Background: an optimization exercise with open tools, aiming at small area, a short achievable clock period and few clock cycles per item. Do not read the settings as production practice.
Function was checked by simulation only, so behaviour that the tests miss may differ from the original.
Not every run is shown, and edits may drop behaviour that the tests do not exercise.

===== flow/config.mk =====
export PLATFORM = sky130hd
export DESIGN_NAME = GSIM
export DESIGN_NICKNAME = GSIM
export VERILOG_FILES = /design/flow/design.v
export SDC_FILE = /design/flow/constraint.sdc
export NUM_CORES = 8
export LEC_CHECK = 0
export CAP_MARGIN = 20
export CORE_MARGIN = 2
export CORE_UTILIZATION = 40
export SLEW_MARGIN = 20

===== flow/constraint.sdc =====
create_clock -name core_clock -period 12.5 [get_ports {i_clk}]
set_input_delay 2.5000 -clock core_clock [delete_from_list [all_inputs] [get_ports {i_clk}]]
set_output_delay 2.5000 -clock core_clock [all_outputs]
set_load 0.01 [all_outputs]

===== flow/design.v =====
module GSIM (                        
	input          i_clk,
	input          i_reset,
	input          i_module_en,
	input  [  4:0] i_matrix_num,
	output         o_proc_done,
	output         o_mem_rreq,
	output [  9:0] o_mem_addr,
	input          i_mem_rrdy,
	input  [255:0] i_mem_dout,
	input          i_mem_dout_vld,
	output 	       o_x_wen,
	output reg [  8:0] o_x_addr,
	output reg [ 31:0] o_x_data  
);
reg  [255:0]	Matrix_Data [15:0];		 
reg  signed[31:0]	X_Data [15:0];
reg  signed[255:0]	B_Data;
reg [4:0]			curr_state, next_state;
reg [9:0]			o_mem_addr_r;
wire				read_finish;
reg [4:0]			index;
wire signed[31:0]	low;
wire signed[31:0]	high;
reg	 signed[47:0] 	AX;
reg  signed[31:0]	aX_1, aX_2, aX_3, aX_4, aX_5, aX_6, aX_7, aX_8, aX_9, aX_10, aX_11, aX_12, aX_13, aX_14, aX_15;
reg  signed[35:0]	B_minus;	 
reg  signed[31:0]	b_minus;	 
reg  signed[15:0]	B_factor;	 
reg [3:0]			counter;
reg [4:0]			counter2;	
wire signed[31:0]	B_factor_16;	
wire [4:0]			matrix_num;
reg	 [5:0]			count_matrix;
reg signed [15:0]	A;
reg signed [31:0]	X;
reg signed [31:0]	set_X;
reg signed [15:0]	aX_X;	
reg signed [15:0]	a16_1, a15_1, a14_1, a13_1, a12_1, a11_1, a10_1, a9_1, a8_1, a7_1, a6_1, a5_1, a4_1, a3_1, a2_1, a1_1;
reg signed [15:0]	a16_2, a15_2, a14_2, a13_2, a12_2, a11_2, a10_2, a9_2, a8_2, a7_2, a6_2, a5_2, a4_2, a3_2, a2_2, a1_2;
reg signed [15:0]	a16_3, a15_3, a14_3, a13_3, a12_3, a11_3, a10_3, a9_3, a8_3, a7_3, a6_3, a5_3, a4_3, a3_3, a2_3, a1_3;
reg signed [15:0]	a16_4, a15_4, a14_4, a13_4, a12_4, a11_4, a10_4, a9_4, a8_4, a7_4, a6_4, a5_4, a4_4, a3_4, a2_4, a1_4;
reg signed [15:0]	a16_5, a15_5, a14_5, a13_5, a12_5, a11_5, a10_5, a9_5, a8_5, a7_5, a6_5, a5_5, a4_5, a3_5, a2_5, a1_5;
reg signed [15:0]	a16_6, a15_6, a14_6, a13_6, a12_6, a11_6, a10_6, a9_6, a8_6, a7_6, a6_6, a5_6, a4_6, a3_6, a2_6, a1_6;
reg signed [15:0]	a16_7, a15_7, a14_7, a13_7, a12_7, a11_7, a10_7, a9_7, a8_7, a7_7, a6_7, a5_7, a4_7, a3_7, a2_7, a1_7;
reg signed [15:0]	a16_8, a15_8, a14_8, a13_8, a12_8, a11_8, a10_8, a9_8, a8_8, a7_8, a6_8, a5_8, a4_8, a3_8, a2_8, a1_8;
reg signed [15:0]	a16_9, a15_9, a14_9, a13_9, a12_9, a11_9, a10_9, a9_9, a8_9, a7_9, a6_9, a5_9, a4_9, a3_9, a2_9, a1_9;
reg signed [15:0]	a16_10, a15_10, a14_10, a13_10, a12_10, a11_10, a10_10, a9_10, a8_10, a7_10, a6_10, a5_10, a4_10, a3_10, a2_10, a1_10;
reg signed [15:0]	a16_11, a15_11, a14_11, a13_11, a12_11, a11_11, a10_11, a9_11, a8_11, a7_11, a6_11, a5_11, a4_11, a3_11, a2_11, a1_11;
reg signed [15:0]	a16_12, a15_12, a14_12, a13_12, a12_12, a11_12, a10_12, a9_12, a8_12, a7_12, a6_12, a5_12, a4_12, a3_12, a2_12, a1_12;
reg signed [15:0]	a16_13, a15_13, a14_13, a13_13, a12_13, a11_13, a10_13, a9_13, a8_13, a7_13, a6_13, a5_13, a4_13, a3_13, a2_13, a1_13;
reg signed [15:0]	a16_14, a15_14, a14_14, a13_14, a12_14, a11_14, a10_14, a9_14, a8_14, a7_14, a6_14, a5_14, a4_14, a3_14, a2_14, a1_14;
reg signed [15:0]	a16_15, a15_15, a14_15, a13_15, a12_15, a11_15, a10_15, a9_15, a8_15, a7_15, a6_15, a5_15, a4_15, a3_15, a2_15, a1_15;
reg signed [15:0]	a16_16, a15_16, a14_16, a13_16, a12_16, a11_16, a10_16, a9_16, a8_16, a7_16, a6_16, a5_16, a4_16, a3_16, a2_16, a1_16;
reg signed [15:0]	b16, b15, b14, b13, b12, b11, b10, b9, b8, b7, b6, b5, b4, b3, b2, b1;
assign	o_mem_rreq  = 	(curr_state == 1 & index != 5'd16)? 1 : 0;
assign	o_mem_addr  = 	o_mem_addr_r;
assign	read_finish	=	(index == 5'd16)?	1 : 0;	 
assign	low			=	32'b1000_0000_0000_0000_0000_0000_0000_0000;	 
assign	high		=	32'b0111_1111_1111_1111_1111_1111_1111_1111;	 
assign	B_factor_16	=	(B_factor << 16);
assign	matrix_num	=	i_matrix_num;
assign	o_proc_done =	(count_matrix != matrix_num)? 0 : (i_module_en)? 1 : 0;
assign	o_x_wen		=	(curr_state == 20 || curr_state == 21)? 1 : 0;
always@(*) begin
    a16_1	=	Matrix_Data[0][255:240];
    a15_1	=	Matrix_Data[0][239:224];
    a14_1	=	Matrix_Data[0][223:208];
    a13_1	=	Matrix_Data[0][207:192];
    a12_1	=	Matrix_Data[0][191:176];
    a11_1	=	Matrix_Data[0][175:160];
    a10_1	=	Matrix_Data[0][159:144];
    a9_1	=	Matrix_Data[0][143:128];
    a8_1	=	Matrix_Data[0][127:112];
    a7_1	=	Matrix_Data[0][111:96];
    a6_1	=	Matrix_Data[0][95:80];
    a5_1	=	Matrix_Data[0][79:64];
    a4_1	=	Matrix_Data[0][63:48];
    a3_1	=	Matrix_Data[0][47:32];
    a2_1	=	Matrix_Data[0][31:16];
    a1_1	=	Matrix_Data[0][15:0];
    a16_2	=	Matrix_Data[1][255:240];
    a15_2	=	Matrix_Data[1][239:224];
    a14_2	=	Matrix_Data[1][223:208];
    a13_2	=	Matrix_Data[1][207:192];
    a12_2	=	Matrix_Data[1][191:176];
    a11_2	=	Matrix_Data[1][175:160];
    a10_2	=	Matrix_Data[1][159:144];
    a9_2	=	Matrix_Data[1][143:128];
    a8_2	=	Matrix_Data[1][127:112];
    a7_2	=	Matrix_Data[1][111:96];
    a6_2	=	Matrix_Data[1][95:80];
    a5_2	=	Matrix_Data[1][79:64];
    a4_2	=	Matrix_Data[1][63:48];
    a3_2	=	Matrix_Data[1][47:32];
    a2_2	=	Matrix_Data[1][31:16];
    a1_2	=	Matrix_Data[1][15:0];
    a16_3	=	Matrix_Data[2][255:240];
    a15_3	=	Matrix_Data[2][239:224];
    a14_3	=	Matrix_Data[2][223:208];
    a13_3	=	Matrix_Data[2][207:192];
    a12_3	=	Matrix_Data[2][191:176];
    a11_3	=	Matrix_Data[2][175:160];
    a10_3	=	Matrix_Data[2][159:144];
    a9_3	=	Matrix_Data[2][143:128];
    a8_3	=	Matrix_Data[2][127:112];
    a7_3	=	Matrix_Data[2][111:96];
    a6_3	=	Matrix_Data[2][95:80];
    a5_3	=	Matrix_Data[2][79:64];
    a4_3	=	Matrix_Data[2][63:48];
    a3_3	=	Matrix_Data[2][47:32];
    a2_3	=	Matrix_Data[2][31:16];
    a1_3	=	Matrix_Data[2][15:0];
    a16_4	=	Matrix_Data[3][255:240];
    a15_4	=	Matrix_Data[3][239:224];
    a14_4	=	Matrix_Data[3][223:208];
    a13_4	=	Matrix_Data[3][207:192];
    a12_4	=	Matrix_Data[3][191:176];
    a11_4	=	Matrix_Data[3][175:160];
    a10_4	=	Matrix_Data[3][159:144];
    a9_4	=	Matrix_Data[3][143:128];
    a8_4	=	Matrix_Data[3][127:112];
    a7_4	=	Matrix_Data[3][111:96];
    a6_4	=	Matrix_Data[3][95:80];
    a5_4	=	Matrix_Data[3][79:64];
    a4_4	=	Matrix_Data[3][63:48];
    a3_4	=	Matrix_Data[3][47:32];
    a2_4	=	Matrix_Data[3][31:16];
    a1_4	=	Matrix_Data[3][15:0];
    a16_5	=	Matrix_Data[4][255:240];
    a15_5	=	Matrix_Data[4][239:224];
    a14_5	=	Matrix_Data[4][223:208];
    a13_5	=	Matrix_Data[4][207:192];
    a12_5	=	Matrix_Data[4][191:176];
    a11_5	=	Matrix_Data[4][175:160];
    a10_5	=	Matrix_Data[4][159:144];
    a9_5	=	Matrix_Data[4][143:128];
    a8_5	=	Matrix_Data[4][127:112];
    a7_5	=	Matrix_Data[4][111:96];
    a6_5	=	Matrix_Data[4][95:80];
    a5_5	=	Matrix_Data[4][79:64];
    a4_5	=	Matrix_Data[4][63:48];
    a3_5	=	Matrix_Data[4][47:32];
    a2_5	=	Matrix_Data[4][31:16];
    a1_5	=	Matrix_Data[4][15:0];
    a16_6	=	Matrix_Data[5][255:240];
    a15_6	=	Matrix_Data[5][239:224];
    a14_6	=	Matrix_Data[5][223:208];
    a13_6	=	Matrix_Data[5][207:192];
    a12_6	=	Matrix_Data[5][191:176];
    a11_6	=	Matrix_Data[5][175:160];
    a10_6	=	Matrix_Data[5][159:144];
    a9_6	=	Matrix_Data[5][143:128];
    a8_6	=	Matrix_Data[5][127:112];
    a7_6	=	Matrix_Data[5][111:96];
    a6_6	=	Matrix_Data[5][95:80];
    a5_6	=	Matrix_Data[5][79:64];
    a4_6	=	Matrix_Data[5][63:48];
    a3_6	=	Matrix_Data[5][47:32];
    a2_6	=	Matrix_Data[5][31:16];
    a1_6	=	Matrix_Data[5][15:0];
    a16_7	=	Matrix_Data[6][255:240];
    a15_7	=	Matrix_Data[6][239:224];
    a14_7	=	Matrix_Data[6][223:208];
    a13_7	=	Matrix_Data[6][207:192];
    a12_7	=	Matrix_Data[6][191:176];
    a11_7	=	Matrix_Data[6][175:160];
    a10_7	=	Matrix_Data[6][159:144];
    a9_7	=	Matrix_Data[6][143:128];
    a8_7	=	Matrix_Data[6][127:112];
    a7_7	=	Matrix_Data[6][111:96];
    a6_7	=	Matrix_Data[6][95:80];
    a5_7	=	Matrix_Data[6][79:64];
    a4_7	=	Matrix_Data[6][63:48];
    a3_7	=	Matrix_Data[6][47:32];
    a2_7	=	Matrix_Data[6][31:16];
    a1_7	=	Matrix_Data[6][15:0];
    a16_8	=	Matrix_Data[7][255:240];
    a15_8	=	Matrix_Data[7][239:224];
    a14_8	=	Matrix_Data[7][223:208];
    a13_8	=	Matrix_Data[7][207:192];
    a12_8	=	Matrix_Data[7][191:176];
    a11_8	=	Matrix_Data[7][175:160];
    a10_8	=	Matrix_Data[7][159:144];
    a9_8	=	Matrix_Data[7][143:128];
    a8_8	=	Matrix_Data[7][127:112];
    a7_8	=	Matrix_Data[7][111:96];
    a6_8	=	Matrix_Data[7][95:80];
    a5_8	=	Matrix_Data[7][79:64];
    a4_8	=	Matrix_Data[7][63:48];
    a3_8	=	Matrix_Data[7][47:32];
    a2_8	=	Matrix_Data[7][31:16];
    a1_8	=	Matrix_Data[7][15:0];
    a16_9	=	Matrix_Data[8][255:240];
    a15_9	=	Matrix_Data[8][239:224];
    a14_9	=	Matrix_Data[8][223:208];
    a13_9	=	Matrix_Data[8][207:192];
    a12_9	=	Matrix_Data[8][191:176];
    a11_9	=	Matrix_Data[8][175:160];
    a10_9	=	Matrix_Data[8][159:144];
    a9_9	=	Matrix_Data[8][143:128];
    a8_9	=	Matrix_Data[8][127:112];
    a7_9	=	Matrix_Data[8][111:96];
    a6_9	=	Matrix_Data[8][95:80];
    a5_9	=	Matrix_Data[8][79:64];
    a4_9	=	Matrix_Data[8][63:48];
    a3_9	=	Matrix_Data[8][47:32];
    a2_9	=	Matrix_Data[8][31:16];
    a1_9	=	Matrix_Data[8][15:0];
    a16_10	=	Matrix_Data[9][255:240];
    a15_10	=	Matrix_Data[9][239:224];
    a14_10	=	Matrix_Data[9][223:208];
    a13_10	=	Matrix_Data[9][207:192];
    a12_10	=	Matrix_Data[9][191:176];
    a11_10	=	Matrix_Data[9][175:160];
    a10_10	=	Matrix_Data[9][159:144];
    a9_10	=	Matrix_Data[9][143:128];
    a8_10	=	Matrix_Data[9][127:112];
    a7_10	=	Matrix_Data[9][111:96];
    a6_10	=	Matrix_Data[9][95:80];
    a5_10	=	Matrix_Data[9][79:64];
    a4_10	=	Matrix_Data[9][63:48];
    a3_10	=	Matrix_Data[9][47:32];
    a2_10	=	Matrix_Data[9][31:16];
    a1_10	=	Matrix_Data[9][15:0];
    a16_11	=	Matrix_Data[10][255:240];
    a15_11	=	Matrix_Data[10][239:224];
    a14_11	=	Matrix_Data[10][223:208];
    a13_11	=	Matrix_Data[10][207:192];
    a12_11	=	Matrix_Data[10][191:176];
    a11_11	=	Matrix_Data[10][175:160];
    a10_11	=	Matrix_Data[10][159:144];
    a9_11	=	Matrix_Data[10][143:128];
    a8_11	=	Matrix_Data[10][127:112];
    a7_11	=	Matrix_Data[10][111:96];
    a6_11	=	Matrix_Data[10][95:80];
    a5_11	=	Matrix_Data[10][79:64];
    a4_11	=	Matrix_Data[10][63:48];
    a3_11	=	Matrix_Data[10][47:32];
    a2_11	=	Matrix_Data[10][31:16];
    a1_11	=	Matrix_Data[10][15:0];
    a16_12	=	Matrix_Data[11][255:240];
    a15_12	=	Matrix_Data[11][239:224];
    a14_12	=	Matrix_Data[11][223:208];
    a13_12	=	Matrix_Data[11][207:192];
    a12_12	=	Matrix_Data[11][191:176];
    a11_12	=	Matrix_Data[11][175:160];
    a10_12	=	Matrix_Data[11][159:144];
    a9_12	=	Matrix_Data[11][143:128];
    a8_12	=	Matrix_Data[11][127:112];
    a7_12	=	Matrix_Data[11][111:96];
    a6_12	=	Matrix_Data[11][95:80];
    a5_12	=	Matrix_Data[11][79:64];
    a4_12	=	Matrix_Data[11][63:48];
    a3_12	=	Matrix_Data[11][47:32];
    a2_12	=	Matrix_Data[11][31:16];
    a1_12	=	Matrix_Data[11][15:0];
    a16_13	=	Matrix_Data[12][255:240];
    a15_13	=	Matrix_Data[12][239:224];
    a14_13	=	Matrix_Data[12][223:208];
    a13_13	=	Matrix_Data[12][207:192];
    a12_13	=	Matrix_Data[12][191:176];
    a11_13	=	Matrix_Data[12][175:160];
    a10_13	=	Matrix_Data[12][159:144];
    a9_13	=	Matrix_Data[12][143:128];
    a8_13	=	Matrix_Data[12][127:112];
    a7_13	=	Matrix_Data[12][111:96];
    a6_13	=	Matrix_Data[12][95:80];
    a5_13	=	Matrix_Data[12][79:64];
    a4_13	=	Matrix_Data[12][63:48];
    a3_13	=	Matrix_Data[12][47:32];
    a2_13	=	Matrix_Data[12][31:16];
    a1_13	=	Matrix_Data[12][15:0];
    a16_14	=	Matrix_Data[13][255:240];
    a15_14	=	Matrix_Data[13][239:224];
    a14_14	=	Matrix_Data[13][223:208];
    a13_14	=	Matrix_Data[13][207:192];
    a12_14	=	Matrix_Data[13][191:176];
    a11_14	=	Matrix_Data[13][175:160];
    a10_14	=	Matrix_Data[13][159:144];
    a9_14	=	Matrix_Data[13][143:128];
    a8_14	=	Matrix_Data[13][127:112];
    a7_14	=	Matrix_Data[13][111:96];
    a6_14	=	Matrix_Data[13][95:80];
    a5_14	=	Matrix_Data[13][79:64];
    a4_14	=	Matrix_Data[13][63:48];
    a3_14	=	Matrix_Data[13][47:32];
    a2_14	=	Matrix_Data[13][31:16];
    a1_14	=	Matrix_Data[13][15:0];
    a16_15	=	Matrix_Data[14][255:240];
    a15_15	=	Matrix_Data[14][239:224];
    a14_15	=	Matrix_Data[14][223:208];
    a13_15	=	Matrix_Data[14][207:192];
    a12_15	=	Matrix_Data[14][191:176];
    a11_15	=	Matrix_Data[14][175:160];
    a10_15	=	Matrix_Data[14][159:144];
    a9_15	=	Matrix_Data[14][143:128];
    a8_15	=	Matrix_Data[14][127:112];
    a7_15	=	Matrix_Data[14][111:96];
    a6_15	=	Matrix_Data[14][95:80];
    a5_15	=	Matrix_Data[14][79:64];
    a4_15	=	Matrix_Data[14][63:48];
    a3_15	=	Matrix_Data[14][47:32];
    a2_15	=	Matrix_Data[14][31:16];
    a1_15	=	Matrix_Data[14][15:0];
    a16_16	=	Matrix_Data[15][255:240];
    a15_16	=	Matrix_Data[15][239:224];
    a14_16	=	Matrix_Data[15][223:208];
    a13_16	=	Matrix_Data[15][207:192];
    a12_16	=	Matrix_Data[15][191:176];
    a11_16	=	Matrix_Data[15][175:160];
    a10_16	=	Matrix_Data[15][159:144];
    a9_16	=	Matrix_Data[15][143:128];
    a8_16	=	Matrix_Data[15][127:112];
    a7_16	=	Matrix_Data[15][111:96];
    a6_16	=	Matrix_Data[15][95:80];
    a5_16	=	Matrix_Data[15][79:64];
    a4_16	=	Matrix_Data[15][63:48];
    a3_16	=	Matrix_Data[15][47:32];
    a2_16	=	Matrix_Data[15][31:16];
    a1_16	=	Matrix_Data[15][15:0];
end
always@(*) begin
    b16		=	B_Data[255:240];
    b15		=	B_Data[239:224];
    b14		=	B_Data[223:208];
    b13		=	B_Data[207:192];
    b12		=	B_Data[191:176];
    b11		=	B_Data[175:160];
    b10 	=	B_Data[159:144];
    b9 		=	B_Data[143:128];
    b8 		=	B_Data[127:112];
    b7 		=	B_Data[111:96];
    b6 		=	B_Data[95:80];
    b5 		=	B_Data[79:64];
    b4		=	B_Data[63:48];
    b3		=	B_Data[47:32];
    b2		=	B_Data[31:16];
    b1		=	B_Data[15:0];
end
always@(*) begin
	case(curr_state)
		0		:	next_state = (i_module_en)? 1 : 0;
		1		:	next_state = (read_finish)? 2	: 1;
		2		:	next_state = (counter == 4'd15)? 3 : 2;
		3	:	next_state = 4;
		4	:	next_state = (counter2 != 5'd17)? 4 : 5;
		5 :	next_state = (counter2 != 5'd17)? 5 : 6;
		6 :	next_state = (counter2 != 5'd17)? 6 : 7;
		7 :	next_state = (counter2 != 5'd17)? 7 : 8;
		8 :	next_state = (counter2 != 5'd17)? 8 : 9;
		9 :	next_state = (counter2 != 5'd17)? 9 : 10;
		10 :	next_state = (counter2 != 5'd17)? 10 : 11;
		11 :	next_state = (counter2 != 5'd17)? 11 : 12;
		12 :	next_state = (counter2 != 5'd17)? 12 : 13;
		13 :	next_state = (counter2 != 5'd17)? 13 : 14;
		14:	next_state = (counter2 != 5'd17)? 14: 15;
		15:	next_state = (counter2 != 5'd17)? 15: 16;
		16:	next_state = (counter2 != 5'd17)? 16: 17;
		17:	next_state = (counter2 != 5'd17)? 17: 18;
		18:	next_state = (counter2 != 5'd17)? 18: 19;
		19:	next_state = (counter2 != 5'd17)? 19: (counter == 0)? 20 : 4;		 
		20 :	next_state = 21;  
		21 :	next_state = (counter == 4'd15)? 0		 : 21;  
		default		:	next_state = 0;
	endcase
end
always@(*) begin
	if(curr_state == 20 | curr_state == 21)
		o_x_data		=	X_Data[counter];
	else 
		o_x_data		=	0;
end
always@(*) begin
	if(curr_state == 2) 
		set_X	=	B_factor * aX_X;
	else 
		set_X	=	0;
end
always@(*)begin
	B_minus	= (counter2 != 5'd15)? 0 : B_factor_16 - ((((aX_1 + aX_2) + (aX_3 + aX_4)) + ((aX_5 + aX_6) + (aX_7 + aX_8))) + ((aX_9 + (aX_10 + aX_11)) + ((aX_12 + aX_13) + (aX_14 + aX_15))));
end
always@(*) begin
	case(curr_state)
		2	: begin
			case(counter)
			0		:	aX_X = 	a1_1;
			1		:	aX_X = 	a2_2;
			2		:	aX_X = 	a3_3;
			3		:	aX_X = 	a4_4;
			4		:	aX_X = 	a5_5;
			5		:	aX_X = 	a6_6;
			6		:	aX_X = 	a7_7;
			7		:	aX_X = 	a8_8;
			8		:	aX_X = 	a9_9;
			9		:	aX_X = 	a10_10;
			10		:	aX_X = 	a11_11;
			11		:	aX_X = 	a12_12;
			12		:	aX_X = 	a13_13;
			13		:	aX_X = 	a14_14;
			14		:	aX_X = 	a15_15;
			15		:	aX_X = 	a16_16;
			endcase
		end
		4	:	aX_X =	a1_1;
		5	:	aX_X =	a2_2;
		6	:	aX_X =	a3_3;
		7	:	aX_X =	a4_4;
		8	:	aX_X =	a5_5;
		9	:	aX_X =	a6_6;
		10	:	aX_X =	a7_7;
		11	:	aX_X =	a8_8;
		12	:	aX_X =	a9_9;
		13	:	aX_X =	a10_10;
		14:	aX_X =	a11_11;
		15:	aX_X =	a12_12;
		16:	aX_X =	a13_13;
		17:	aX_X =	a14_14;
		18:	aX_X =	a15_15;
		19:	aX_X =	a16_16;
		default		:	aX_X =	0;
	endcase
end
always@(*) begin
	if(counter2 != 5'd16)
		AX		=	A * X;
	else
		AX		=	A * b_minus;
end
always@(posedge i_clk or posedge i_reset) begin
	if(i_reset)	begin
		aX_1  <=  0;  aX_2  <=  0;  aX_3  <=  0;  aX_4  <=  0;  aX_5  <=  0;  aX_6  <=  0;  
		aX_7  <=  0;  aX_8  <=  0;  aX_9  <=  0;  aX_10 <=  0;  aX_11 <=  0;  aX_12 <=  0;
		aX_13 <=  0;  aX_14 <=  0;  aX_15 <=  0;  b_minus <=  0;
	end
	else if(i_module_en) begin
		case(counter2)
		5'd0	:	aX_1 <= ((AX[47:31] == {17{1'b1}}) || (AX[47:31] == {17{1'b0}}))? $signed(AX[31:0]) : (AX[47])? low : high;
		5'd1	:	aX_2 <= ((AX[47:31] == {17{1'b1}}) || (AX[47:31] == {17{1'b0}}))? $signed(AX[31:0]) : (AX[47])? low : high;
		5'd2	:	aX_3 <= ((AX[47:31] == {17{1'b1}}) || (AX[47:31] == {17{1'b0}}))? $signed(AX[31:0]) : (AX[47])? low : high;
		5'd3	:	aX_4 <= ((AX[47:31] == {17{1'b1}}) || (AX[47:31] == {17{1'b0}}))? $signed(AX[31:0]) : (AX[47])? low : high;
		5'd4	:	aX_5 <= ((AX[47:31] == {17{1'b1}}) || (AX[47:31] == {17{1'b0}}))? $signed(AX[31:0]) : (AX[47])? low : high;
		5'd5	:	aX_6 <= ((AX[47:31] == {17{1'b1}}) || (AX[47:31] == {17{1'b0}}))? $signed(AX[31:0]) : (AX[47])? low : high;
		5'd6	:	aX_7 <= ((AX[47:31] == {17{1'b1}}) || (AX[47:31] == {17{1'b0}}))? $signed(AX[31:0]) : (AX[47])? low : high;
		5'd7	:	aX_8 <= ((AX[47:31] == {17{1'b1}}) || (AX[47:31] == {17{1'b0}}))? $signed(AX[31:0]) : (AX[47])? low : high;
		5'd8	:	aX_9 <= ((AX[47:31] == {17{1'b1}}) || (AX[47:31] == {17{1'b0}}))? $signed(AX[31:0]) : (AX[47])? low : high;
		5'd9	:	aX_10 <= ((AX[47:31] == {17{1'b1}}) || (AX[47:31] == {17{1'b0}}))? $signed(AX[31:0]) : (AX[47])? low : high;
		5'd10	:	aX_11 <= ((AX[47:31] == {17{1'b1}}) || (AX[47:31] == {17{1'b0}}))? $signed(AX[31:0]) : (AX[47])? low : high;
		5'd11	:	aX_12 <= ((AX[47:31] == {17{1'b1}}) || (AX[47:31] == {17{1'b0}}))? $signed(AX[31:0]) : (AX[47])? low : high;
		5'd12	:	aX_13 <= ((AX[47:31] == {17{1'b1}}) || (AX[47:31] == {17{1'b0}}))? $signed(AX[31:0]) : (AX[47])? low : high;
		5'd13	:	aX_14 <= ((AX[47:31] == {17{1'b1}}) || (AX[47:31] == {17{1'b0}}))? $signed(AX[31:0]) : (AX[47])? low : high;
		5'd14	:	aX_15 <= ((AX[47:31] == {17{1'b1}}) || (AX[47:31] == {17{1'b0}}))? $signed(AX[31:0]) : (AX[47])? low : high;
		5'd15	:	b_minus <=	((B_minus[35:31] == {5{1'b1}}) || (B_minus[35:31] == {5{1'b0}}))? $signed(B_minus[31:0]) : (B_minus[35])? low : high;
		default : 	begin end
		endcase
	end
	else begin
		aX_1  <=  aX_1;  aX_2  <=  aX_2;  aX_3  <=  aX_3;  aX_4  <=  aX_4;  aX_5  <=  aX_5;  aX_6  <=  aX_6;  
		aX_7  <=  aX_7;  aX_8  <=  aX_8;  aX_9  <=  aX_9;  aX_10 <=  aX_10;  aX_11 <=  aX_11;  aX_12 <=  aX_12;
		aX_13 <=  aX_13;  aX_14 <=  aX_14;  aX_15 <=  aX_15;  b_minus <=  b_minus;
	end
end
always@(posedge i_clk or posedge i_reset) begin
	if(i_reset) begin
		counter2	<=	0;
	end
	else if(i_module_en) begin
		case(curr_state)
		4, 5, 6, 7, 8, 9, 10, 11, 12, 13, 14, 15, 16, 17, 18, 19: counter2	<=	(counter2 != 5'd17)? counter2 + 1 : 5'd0;
		default: begin	end
		endcase
	end
	else begin
		counter2	<=	counter2;
	end
end
always@(posedge i_clk or posedge i_reset) begin
	if(i_reset) begin
		A	<=	0;	X	<=	0;
	end
	else if(i_module_en) begin
		case(curr_state)
		3: begin
			A	<=	a1_2;	X	<=	X_Data[1];
		end
		4 : begin
			case(counter2)
			0:  begin	A <= a1_3;  X <= X_Data[2]; end
			1:  begin	A <= a1_4;  X <= X_Data[3]; end
			2:  begin	A <= a1_5;  X <= X_Data[4]; end
			3:  begin	A <= a1_6;  X <= X_Data[5]; end
			4:  begin	A <= a1_7;  X <= X_Data[6]; end
			5:  begin	A <= a1_8;  X <= X_Data[7]; end
			6:  begin	A <= a1_9;  X <= X_Data[8]; end
			7:  begin	A <= a1_10; X <= X_Data[9]; end
			8:  begin	A <= a1_11; X <= X_Data[10]; end
			9:  begin	A <= a1_12; X <= X_Data[11]; end
			10: begin	A <= a1_13; X <= X_Data[12]; end
			11: begin	A <= a1_14; X <= X_Data[13]; end
			12: begin	A <= a1_15; X <= X_Data[14]; end
			13: begin	A <= a1_16; X <= X_Data[15]; end
			15: begin	A <= a1_1;	end
			17: begin	A <= a2_1;  X <= X_Data[0]; end
			default: begin	end
			endcase
		end
		5 : begin
			case(counter2)
			0:  begin	A <= a2_3;  X <= X_Data[2]; end
			1:  begin	A <= a2_4;  X <= X_Data[3]; end
			2:  begin	A <= a2_5;  X <= X_Data[4]; end
			3:  begin	A <= a2_6;  X <= X_Data[5]; end
			4:  begin	A <= a2_7;  X <= X_Data[6]; end
			5:  begin	A <= a2_8;  X <= X_Data[7]; end
			6:  begin	A <= a2_9;  X <= X_Data[8]; end
			7:  begin	A <= a2_10; X <= X_Data[9]; end
			8:  begin	A <= a2_11; X <= X_Data[10]; end
			9:  begin	A <= a2_12; X <= X_Data[11]; end
			10: begin	A <= a2_13; X <= X_Data[12]; end
			11: begin	A <= a2_14; X <= X_Data[13]; end
			12: begin	A <= a2_15; X <= X_Data[14]; end
			13: begin	A <= a2_16; X <= X_Data[15]; end
			15: begin	A <= a2_2;	end
			17: begin	A <= a3_1;  X <= X_Data[0]; end
			default: begin	end
			endcase
		end
		6 : begin
			case(counter2)
			0:  begin	A <= a3_2;  X <= X_Data[1]; end
			1:  begin	A <= a3_4;  X <= X_Data[3]; end
			2:  begin	A <= a3_5;  X <= X_Data[4]; end
			3:  begin	A <= a3_6;  X <= X_Data[5]; end
			4:  begin	A <= a3_7;  X <= X_Data[6]; end
			5:  begin	A <= a3_8;  X <= X_Data[7]; end
			6:  begin	A <= a3_9;  X <= X_Data[8]; end
			7:  begin	A <= a3_10; X <= X_Data[9]; end
			8:  begin	A <= a3_11; X <= X_Data[10]; end
			9:  begin	A <= a3_12; X <= X_Data[11]; end
			10: begin	A <= a3_13; X <= X_Data[12]; end
			11: begin	A <= a3_14; X <= X_Data[13]; end
			12: begin	A <= a3_15; X <= X_Data[14]; end
			13: begin	A <= a3_16; X <= X_Data[15]; end
			15: begin	A <= a3_3;	end
			17: begin	A <= a4_1;  X <= X_Data[0]; end
			default: begin	end
			endcase
		end
		7 : begin
			case(counter2)
			0:  begin	A <= a4_2;  X <= X_Data[1]; end
			1:  begin	A <= a4_3;  X <= X_Data[2]; end
			2:  begin	A <= a4_5;  X <= X_Data[4]; end
			3:  begin	A <= a4_6;  X <= X_Data[5]; end
			4:  begin	A <= a4_7;  X <= X_Data[6]; end
			5:  begin	A <= a4_8;  X <= X_Data[7]; end
			6:  begin	A <= a4_9;  X <= X_Data[8]; end
			7:  begin	A <= a4_10; X <= X_Data[9]; end
			8:  begin	A <= a4_11; X <= X_Data[10]; end
			9:  begin	A <= a4_12; X <= X_Data[11]; end
			10: begin	A <= a4_13; X <= X_Data[12]; end
			11: begin	A <= a4_14; X <= X_Data[13]; end
			12: begin	A <= a4_15; X <= X_Data[14]; end
			13: begin	A <= a4_16; X <= X_Data[15]; end
			15: begin	A <= a4_4;	end
			17: begin	A <= a5_1;  X <= X_Data[0]; end
			default: begin	end
			endcase
		end
		8 : begin
			case(counter2)
			0:  begin	A <= a5_2;  X <= X_Data[1]; end
			1:  begin	A <= a5_3;  X <= X_Data[2]; end
			2:  begin	A <= a5_4;  X <= X_Data[3]; end
			3:  begin	A <= a5_6;  X <= X_Data[5]; end
			4:  begin	A <= a5_7;  X <= X_Data[6]; end
			5:  begin	A <= a5_8;  X <= X_Data[7]; end
			6:  begin	A <= a5_9;  X <= X_Data[8]; end
			7:  begin	A <= a5_10; X <= X_Data[9]; end
			8:  begin	A <= a5_11; X <= X_Data[10]; end
			9:  begin	A <= a5_12; X <= X_Data[11]; end
			10: begin	A <= a5_13; X <= X_Data[12]; end
			11: begin	A <= a5_14; X <= X_Data[13]; end
			12: begin	A <= a5_15; X <= X_Data[14]; end
			13: begin	A <= a5_16; X <= X_Data[15]; end
			15: begin	A <= a5_5;	end
			17: begin	A <= a6_1;  X <= X_Data[0]; end
			default: begin	end
			endcase
		end
		9 : begin
			case(counter2)
			0:  begin	A <= a6_2;  X <= X_Data[1]; end
			1:  begin	A <= a6_3;  X <= X_Data[2]; end
			2:  begin	A <= a6_4;  X <= X_Data[3]; end
			3:  begin	A <= a6_5;  X <= X_Data[4]; end
			4:  begin	A <= a6_7;  X <= X_Data[6]; end
			5:  begin	A <= a6_8;  X <= X_Data[7]; end
			6:  begin	A <= a6_9;  X <= X_Data[8]; end
			7:  begin	A <= a6_10; X <= X_Data[9]; end
			8:  begin	A <= a6_11; X <= X_Data[10]; end
			9:  begin	A <= a6_12; X <= X_Data[11]; end
			10: begin	A <= a6_13; X <= X_Data[12]; end
			11: begin	A <= a6_14; X <= X_Data[13]; end
			12: begin	A <= a6_15; X <= X_Data[14]; end
			13: begin	A <= a6_16; X <= X_Data[15]; end
			15: begin	A <= a6_6;	end
			17: begin	A <= a7_1;  X <= X_Data[0]; end
			default: begin	end
			endcase
		end
		10 : begin
			case(counter2)
			0:  begin	A <= a7_2;  X <= X_Data[1]; end
			1:  begin	A <= a7_3;  X <= X_Data[2]; end
			2:  begin	A <= a7_4;  X <= X_Data[3]; end
			3:  begin	A <= a7_5;  X <= X_Data[4]; end
			4:  begin	A <= a7_6;  X <= X_Data[5]; end
			5:  begin	A <= a7_8;  X <= X_Data[7]; end
			6:  begin	A <= a7_9;  X <= X_Data[8]; end
			7:  begin	A <= a7_10; X <= X_Data[9]; end
			8:  begin	A <= a7_11; X <= X_Data[10]; end
			9:  begin	A <= a7_12; X <= X_Data[11]; end
			10: begin	A <= a7_13; X <= X_Data[12]; end
			11: begin	A <= a7_14; X <= X_Data[13]; end
			12: begin	A <= a7_15; X <= X_Data[14]; end
			13: begin	A <= a7_16; X <= X_Data[15]; end
			15: begin	A <= a7_7;	end
			17: begin	A <= a8_1;  X <= X_Data[0]; end
			default: begin	end
			endcase
		end
		11 : begin
			case(counter2)
			0:  begin	A <= a8_2;  X <= X_Data[1]; end
			1:  begin	A <= a8_3;  X <= X_Data[2]; end
			2:  begin	A <= a8_4;  X <= X_Data[3]; end
			3:  begin	A <= a8_5;  X <= X_Data[4]; end
			4:  begin	A <= a8_6;  X <= X_Data[5]; end
			5:  begin	A <= a8_7;  X <= X_Data[6]; end
			6:  begin	A <= a8_9;  X <= X_Data[8]; end
			7:  begin	A <= a8_10; X <= X_Data[9]; end
			8:  begin	A <= a8_11; X <= X_Data[10]; end
			9:  begin	A <= a8_12; X <= X_Data[11]; end
			10: begin	A <= a8_13; X <= X_Data[12]; end
			11: begin	A <= a8_14; X <= X_Data[13]; end
			12: begin	A <= a8_15; X <= X_Data[14]; end
			13: begin	A <= a8_16; X <= X_Data[15]; end
			15: begin	A <= a8_8;	end
			17: begin	A <= a9_1;  X <= X_Data[0]; end
			default: begin	end
			endcase
		end
		12 : begin
			case(counter2)
			0:  begin	A <= a9_2;  X <= X_Data[1]; end
			1:  begin	A <= a9_3;  X <= X_Data[2]; end
			2:  begin	A <= a9_4;  X <= X_Data[3]; end
			3:  begin	A <= a9_5;  X <= X_Data[4]; end
			4:  begin	A <= a9_6;  X <= X_Data[5]; end
			5:  begin	A <= a9_7;  X <= X_Data[6]; end
			6:  begin	A <= a9_8;  X <= X_Data[7]; end
			7:  begin	A <= a9_10; X <= X_Data[9]; end
			8:  begin	A <= a9_11; X <= X_Data[10]; end
			9:  begin	A <= a9_12; X <= X_Data[11]; end
			10: begin	A <= a9_13; X <= X_Data[12]; end
			11: begin	A <= a9_14; X <= X_Data[13]; end
			12: begin	A <= a9_15; X <= X_Data[14]; end
			13: begin	A <= a9_16; X <= X_Data[15]; end
			15: begin	A <= a9_9;	end
			17: begin	A <= a10_1; X <= X_Data[0]; end
			default: begin	end
			endcase
		end
		13 : begin
			case(counter2)
			0:  begin	A <= a10_2;  X <= X_Data[1]; end
			1:  begin	A <= a10_3;  X <= X_Data[2]; end
			2:  begin	A <= a10_4;  X <= X_Data[3]; end
			3:  begin	A <= a10_5;  X <= X_Data[4]; end
			4:  begin	A <= a10_6;  X <= X_Data[5]; end
			5:  begin	A <= a10_7;  X <= X_Data[6]; end
			6:  begin	A <= a10_8;  X <= X_Data[7]; end
			7:  begin	A <= a10_9;  X <= X_Data[8]; end
			8:  begin	A <= a10_11; X <= X_Data[10]; end
			9:  begin	A <= a10_12; X <= X_Data[11]; end
			10: begin	A <= a10_13; X <= X_Data[12]; end
			11: begin	A <= a10_14; X <= X_Data[13]; end
			12: begin	A <= a10_15; X <= X_Data[14]; end
			13: begin	A <= a10_16; X <= X_Data[15]; end
			15: begin	A <= a10_10;	end
			17: begin	A <= a11_1; X <= X_Data[0]; end
			default: begin	end
			endcase
		end
		14 : begin
			case(counter2)
			0:  begin	A <= a11_2;  X <= X_Data[1]; end
			1:  begin	A <= a11_3;  X <= X_Data[2]; end
			2:  begin	A <= a11_4;  X <= X_Data[3]; end
			3:  begin	A <= a11_5;  X <= X_Data[4]; end
			4:  begin	A <= a11_6;  X <= X_Data[5]; end
			5:  begin	A <= a11_7;  X <= X_Data[6]; end
			6:  begin	A <= a11_8;  X <= X_Data[7]; end
			7:  begin	A <= a11_9;  X <= X_Data[8]; end
			8:  begin	A <= a11_10; X <= X_Data[9]; end
			9:  begin	A <= a11_12; X <= X_Data[11]; end
			10: begin	A <= a11_13; X <= X_Data[12]; end
			11: begin	A <= a11_14; X <= X_Data[13]; end
			12: begin	A <= a11_15; X <= X_Data[14]; end
			13: begin	A <= a11_16; X <= X_Data[15]; end
			15: begin	A <= a11_11;	end
			17: begin	A <= a12_1; X <= X_Data[0]; end
			default: begin	end
			endcase
		end
		15 : begin
			case(counter2)
			0:  begin	A <= a12_2;  X <= X_Data[1]; end
			1:  begin	A <= a12_3;  X <= X_Data[2]; end
			2:  begin	A <= a12_4;  X <= X_Data[3]; end
			3:  begin	A <= a12_5;  X <= X_Data[4]; end
			4:  begin	A <= a12_6;  X <= X_Data[5]; end
			5:  begin	A <= a12_7;  X <= X_Data[6]; end
			6:  begin	A <= a12_8;  X <= X_Data[7]; end
			7:  begin	A <= a12_9;  X <= X_Data[8]; end
			8:  begin	A <= a12_10; X <= X_Data[9]; end
			9:  begin	A <= a12_11; X <= X_Data[10]; end
			10: begin	A <= a12_13; X <= X_Data[12]; end
			11: begin	A <= a12_14; X <= X_Data[13]; end
			12: begin	A <= a12_15; X <= X_Data[14]; end
			13: begin	A <= a12_16; X <= X_Data[15]; end
			15: begin	A <= a12_12;	end
			17: begin	A <= a13_1; X <= X_Data[0]; end
			default: begin	end
			endcase
		end
		16 : begin
			case(counter2)
			0:  begin	A <= a13_2;  X <= X_Data[1]; end
			1:  begin	A <= a13_3;  X <= X_Data[2]; end
			2:  begin	A <= a13_4;  X <= X_Data[3]; end
			3:  begin	A <= a13_5;  X <= X_Data[4]; end
			4:  begin	A <= a13_6;  X <= X_Data[5]; end
			5:  begin	A <= a13_7;  X <= X_Data[6]; end
			6:  begin	A <= a13_8;  X <= X_Data[7]; end
			7:  begin	A <= a13_9;  X <= X_Data[8]; end
			8:  begin	A <= a13_10; X <= X_Data[9]; end
			9:  begin	A <= a13_11; X <= X_Data[10]; end
			10: begin	A <= a13_12; X <= X_Data[11]; end
			11: begin	A <= a13_14; X <= X_Data[13]; end
			12: begin	A <= a13_15; X <= X_Data[14]; end
			13: begin	A <= a13_16; X <= X_Data[15]; end
			15: begin	A <= a13_13;	end
			17: begin	A <= a14_1; X <= X_Data[0]; end
			default: begin	end
			endcase
		end
		17 : begin
			case(counter2)
			0:  begin	A <= a14_2;  X <= X_Data[1]; end
			1:  begin	A <= a14_3;  X <= X_Data[2]; end
			2:  begin	A <= a14_4;  X <= X_Data[3]; end
			3:  begin	A <= a14_5;  X <= X_Data[4]; end
			4:  begin	A <= a14_6;  X <= X_Data[5]; end
			5:  begin	A <= a14_7;  X <= X_Data[6]; end
			6:  begin	A <= a14_8;  X <= X_Data[7]; end
			7:  begin	A <= a14_9;  X <= X_Data[8]; end
			8:  begin	A <= a14_10; X <= X_Data[9]; end
			9:  begin	A <= a14_11; X <= X_Data[10]; end
			10: begin	A <= a14_12; X <= X_Data[11]; end
			11: begin	A <= a14_13; X <= X_Data[12]; end
			12: begin	A <= a14_15; X <= X_Data[14]; end
			13: begin	A <= a14_16; X <= X_Data[15]; end
			15: begin	A <= a14_14;	end
			17: begin	A <= a15_1; X <= X_Data[0]; end
			default: begin	end
			endcase
		end
		18 : begin
			case(counter2)
			0:  begin	A <= a15_2;  X <= X_Data[1]; end
			1:  begin	A <= a15_3;  X <= X_Data[2]; end
			2:  begin	A <= a15_4;  X <= X_Data[3]; end
			3:  begin	A <= a15_5;  X <= X_Data[4]; end
			4:  begin	A <= a15_6;  X <= X_Data[5]; end
			5:  begin	A <= a15_7;  X <= X_Data[6]; end
			6:  begin	A <= a15_8;  X <= X_Data[7]; end
			7:  begin	A <= a15_9;  X <= X_Data[8]; end
			8:  begin	A <= a15_10; X <= X_Data[9]; end
			9:  begin	A <= a15_11; X <= X_Data[10]; end
			10: begin	A <= a15_12; X <= X_Data[11]; end
			11: begin	A <= a15_13; X <= X_Data[12]; end
			12: begin	A <= a15_14; X <= X_Data[13]; end
			13: begin	A <= a15_16; X <= X_Data[15]; end
			15: begin	A <= a15_15;	end
			17: begin	A <= a16_1; X <= X_Data[0]; end
			default: begin	end
			endcase
		end
		19 : begin
			case(counter2)
			0:  begin	A <= a16_2;  X <= X_Data[1]; end
			1:  begin	A <= a16_3;  X <= X_Data[2]; end
			2:  begin	A <= a16_4;  X <= X_Data[3]; end
			3:  begin	A <= a16_5;  X <= X_Data[4]; end
			4:  begin	A <= a16_6;  X <= X_Data[5]; end
			5:  begin	A <= a16_7;  X <= X_Data[6]; end
			6:  begin	A <= a16_8;  X <= X_Data[7]; end
			7:  begin	A <= a16_9;  X <= X_Data[8]; end
			8:  begin	A <= a16_10; X <= X_Data[9]; end
			9:  begin	A <= a16_11; X <= X_Data[10]; end
			10: begin	A <= a16_12; X <= X_Data[11]; end
			11: begin	A <= a16_13; X <= X_Data[12]; end
			12: begin	A <= a16_14; X <= X_Data[13]; end
			13: begin	A <= a16_15; X <= X_Data[14]; end
			15: begin	A <= a16_16;	end
			17: begin	A <= a1_2; X <= X_Data[1]; end
			default: begin	end
			endcase
		end
		default: begin end
		endcase
	end
	else begin
		A	<=	A;	X	<=	X;
	end
end
always@(posedge i_clk or posedge i_reset) begin
	if(i_reset) begin
		B_factor		<=	0;
		counter			<=	0;
		count_matrix	<=	6'b111111;
		X_Data[0]		<=	0;	X_Data[1]		<=	0;	X_Data[2]		<=	0;
		X_Data[3]		<=	0;	X_Data[4]		<=	0;	X_Data[5]		<=	0;
		X_Data[6]		<=	0;	X_Data[7]		<=	0;	X_Data[8]		<=	0;
		X_Data[9]		<=	0;	X_Data[10]		<=	0;	X_Data[11]		<=	0;
		X_Data[12]		<=	0;	X_Data[13]		<=	0;	X_Data[14]		<=	0;
		X_Data[15]		<=	0;
	end	
	else if(i_module_en) begin
		case(curr_state)
		1	: begin
			B_factor	<=	(i_mem_dout_vld && index == 5'd16)? i_mem_dout[15:0] : b1;	 
		end
		2		: begin
			counter		<=	counter	+ 1;
			case(counter)
			0 : begin 
				X_Data[0]	<=	(set_X[31:29] == {3{1'b1}} || set_X[31:29] == {3{1'b0}})? $signed({set_X[29:0], {2{1'b0}}}) : (set_X[31])? low : high;
				B_factor	<=	b2;
			end
			1 : begin
				X_Data[1]	<=	(set_X[31:29] == {3{1'b1}} || set_X[31:29] == {3{1'b0}})? $signed({set_X[29:0], {2{1'b0}}}) : (set_X[31])? low : high;
				B_factor	<=	b3;
			end
			2 : begin
				X_Data[2]	<=	(set_X[31:29] == {3{1'b1}} || set_X[31:29] == {3{1'b0}})? $signed({set_X[29:0], {2{1'b0}}}) : (set_X[31])? low : high;
				B_factor	<=	b4;
			end
			3 : begin
				X_Data[3]	<=	(set_X[31:29] == {3{1'b1}} || set_X[31:29] == {3{1'b0}})? $signed({set_X[29:0], {2{1'b0}}}) : (set_X[31])? low : high;
				B_factor	<=	b5;
			end
			4 : begin
				X_Data[4]	<=	(set_X[31:29] == {3{1'b1}} || set_X[31:29] == {3{1'b0}})? $signed({set_X[29:0], {2{1'b0}}}) : (set_X[31])? low : high;
				B_factor	<=	b6;
			end
			5 : begin
				X_Data[5]	<=	(set_X[31:29] == {3{1'b1}} || set_X[31:29] == {3{1'b0}})? $signed({set_X[29:0], {2{1'b0}}}) : (set_X[31])? low : high;
				B_factor	<=	b7;
			end
			6 : begin
				X_Data[6]	<=	(set_X[31:29] == {3{1'b1}} || set_X[31:29] == {3{1'b0}})? $signed({set_X[29:0], {2{1'b0}}}) : (set_X[31])? low : high;
				B_factor	<=	b8;
			end
			7 : begin
				X_Data[7]	<=	(set_X[31:29] == {3{1'b1}} || set_X[31:29] == {3{1'b0}})? $signed({set_X[29:0], {2{1'b0}}}) : (set_X[31])? low : high;
				B_factor	<=	b9;
			end
			8 : begin
				X_Data[8]	<=	(set_X[31:29] == {3{1'b1}} || set_X[31:29] == {3{1'b0}})? $signed({set_X[29:0], {2{1'b0}}}) : (set_X[31])? low : high;
				B_factor	<=	b10;
			end
			9 : begin
				X_Data[9]	<=	(set_X[31:29] == {3{1'b1}} || set_X[31:29] == {3{1'b0}})? $signed({set_X[29:0], {2{1'b0}}}) : (set_X[31])? low : high;
				B_factor	<=	b11;
			end
			10: begin
				X_Data[10]	<=	(set_X[31:29] == {3{1'b1}} || set_X[31:29] == {3{1'b0}})? $signed({set_X[29:0], {2{1'b0}}}) : (set_X[31])? low : high;
				B_factor	<=	b12;
			end
			11: begin
				X_Data[11]	<=	(set_X[31:29] == {3{1'b1}} || set_X[31:29] == {3{1'b0}})? $signed({set_X[29:0], {2{1'b0}}}) : (set_X[31])? low : high;
				B_factor	<=	b13;
			end
			12: begin
				X_Data[12]	<=	(set_X[31:29] == {3{1'b1}} || set_X[31:29] == {3{1'b0}})? $signed({set_X[29:0], {2{1'b0}}}) : (set_X[31])? low : high;
				B_factor	<=	b14;
			end
			13: begin
				X_Data[13]	<=	(set_X[31:29] == {3{1'b1}} || set_X[31:29] == {3{1'b0}})? $signed({set_X[29:0], {2{1'b0}}}) : (set_X[31])? low : high;
				B_factor	<=	b15;
			end
			14: begin
				X_Data[14]	<=	(set_X[31:29] == {3{1'b1}} || set_X[31:29] == {3{1'b0}})? $signed({set_X[29:0], {2{1'b0}}}) : (set_X[31])? low : high;
				B_factor	<=	b16;
			end
			15: begin
				X_Data[15]	<=	(set_X[31:29] == {3{1'b1}} || set_X[31:29] == {3{1'b0}})? $signed({set_X[29:0], {2{1'b0}}}) : (set_X[31])? low : high;
				B_factor	<=	b1;
			end
			default: begin	end
			endcase
		end
		3 : begin
			count_matrix	<=	count_matrix + 1;
		end
		4	: begin
			if(counter2 == 5'd16) begin
				X_Data[0] <=  ((AX[47:45] == {3{1'b1}}) || (AX[47:45] == {3{1'b0}}))? $signed(AX[45:14]) : (AX[47])? low : high;
				B_factor 	<=	b2;
			end
		end
		5	: begin
			if(counter2 == 5'd16) begin
				X_Data[1] <=  ((AX[47:45] == {3{1'b1}}) || (AX[47:45] == {3{1'b0}}))? $signed(AX[45:14]) : (AX[47])? low : high;
				B_factor 	<=	b3;
			end
		end
		6	: begin
			if(counter2 == 5'd16) begin
				X_Data[2] <=  ((AX[47:45] == {3{1'b1}}) || (AX[47:45] == {3{1'b0}}))? $signed(AX[45:14]) : (AX[47])? low : high;
				B_factor 	<=	b4;
			end
		end
		7	: begin
			if(counter2 == 5'd16) begin
				X_Data[3] <=  ((AX[47:45] == {3{1'b1}}) || (AX[47:45] == {3{1'b0}}))? $signed(AX[45:14]) : (AX[47])? low : high;
				B_factor 	<=	b5;
			end
		end
		8	: begin
			if(counter2 == 5'd16) begin
				X_Data[4] <=  ((AX[47:45] == {3{1'b1}}) || (AX[47:45] == {3{1'b0}}))? $signed(AX[45:14]) : (AX[47])? low : high;
				B_factor 	<=	b6;
			end
		end
		9	: begin
			if(counter2 == 5'd16) begin
				X_Data[5] <=  ((AX[47:45] == {3{1'b1}}) || (AX[47:45] == {3{1'b0}}))? $signed(AX[45:14]) : (AX[47])? low : high;
				B_factor 	<=	b7;
			end
		end
		10	: begin
			if(counter2 == 5'd16) begin
				X_Data[6] <=  ((AX[47:45] == {3{1'b1}}) || (AX[47:45] == {3{1'b0}}))? $signed(AX[45:14]) : (AX[47])? low : high;
				B_factor 	<=	b8;
			end
		end
		11	: begin
			if(counter2 == 5'd16) begin
				X_Data[7] <=  ((AX[47:45] == {3{1'b1}}) || (AX[47:45] == {3{1'b0}}))? $signed(AX[45:14]) : (AX[47])? low : high;
				B_factor 	<=	b9;
			end
		end
		12	: begin
			if(counter2 == 5'd16) begin
				X_Data[8] <=  ((AX[47:45] == {3{1'b1}}) || (AX[47:45] == {3{1'b0}}))? $signed(AX[45:14]) : (AX[47])? low : high;
				B_factor 	<=	b10;
			end
		end
		13	: begin
			if(counter2 == 5'd16) begin
				X_Data[9] <=  ((AX[47:45] == {3{1'b1}}) || (AX[47:45] == {3{1'b0}}))? $signed(AX[45:14]) : (AX[47])? low : high;
				B_factor 	<=	b11;
			end
		end
		14	: begin
			if(counter2 == 5'd16) begin
				X_Data[10] <=  ((AX[47:45] == {3{1'b1}}) || (AX[47:45] == {3{1'b0}}))? $signed(AX[45:14]) : (AX[47])? low : high;
				B_factor 	<=	b12;
			end
		end
		15	: begin	
			if(counter2 == 5'd16) begin
				X_Data[11] <=  ((AX[47:45] == {3{1'b1}}) || (AX[47:45] == {3{1'b0}}))? $signed(AX[45:14]) : (AX[47])? low : high;
				B_factor 	<=	b13;
			end
		end
		16	: begin
			if(counter2 == 5'd16) begin
				X_Data[12] <=  ((AX[47:45] == {3{1'b1}}) || (AX[47:45] == {3{1'b0}}))? $signed(AX[45:14]) : (AX[47])? low : high;
				B_factor 	<=	b14;
			end
		end
		17	: begin	
			if(counter2 == 5'd16) begin
				X_Data[13] <=  ((AX[47:45] == {3{1'b1}}) || (AX[47:45] == {3{1'b0}}))? $signed(AX[45:14]) : (AX[47])? low : high;
				B_factor 	<=	b15;
			end
		end
		18	: begin	
			if(counter2 == 5'd16) begin
				X_Data[14] <=  ((AX[47:45] == {3{1'b1}}) || (AX[47:45] == {3{1'b0}}))? $signed(AX[45:14]) : (AX[47])? low : high;
				B_factor 	<=	b16;
				counter		<=	counter + 1;
			end
		end
		19	: begin
			if(counter2 == 5'd16) begin
				X_Data[15] <=  ((AX[47:45] == {3{1'b1}}) || (AX[47:45] == {3{1'b0}}))? $signed(AX[45:14]) : (AX[47])? low : high;
				B_factor 	<=	b1;
			end
		end
		20, 21: begin
			counter		<=	counter + 1;
		end
		default			: begin
			B_factor		<=	B_factor;
		end
		endcase
	end
	else begin
		B_factor		<=	B_factor;
		counter			<=	counter;
		count_matrix	<=	count_matrix;
		X_Data[0]	<=	X_Data[0];	X_Data[1]	<=	X_Data[1];	X_Data[2]	<=	X_Data[2];
		X_Data[3]	<=	X_Data[3];	X_Data[4]	<=	X_Data[4];	X_Data[5]	<=	X_Data[5];
		X_Data[6]	<=	X_Data[6];	X_Data[7]	<=	X_Data[7];	X_Data[8]	<=	X_Data[8];
		X_Data[9]	<=	X_Data[9];	X_Data[10]	<=	X_Data[10];	X_Data[11]	<=	X_Data[11];
		X_Data[12]	<=	X_Data[12];	X_Data[13]	<=	X_Data[13];	X_Data[14]	<=	X_Data[14];
		X_Data[15]	<=	X_Data[15];
	end
end
always@(posedge i_clk or posedge i_reset) begin
	if(i_reset)	begin
		index			<=	5'b11111;
		o_mem_addr_r	<=	0;
	end
	else if(i_module_en) begin
		if(i_mem_dout_vld) begin
			if(index != 5'd16)
				Matrix_Data[index]	<=	i_mem_dout;
			else
				B_Data				<=	i_mem_dout;
		end
		if(i_mem_rrdy & o_mem_rreq) begin
			index				<=	(index == 5'd16)? 5'b11111 : index + 1;	 
			o_mem_addr_r		<=	o_mem_addr_r + 1;
		end
		else if(curr_state	==	2) begin
			index				<=	5'b11111;
		end
	end
	else begin
		index			<=	index;
		o_mem_addr_r	<=	o_mem_addr_r;
	end
end
always@(posedge i_clk or posedge i_reset) begin
	if(i_reset)	
		o_x_addr	<=	0;
	else if(i_module_en) begin
		if(curr_state == 20 | curr_state == 21)
			o_x_addr	<=	o_x_addr + 1;
	end
	else begin
		o_x_addr	<=	o_x_addr;
	end
end
always@(posedge i_clk or posedge i_reset) begin
	if(i_reset) 
		curr_state		<=	0;
	else if(i_module_en) begin
		curr_state		<=	next_state;
	end
	else begin
		curr_state		<=	curr_state;
	end
end
endmodule

===== flow/run.sh =====
#!/bin/bash
# synth_recipe.tcl (not shown) runs the flow's synth.tcl, then flattens the netlist and writes it again
# the make line also repeats each setting of config.mk as NAME=value (left out here)
make -C /OpenROAD-flow-scripts/flow DESIGN_CONFIG=/design/flow/config.mk WORK_HOME=/design/flow/orfs CLKGATE_MAP_FILE= SYNTH_SCRIPT=/design/flow/synth_recipe.tcl finish

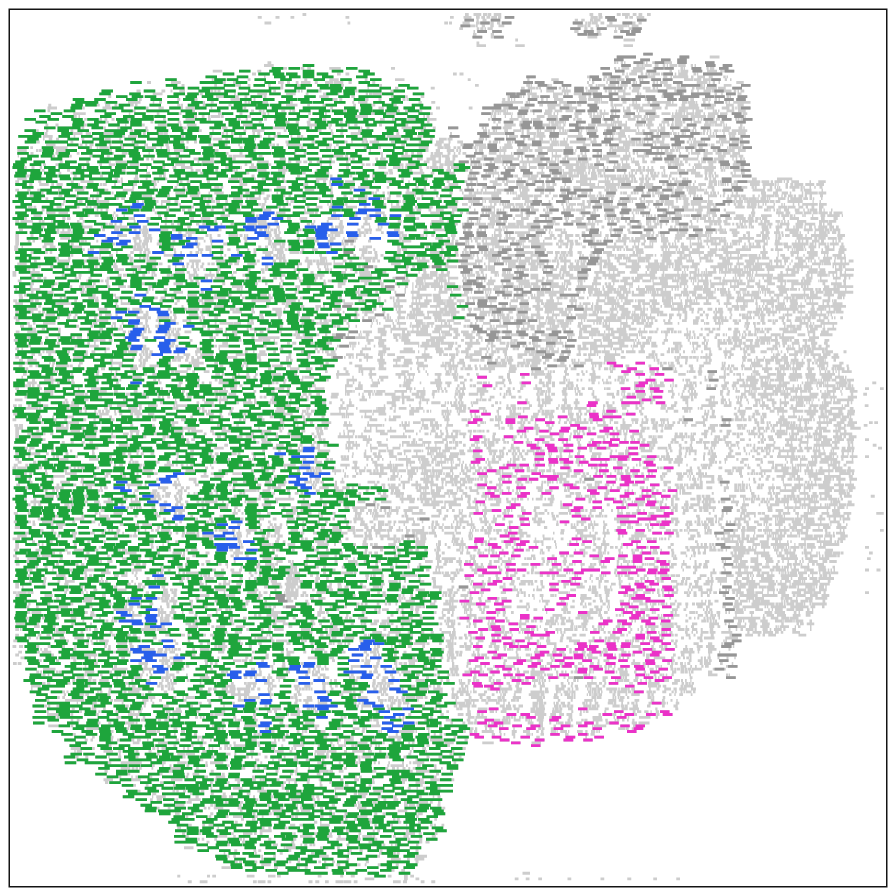
*Register map, names as in the netlist, run 1*
Other sequential cells in the stronger gray, the rest of the logic in the fainter gray.
`X_Data` -> magenta  # sequential cells 512
`B_Data` -> blue  # sequential cells 256
`Matrix_Data` -> green  # sequential cells 4,096
not colored = 620
sequential cell area share: 50.6%
utilization after layout: 45.0%
sequential cell area: 159,000 um2

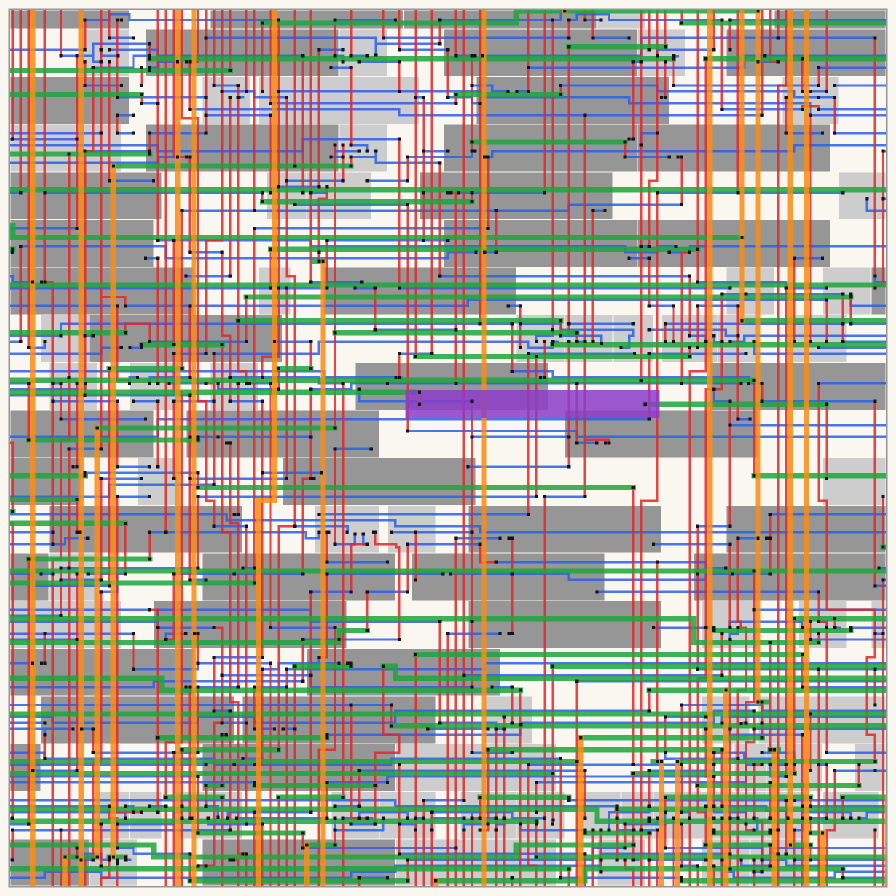
*Close-up of the layout, run 1*
Window x 185 to 235, y 185 to 235 um. Cells in gray, sequential cells in the stronger gray; small squares are vias.
metal 2 -> red
metal 4 -> orange
metal 5 -> purple
metal 1 -> blue
metal 3 -> green
netlist names of flops here include = `Matrix_Data` (31), `B_Data` (5)
sequential cells in the window = 36
most frequent = edfxtp_1 (36), a22oi_1 (19)
cells with their middle in the window = 93

==> flow_summary.yaml, run 1 <==
yosys:
  async_flop_share_pct: 20.6
  synth_area_um2: 280000
  synthDistinctLibCells: 91
  syn_inst: 22500
  ys_warn_count: 3
  synth-main-ff-cell: "edfxtp_1"
  ys_ff_latch: 5484
  syn_avg_cell_area_um2: 12.5
  yosysSeqAreaShare_pct: 56.8
  synth_edf_count: 4352
  syn-num-nets: 24800
sta:
  setup_viol: 0
  setup_tns_ns: 0
  rsz0062_at_grt: "no"
  worst_slew_pin_slew_ns: 1.35
  slew_violations: 0
  skew_ns: 0.101
  final-hold-violation-count: 0
  hold_ws_ns: 0.475
  slew_headroom_pct: 9.62
  post-route-period-util_pct: 97.2
  clock.fmax_mhz: 82.3
clocking:
  htreeDepth: 6
  clkSlewWorstSetupHoldPaths_ns: 0.07
  cts_tree: "yes"
  ctsResizeCount: 0
  clockBufferDepth: 4
  insertion_delay_ns: 1.14
  numCtsBuffers: 565
  clock_sinks: 5484
  holdBufCountCts: 0
  cts_setup_buffers: 0
  clockRootBuffer: "clkbuf_16"
critical_path:
  criticalPathCategory: "reg -> reg"
  slowest_delay_ns: 1.08
  cp_num_buf_inv: 8
  crit_family: "simple AND/OR/NAND/NOR gates"
  cpMaxStageDelayCell: "or4_2"
  required_ns: 13.49
  cp.arrival_ns: 13.14
  cp_max_fo: 21
  worstSetupStartpointType: "flip-flop"
  crit_top_cell: "fa_1"
  cp-end-kind: "flip-flop"
layout:
  finalNonFillerCells: 32300
  nets: 24600
  fin_area_um2: 314000
  drive_gt1_share_pct: 7.74
  areaGrowthSynthToFinish_pct: 12.2
floorplan:
  die-area_um2: 707000
  die_y_um: 841
  initial_utilization_pct: 40.1
  ioPinCount: 320
  core-area_um2: 698000
  die_w_um: 841
  num_rows: 307
run:
  cap_violations: 0
global_routing:
  grt_pass1_wl_mm: 1610
  antenna_found_initial: 219
  grt_use_total_pct: 31.9
  overflow: 0
  grt_pass1_vias: 206000
  grt_start_max_net_pins: 200
place:
  gp_congestion: 0.971
  dp_hpwl_mm: 719
  placed_area_um2: 295000
  port_buffers: 319
  dp.cells: 31000
run_status:
  status: "complete, no violations"
routing:
  viasPerCell: 6.56
  drc: 0
  vias: 212000
  wire_per_inst_um: 35.8
  dr.pass1.iters: 14
  drt-initial-drc-count: 34300
  routed_wirelength_mm: 1150
  antenna_left: 0
worst_hold_path:
  holdCritPathClass: "reg -> reg"
Testbench counts for the RTL of run 1, summed over its fixed seeds: cycles 668,164, matrices 143.
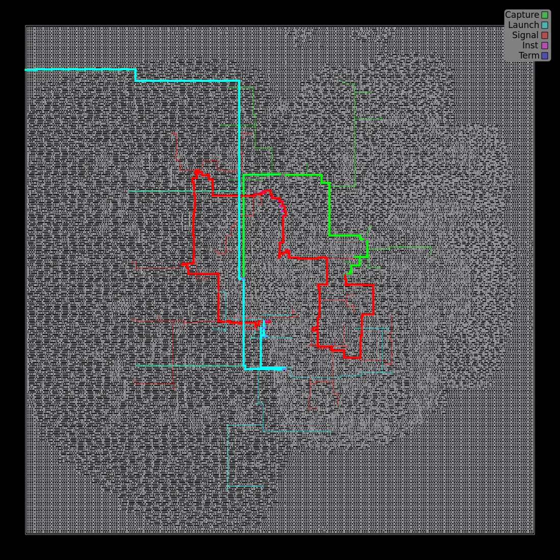
*Critical path on the layout, run 1*
Worst Setup Slack, final: 0.355 ns
Final Critical Period: 12.14 ns

run 1: cell type report:
type | count | area [um2]
inverter | 1690 | 6350
tap | 9270 | 11600
fill | 63100 | 384000
timing repair buffer | 974 | 9190
sequential | 5484 | 159000
antenna | 260 | 651
clock buffer | 731 | 15200
multi-input combinational | 13600 | 109000
clock inverter | 281 | 3170
run 1: cells by family (layout without fill, tap and decap cells):
kind of cell	Yosys count	count (layout)	synth area share [%]
DFF	5484	5484	56.8
other	0	260	0
xor gates and xnor gates	182	182	0.569
adders and majority gates	2057	2057	13.7
buffers and inverters	3409	3676	4.62
AOI/OAI and AO/OA	6415	6415	15.9
and+or+nand+nor	4840	4840	8.12
muxes	80	80	0.299
run 1: cells in the final DEF (no fill, tap or decap), types with 47 or more instances in the layout:
master and instances:
buf_4 567, a22oi_1 2280, dfrtp_1 1103, nor2_1 759, clkinv_1 87, ha_1 381, and3_1 89, diode_2 260
a22o_1 210, a211oi_1 78, clkdlybuf4s50_1 316, o22ai_1 499, xnor2_1 119, nor4_1 47, nor3_1 118, a31oi_1 556
o221ai_1 49, a222oi_1 299, nand2_1 1962, clkinv_2 67, a221oi_1 212, mux2i_1 50, fa_1 1675, nand3_1 537
clkbuf_16 573, nand4_1 454, a21o_1 58, a21oi_1 543, o211ai_1 62, buf_12 85, and2_1 494, inv_1 1689
a21boi_0 71, edfxtp_1 4352, clkbuf_1 136, nand2b_1 87, a2111oi_0 56, o21ai_0 1074, xor2_1 61
run 1: routing by layer:
metal | vias up | global-route usage (%) | part of all wire, %
met3 | 3927 | 10.1 | 13
met4 | 85 | 18.3 | 7.1
li1 | 83700 | - | -
met2 | 16400 | 48.1 | 44
met5 | - | 0.318 | 0.069
met1 | 108000 | 40.6 | 36
run 1: synthesized netlist by cell type (131+ instances only):
library cell | count | share of area, %
o21ai_0 | 1081 | 1.9
and2_1 | 519 | 1.2
a21oi_1 | 554 | 0.99
fa_1 | 1675 | 12
ha_1 | 382 | 1.7
edfxtp_1 | 4352 | 47
inv_1 | 1690 | 2.3
a31oi_1 | 558 | 1.2
nand4_1 | 454 | 1.0
nand3_1 | 542 | 0.97
nor2_1 | 790 | 1.1
o22ai_1 | 500 | 1.1
clkbuf_1 | 1369 | 1.8
dfrtp_1 | 1121 | 10
buf_1 | 256 | 0.34
nand2_1 | 1979 | 2.7
a222oi_1 | 299 | 1.1
a22oi_1 | 2280 | 6.1
nor3_1 | 131 | 0.23
a22o_1 | 210 | 0.66
a221oi_1 | 213 | 0.67
run 1: flip-flops by register name (all words and copies together), names as in the netlist, 16 cells and up:
signal,flops
B_Data,256
aX_6,32
aX_7,32
aX_13,32
aX_12,32
aX_3,32
aX_14,32
X_Data,512
aX_8,32
aX_15,32
aX_5,32
X,32
aX_9,32
aX_4,32
Matrix_Data,4096
aX_11,32
A,16
aX_1,32
aX_10,32
B_factor,16
aX_2,32
b_minus,32
run 1: worst reg2reg max path: cells and delay by family, from the launching register on:
kind	cells	cell delay [ns]
simple gates	11	5.09
fa+ha+maj	7	3.36
buf+inv	8	1.74
compound gates	6	1.36
flops	1	0.50
run 1: stage by stage:
stage	util, %	setup WS [ns]
floorplan	-	-5.62
CTS	44.9	0.640
finish	45.0	0.355
global placement	42.3	0.772
global route	45.0	0.0256
detailed placement	42.3	0.665
run 1: final timing paths:
| check | cells after the start | endpoint | startpoint | slack [ns] |
|---|---|---|---|---|
| max | 32 | X_Data[12][2]$_DFFE_PP0P_ | curr_state[4]$_DFFE_PP0P_ | 0.36 |
| min | 1 | o_x_addr[8]$_DFFE_PP0P_ | o_x_addr[8]$_DFFE_PP0P_ | 0.47 |
| max reg2reg | 32 | X_Data[12][2]$_DFFE_PP0P_ | curr_state[4]$_DFFE_PP0P_ | 0.36 |
| min reg2reg | 1 | o_x_addr[8]$_DFFE_PP0P_ | o_x_addr[8]$_DFFE_PP0P_ | 0.47 |
| max in group asynchronous | 5 | aX_1[0]$_DFFE_PP0P_ | i_reset | 7.81 |
| min in group asynchronous | 2 | o_mem_addr_r[2]$_DFFE_PP0P_ | i_reset | 2.24 |
==> run 2: a larger rewrite; changed files in full <==
==> flow/design.v <==
module GSIM (
	input          i_clk,
	input          i_reset,
	input          i_module_en,
	input  [  4:0] i_matrix_num,
	output         o_proc_done,
	output         o_mem_rreq,
	output [  9:0] o_mem_addr,
	input          i_mem_rrdy,
	input  [255:0] i_mem_dout,
	input          i_mem_dout_vld,
	output         o_x_wen,
	output [  8:0] o_x_addr,
	output [ 31:0] o_x_data
);
localparam ST_IDLE  = 3'd0;
localparam ST_BIN1  = 3'd1;    
localparam ST_BIN2  = 3'd2;    
localparam ST_RUN   = 3'd3;
localparam ST_DONE  = 3'd4;
reg  [2:0] st;
reg        ph;           
reg  [3:0] j;            
reg  [4:0] p;            
reg  [4:0] m;            
reg        wen_r;
reg  [8:0] xaddr_r;
reg        done_r;
reg  [9:0] f_addr;
reg  [4:0] f_col;        
reg  [4:0] f_pass;
reg  [4:0] f_sys;
reg        f_more;
reg        outst;        
reg        n_full;
reg  [255:0] nw;         
reg  [255:0] ww;         
reg  [255:0] bw;         
reg  signed [35:0] acc [0:15];
reg  signed [31:0] xr;
function [31:0] sat36;
	input [35:0] v;
	begin
		if (v[35:31] == 5'b00000 || v[35:31] == 5'b11111) sat36 = v[31:0];
		else sat36 = v[35] ? 32'h80000000 : 32'h7fffffff;
	end
endfunction
function [31:0] sat48;
	input [47:0] v;
	begin
		if (v[47:31] == 17'h00000 || v[47:31] == 17'h1ffff) sat48 = v[31:0];
		else sat48 = v[47] ? 32'h80000000 : 32'h7fffffff;
	end
endfunction
function [31:0] satd;    
	input [47:0] v;
	begin
		if (v[47:45] == 3'b000 || v[47:45] == 3'b111) satd = v[45:14];
		else satd = v[47] ? 32'h80000000 : 32'h7fffffff;
	end
endfunction
wire is_a     = (st == ST_RUN) & ~ph;
wire is_b     = (st == ST_RUN) &  ph;
wire a_go     = is_a & n_full;
wire bin1_go  = (st == ST_BIN1) & n_full;
wire consume  = a_go | bin1_go;
wire last_col = (p == 5'd17) & (j == 4'd15);
wire last_sys = (m == i_matrix_num - 5'd1);
wire n_next   = (n_full & ~consume) | outst;
wire next_a   = is_b | (st == ST_BIN2) | (is_a & ~n_full) | ((st == ST_BIN1) & ~n_full)
              | (a_go & last_col & ~last_sys);
wire rreq     = f_more & (~n_next | next_a);
wire accept   = rreq & i_mem_rrdy;
wire landing  = outst & i_mem_dout_vld;
assign o_mem_rreq = rreq;
assign o_mem_addr = f_addr;
always @(posedge i_clk or posedge i_reset) begin
	if (i_reset) begin
		f_addr <= 10'd16;
		f_col  <= 5'd16;
		f_pass <= 5'd0;
		f_sys  <= 5'd0;
		f_more <= 1'b0;
		outst  <= 1'b0;
		n_full <= 1'b0;
	end else begin
		outst  <= accept;
		n_full <= landing | (n_full & ~consume);
		if (st == ST_IDLE && i_module_en) f_more <= 1'b1;
		if (accept) begin
			if (f_col == 5'd16) begin
				f_col  <= 5'd0;
				f_pass <= 5'd1;
				f_addr <= f_addr - 10'd16;
			end else if (f_col == 5'd15) begin
				if (f_pass == 5'd17) begin
					if (f_sys == i_matrix_num - 5'd1) f_more <= 1'b0;
					f_sys  <= f_sys + 5'd1;
					f_col  <= 5'd16;
					f_addr <= f_addr + 10'd18;
				end else begin
					f_col  <= 5'd0;
					f_pass <= f_pass + 5'd1;
					f_addr <= f_addr - 10'd15;
				end
			end else begin
				f_col  <= f_col + 5'd1;
				f_addr <= f_addr + 10'd1;
			end
		end
	end
end
always @(posedge i_clk) begin
	if (landing) nw <= i_mem_dout;
end
always @(posedge i_clk or posedge i_reset) begin
	if (i_reset) begin
		st      <= ST_IDLE;
		ph      <= 1'b0;
		j       <= 4'd0;
		p       <= 5'd0;
		m       <= 5'd0;
		wen_r   <= 1'b0;
		xaddr_r <= 9'd0;
		done_r  <= 1'b0;
	end else begin
		wen_r <= 1'b0;
		case (st)
		ST_IDLE: if (i_module_en) st <= ST_BIN1;
		ST_BIN1: if (n_full) st <= ST_BIN2;
		ST_BIN2: begin
			st <= ST_RUN;
			ph <= 1'b0;
			j  <= 4'd0;
			p  <= 5'd1;
		end
		ST_RUN: begin
			if (ph) begin
				ph <= 1'b0;
				j  <= j + 4'd1;
				if (j == 4'd15) p <= p + 5'd1;
			end else if (n_full) begin
				if (p == 5'd17) begin
					wen_r   <= 1'b1;
					xaddr_r <= {m, j};
				end
				if (last_col) begin
					if (last_sys) begin
						st     <= ST_DONE;
						done_r <= 1'b1;
					end else begin
						st <= ST_BIN1;
						m  <= m + 5'd1;
					end
				end else begin
					ph <= 1'b1;
				end
			end
		end
		default: ;
		endcase
	end
end
assign o_x_wen     = wen_r;
assign o_x_addr    = xaddr_r;
assign o_x_data    = xr;
assign o_proc_done = done_r;
wire [15:0] dval = nw[16*j +: 16];
wire [35:0] sval = acc[j];
wire signed [15:0] dop_a = dval;
wire signed [31:0] dop_b = sat36(sval);
wire signed [47:0] dop_p = dop_a * dop_b;
always @(posedge i_clk) begin
	if (a_go) begin
		xr <= satd(dop_p);
		ww <= nw;
	end
	if (bin1_go) bw <= nw;
end
wire [3:0] pc = ph ? j : j - 4'd1;
wire [4:0] pq = (ph || j != 4'd0) ? p : p - 5'd1;
wire       pv = (st == ST_RUN) & (ph | n_full);
genvar k, r;
generate
	for (k = 0; k < 8; k = k + 1) begin : g_mul
		localparam [3:0] KK = k;
		wire [3:0] off = KK - pc - 4'd1;
		wire       hi  = off[3] ^ ~ph;            
		wire [3:0] row = {hi, KK[2:0]};
		wire signed [15:0] aa = hi ? ww[16*(k+8) +: 16] : ww[16*k +: 16];
		wire signed [47:0] pp = aa * xr;
		wire [31:0] ps = sat48(pp);
		wire en = pv & (row != pc) & ((pq >= 5'd2) | ((pq == 5'd1) & (row < pc)));
	end
	for (r = 0; r < 16; r = r + 1) begin : g_acc
		wire       upd = g_mul[r % 8].en & (g_mul[r % 8].hi == (r >= 8));
		wire       rst = (st == ST_BIN2) | (a_go & (j == r));
		always @(posedge i_clk) begin
			if (rst)
				acc[r] <= {{4{bw[16*r+15]}}, bw[16*r +: 16], 16'd0};
			else if (upd)
				acc[r] <= acc[r] - {{4{g_mul[r % 8].ps[31]}}, g_mul[r % 8].ps};
		end
	end
endgenerate
endmodule
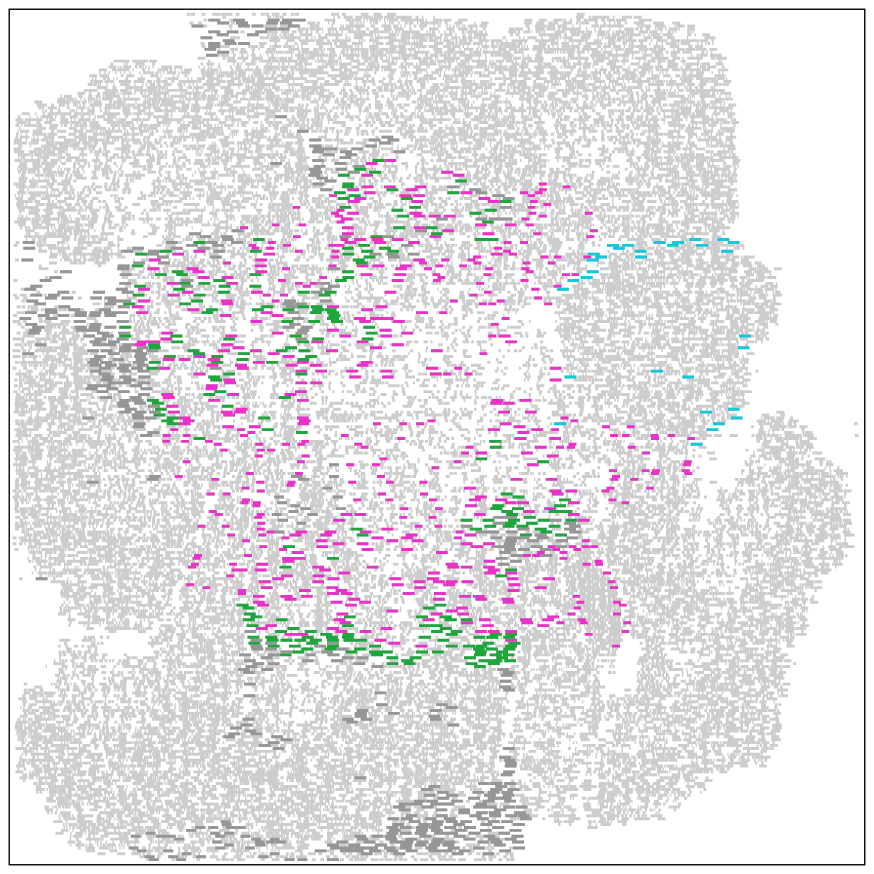
*Register map, names as in the netlist, run 2*
Other sequential cells in the stronger gray, the rest of the logic in the fainter gray.
utilization after layout: 49.2%
sequential cell area: 40,200 um2
sequential cell area share: 13.1%

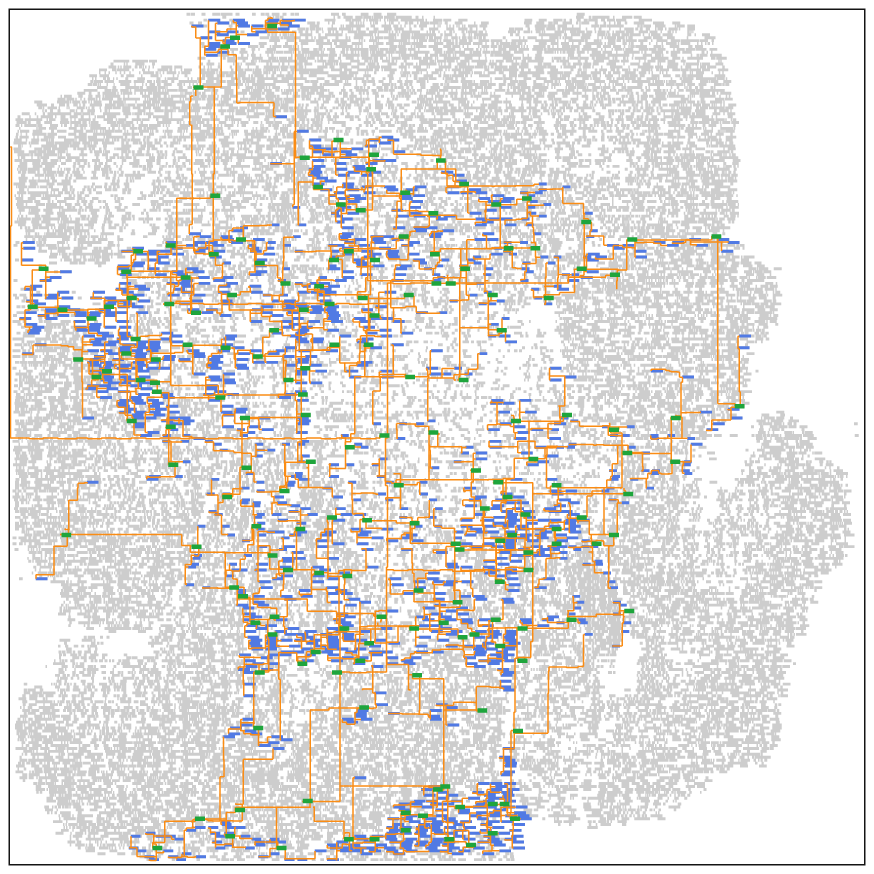
*Clock distribution, run 2*
flip-flops -> blue  # count 1,433
clock wires -> orange  # length 26.9 mm
clock drivers -> green  # count 181
routed clock nets = 182
Clock Skew: 0.0842 ns
clock latency on the worst-skew pair: 0.97 ns

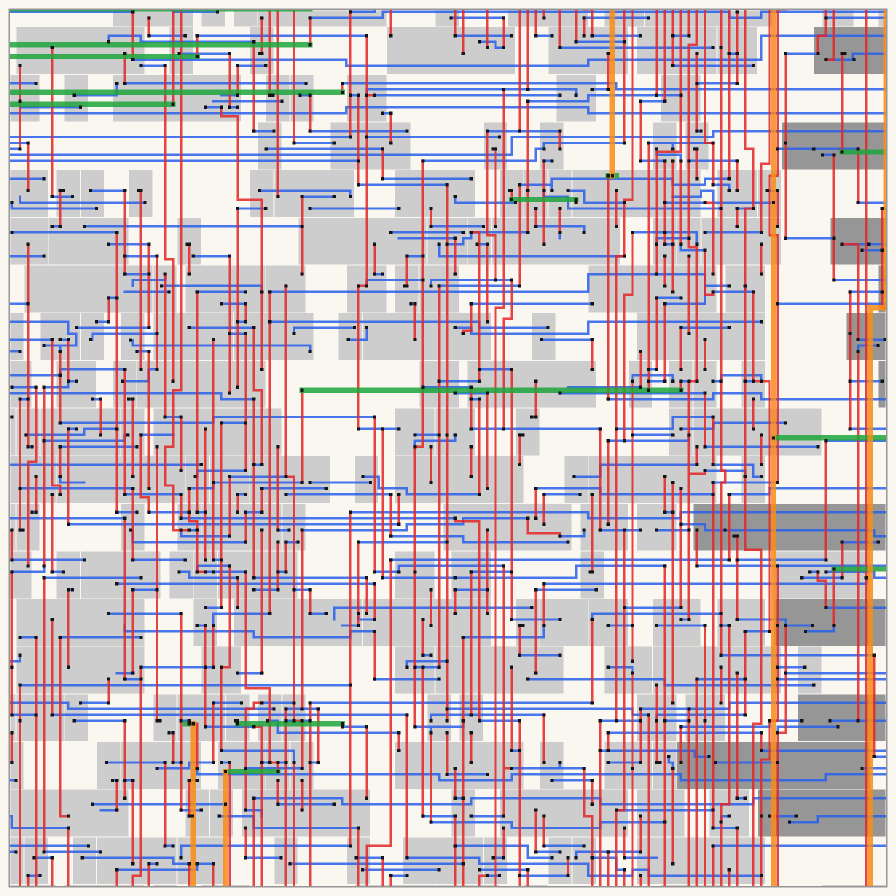
*Close-up of the layout, run 2*
Window x 174 to 224, y 174 to 224 um. Cells in gray, sequential cells in the stronger gray; small squares are vias.

==> run 2 against run 1 <==
- the layout now fails its checks (setup timing)
- critical path depth up 36
- count of clock-buffer cells in the layout shrank 519
- synthesized cell count up 23%
- core utilization increased by 4.2 points
- routed wire length down 11%
- sequential share of layout area shrank 38 points
- design area decreased by 2.4%
- non-clock buffer count grew 3814
- global-route usage grew 0.13 points
==> flow_summary.yaml, run 2 <==
yosys:
  synth-main-ff-cell: "edfxtp_1"
  synthDistinctLibCells: 127
  synth.most_common_cell: "inv_1"
  synth_top_area_share_pct: 35.1
  synth_edf_count: 1120
  syn_inst: 27600
  ys_warn_count: 2
  syn-num-nets: 33800
  syn_avg_cell_area_um2: 9.05
  netlist_top_cells_count: "inv_1, fa_1, nand2_1, ha_1, clkbuf_1"
  yosysSeqAreaShare_pct: 16.1
sta:
  setup_viol: 290
  fin_crit_ns: 13.54
  final-hold-violation-count: 0
  worst_slew_pin_slew_ns: 1.17
  setup_tns_ns: -110.42
  layout_setup_ws_ns: -1.04
  post-route-period-util_pct: 108
  slew_violations: 0
critical_path:
  slowest_delay_ns: 0.56
  criticalPathCategory: "reg -> reg"
  crit_top_cell: "a21oi_2"
  cp.arrival_ns: 14.19
  cp_max_fo: 10
  worstRegToRegCells: 68
  required_ns: 13.15
  rrSetupSlack_ns: -1.04
routing:
  drt-initial-drc-count: 21300
  dr.pass1.iters: 11
  routed_wirelength_mm: 1020
  drc: 0
  wire_per_inst_um: 25.7
  viasPerCell: 5.42
  antenna_left: 0
clocking:
  clock_sinks: 1433
  numCtsBuffers: 181
  clockBufferDepth: 4
  htreeDepth: 4
  clockRootBuffer: "clkbuf_16"
  cts_tree: "yes"
run_status:
  check.faults: "setup timing"
  status: "finished with violations"
layout:
  multi_input_area_um2: 189000
  finalNonFillerCells: 39800
  mostFrequentLayoutCell: "inv_1"
  largest_register_ffs: 576
  areaGrowthSynthToFinish_pct: 22.7
  fin_area_um2: 307000
  nFillCells: 58800
place:
  dp.cells: 39000
  dp_hpwl_mm: 839
  port_buffers: 319
worst_hold_path:
  whs_path_depth: 1
global_routing:
  grt_use_total_pct: 32.0
floorplan:
  die_w_um: 794
Testbench counts for the RTL of run 2, summed over its fixed seeds: cycles 81,210, matrices 143.
==> run 2: cell count changes after synthesis, sizes merged, moves of 612 or more <==
| cell | change |
|---|---|
| inv | +3635 |
| edfxtp | -3232 |
| fa | +2709 |
| a22oi | -2118 |
| nand2 | +1977 |
| ha | +1159 |
| dfrtp | -1066 |
| and2 | +648 |
| a21oi | +612 |
==> run 2: routing by layer <==
metal	GRT usage, %	vias up	routed length (um)
met2	49.5	9352	447000
met1	41.5	109000	406000
met5	0.529	-	969
li1	-	94400	-
met3	7.28	2125	96900
met4	18.0	72	72200
==> run 2: path summary, 6_finish.rpt <==
path / start / to
setup / recovery: j[1]$_DFFE_PP0P_ / acc[8][34]$_DFFE_PP_
hold / removal: f_addr[9]$_DFFE_PP0P_ / f_addr[9]$_DFFE_PP0P_
min in group asynchronous: i_reset / xaddr_r[2]$_DFFE_PP0P_
max in group asynchronous: i_reset / j[1]$_DFFE_PP0P_
setup reg to reg: j[1]$_DFFE_PP0P_ / acc[8][34]$_DFFE_PP_
hold reg to reg: f_addr[9]$_DFFE_PP0P_ / f_addr[9]$_DFFE_PP0P_
==> run 2: repair_timing <==
action,in CTS,in global routing
pin swaps,317,268
resized for setup,577,391
endpoints found under the setup margin,341,429
buffers inserted,255,91
gates cloned,15,12
==> run 2: layout make-up <==
class,instances,share of cell area (%)
well taps,8322,3.40
clock inverters,120,0.396
diodes,120,0.0980
repair buffers,4788,13.3
inverters,5329,6.54
flip-flops and latches,1433,13.1
clock buffers,212,1.54
multi-input cells,19500,61.6
==> run 2: worst reg2reg max path: cells and delay by family (launching register included) <==
family	cells	cell delay, ns
mux	1	0.25
fa+ha+maj	9	4.00
compound gates	34	5.39
simple gates	6	1.13
buf+inv	15	1.48
xor+xnor	3	0.52
flops	1	0.49
==> run 2: cells by family (layout without fill, tap and decap cells) <==
group                    count (synthesis)  count (layout)  synth area share [%]
XOR/XNOR                               981             981                  3.45
AND/OR/NAND/NOR                       8097            8097                  15.1
multiplexers                           238             245                  1.38
other                                    0             120                     0
flip-flops                            1433            1433                  16.1
buffers and inverters                 6726           10400                  10.1
adder cells (fa/ha/maj)               5978            5978                  43.1
AO/OA/AOI/OAI                         4157            4157                  10.8
==> run 2: per-stage QoR <==
stage	hold WS [ns]
after floorplan	0.437
after global placement	0.444
after detailed placement	0.464
after CTS	0.477
after global routing	0.499
final	0.475

-- static timing again, ports no longer ideal --
How much do the figures lean on ideal ports? The routed layouts below were timed once more, with nothing changed but the port constraints. Step 1: set_driving_cell puts a clkbuf_16 on i_clk and a buf_2 on each other input, an assumption about the parent block. Step 2 moves the port delays by t, midway between the first and last clock arrival at a register: inputs arrive t later, outputs are due t later. That takes back most of the time a late clock gives input paths. Three values: ideal ports, drivers, drivers and shift; two values: the first two.
run	t (ns)	slack for setup (ns)	worst setup path after step 2	clock arrival spread, ns	cell pins on the clock port's net
run 1	1.228	0.355 / 0.355 / 0.355	register to register	0.110 / 0.110	1
run 2	1.052	-1.042 / -1.042 / -1.042	register to register	0.085 / 0.084	1
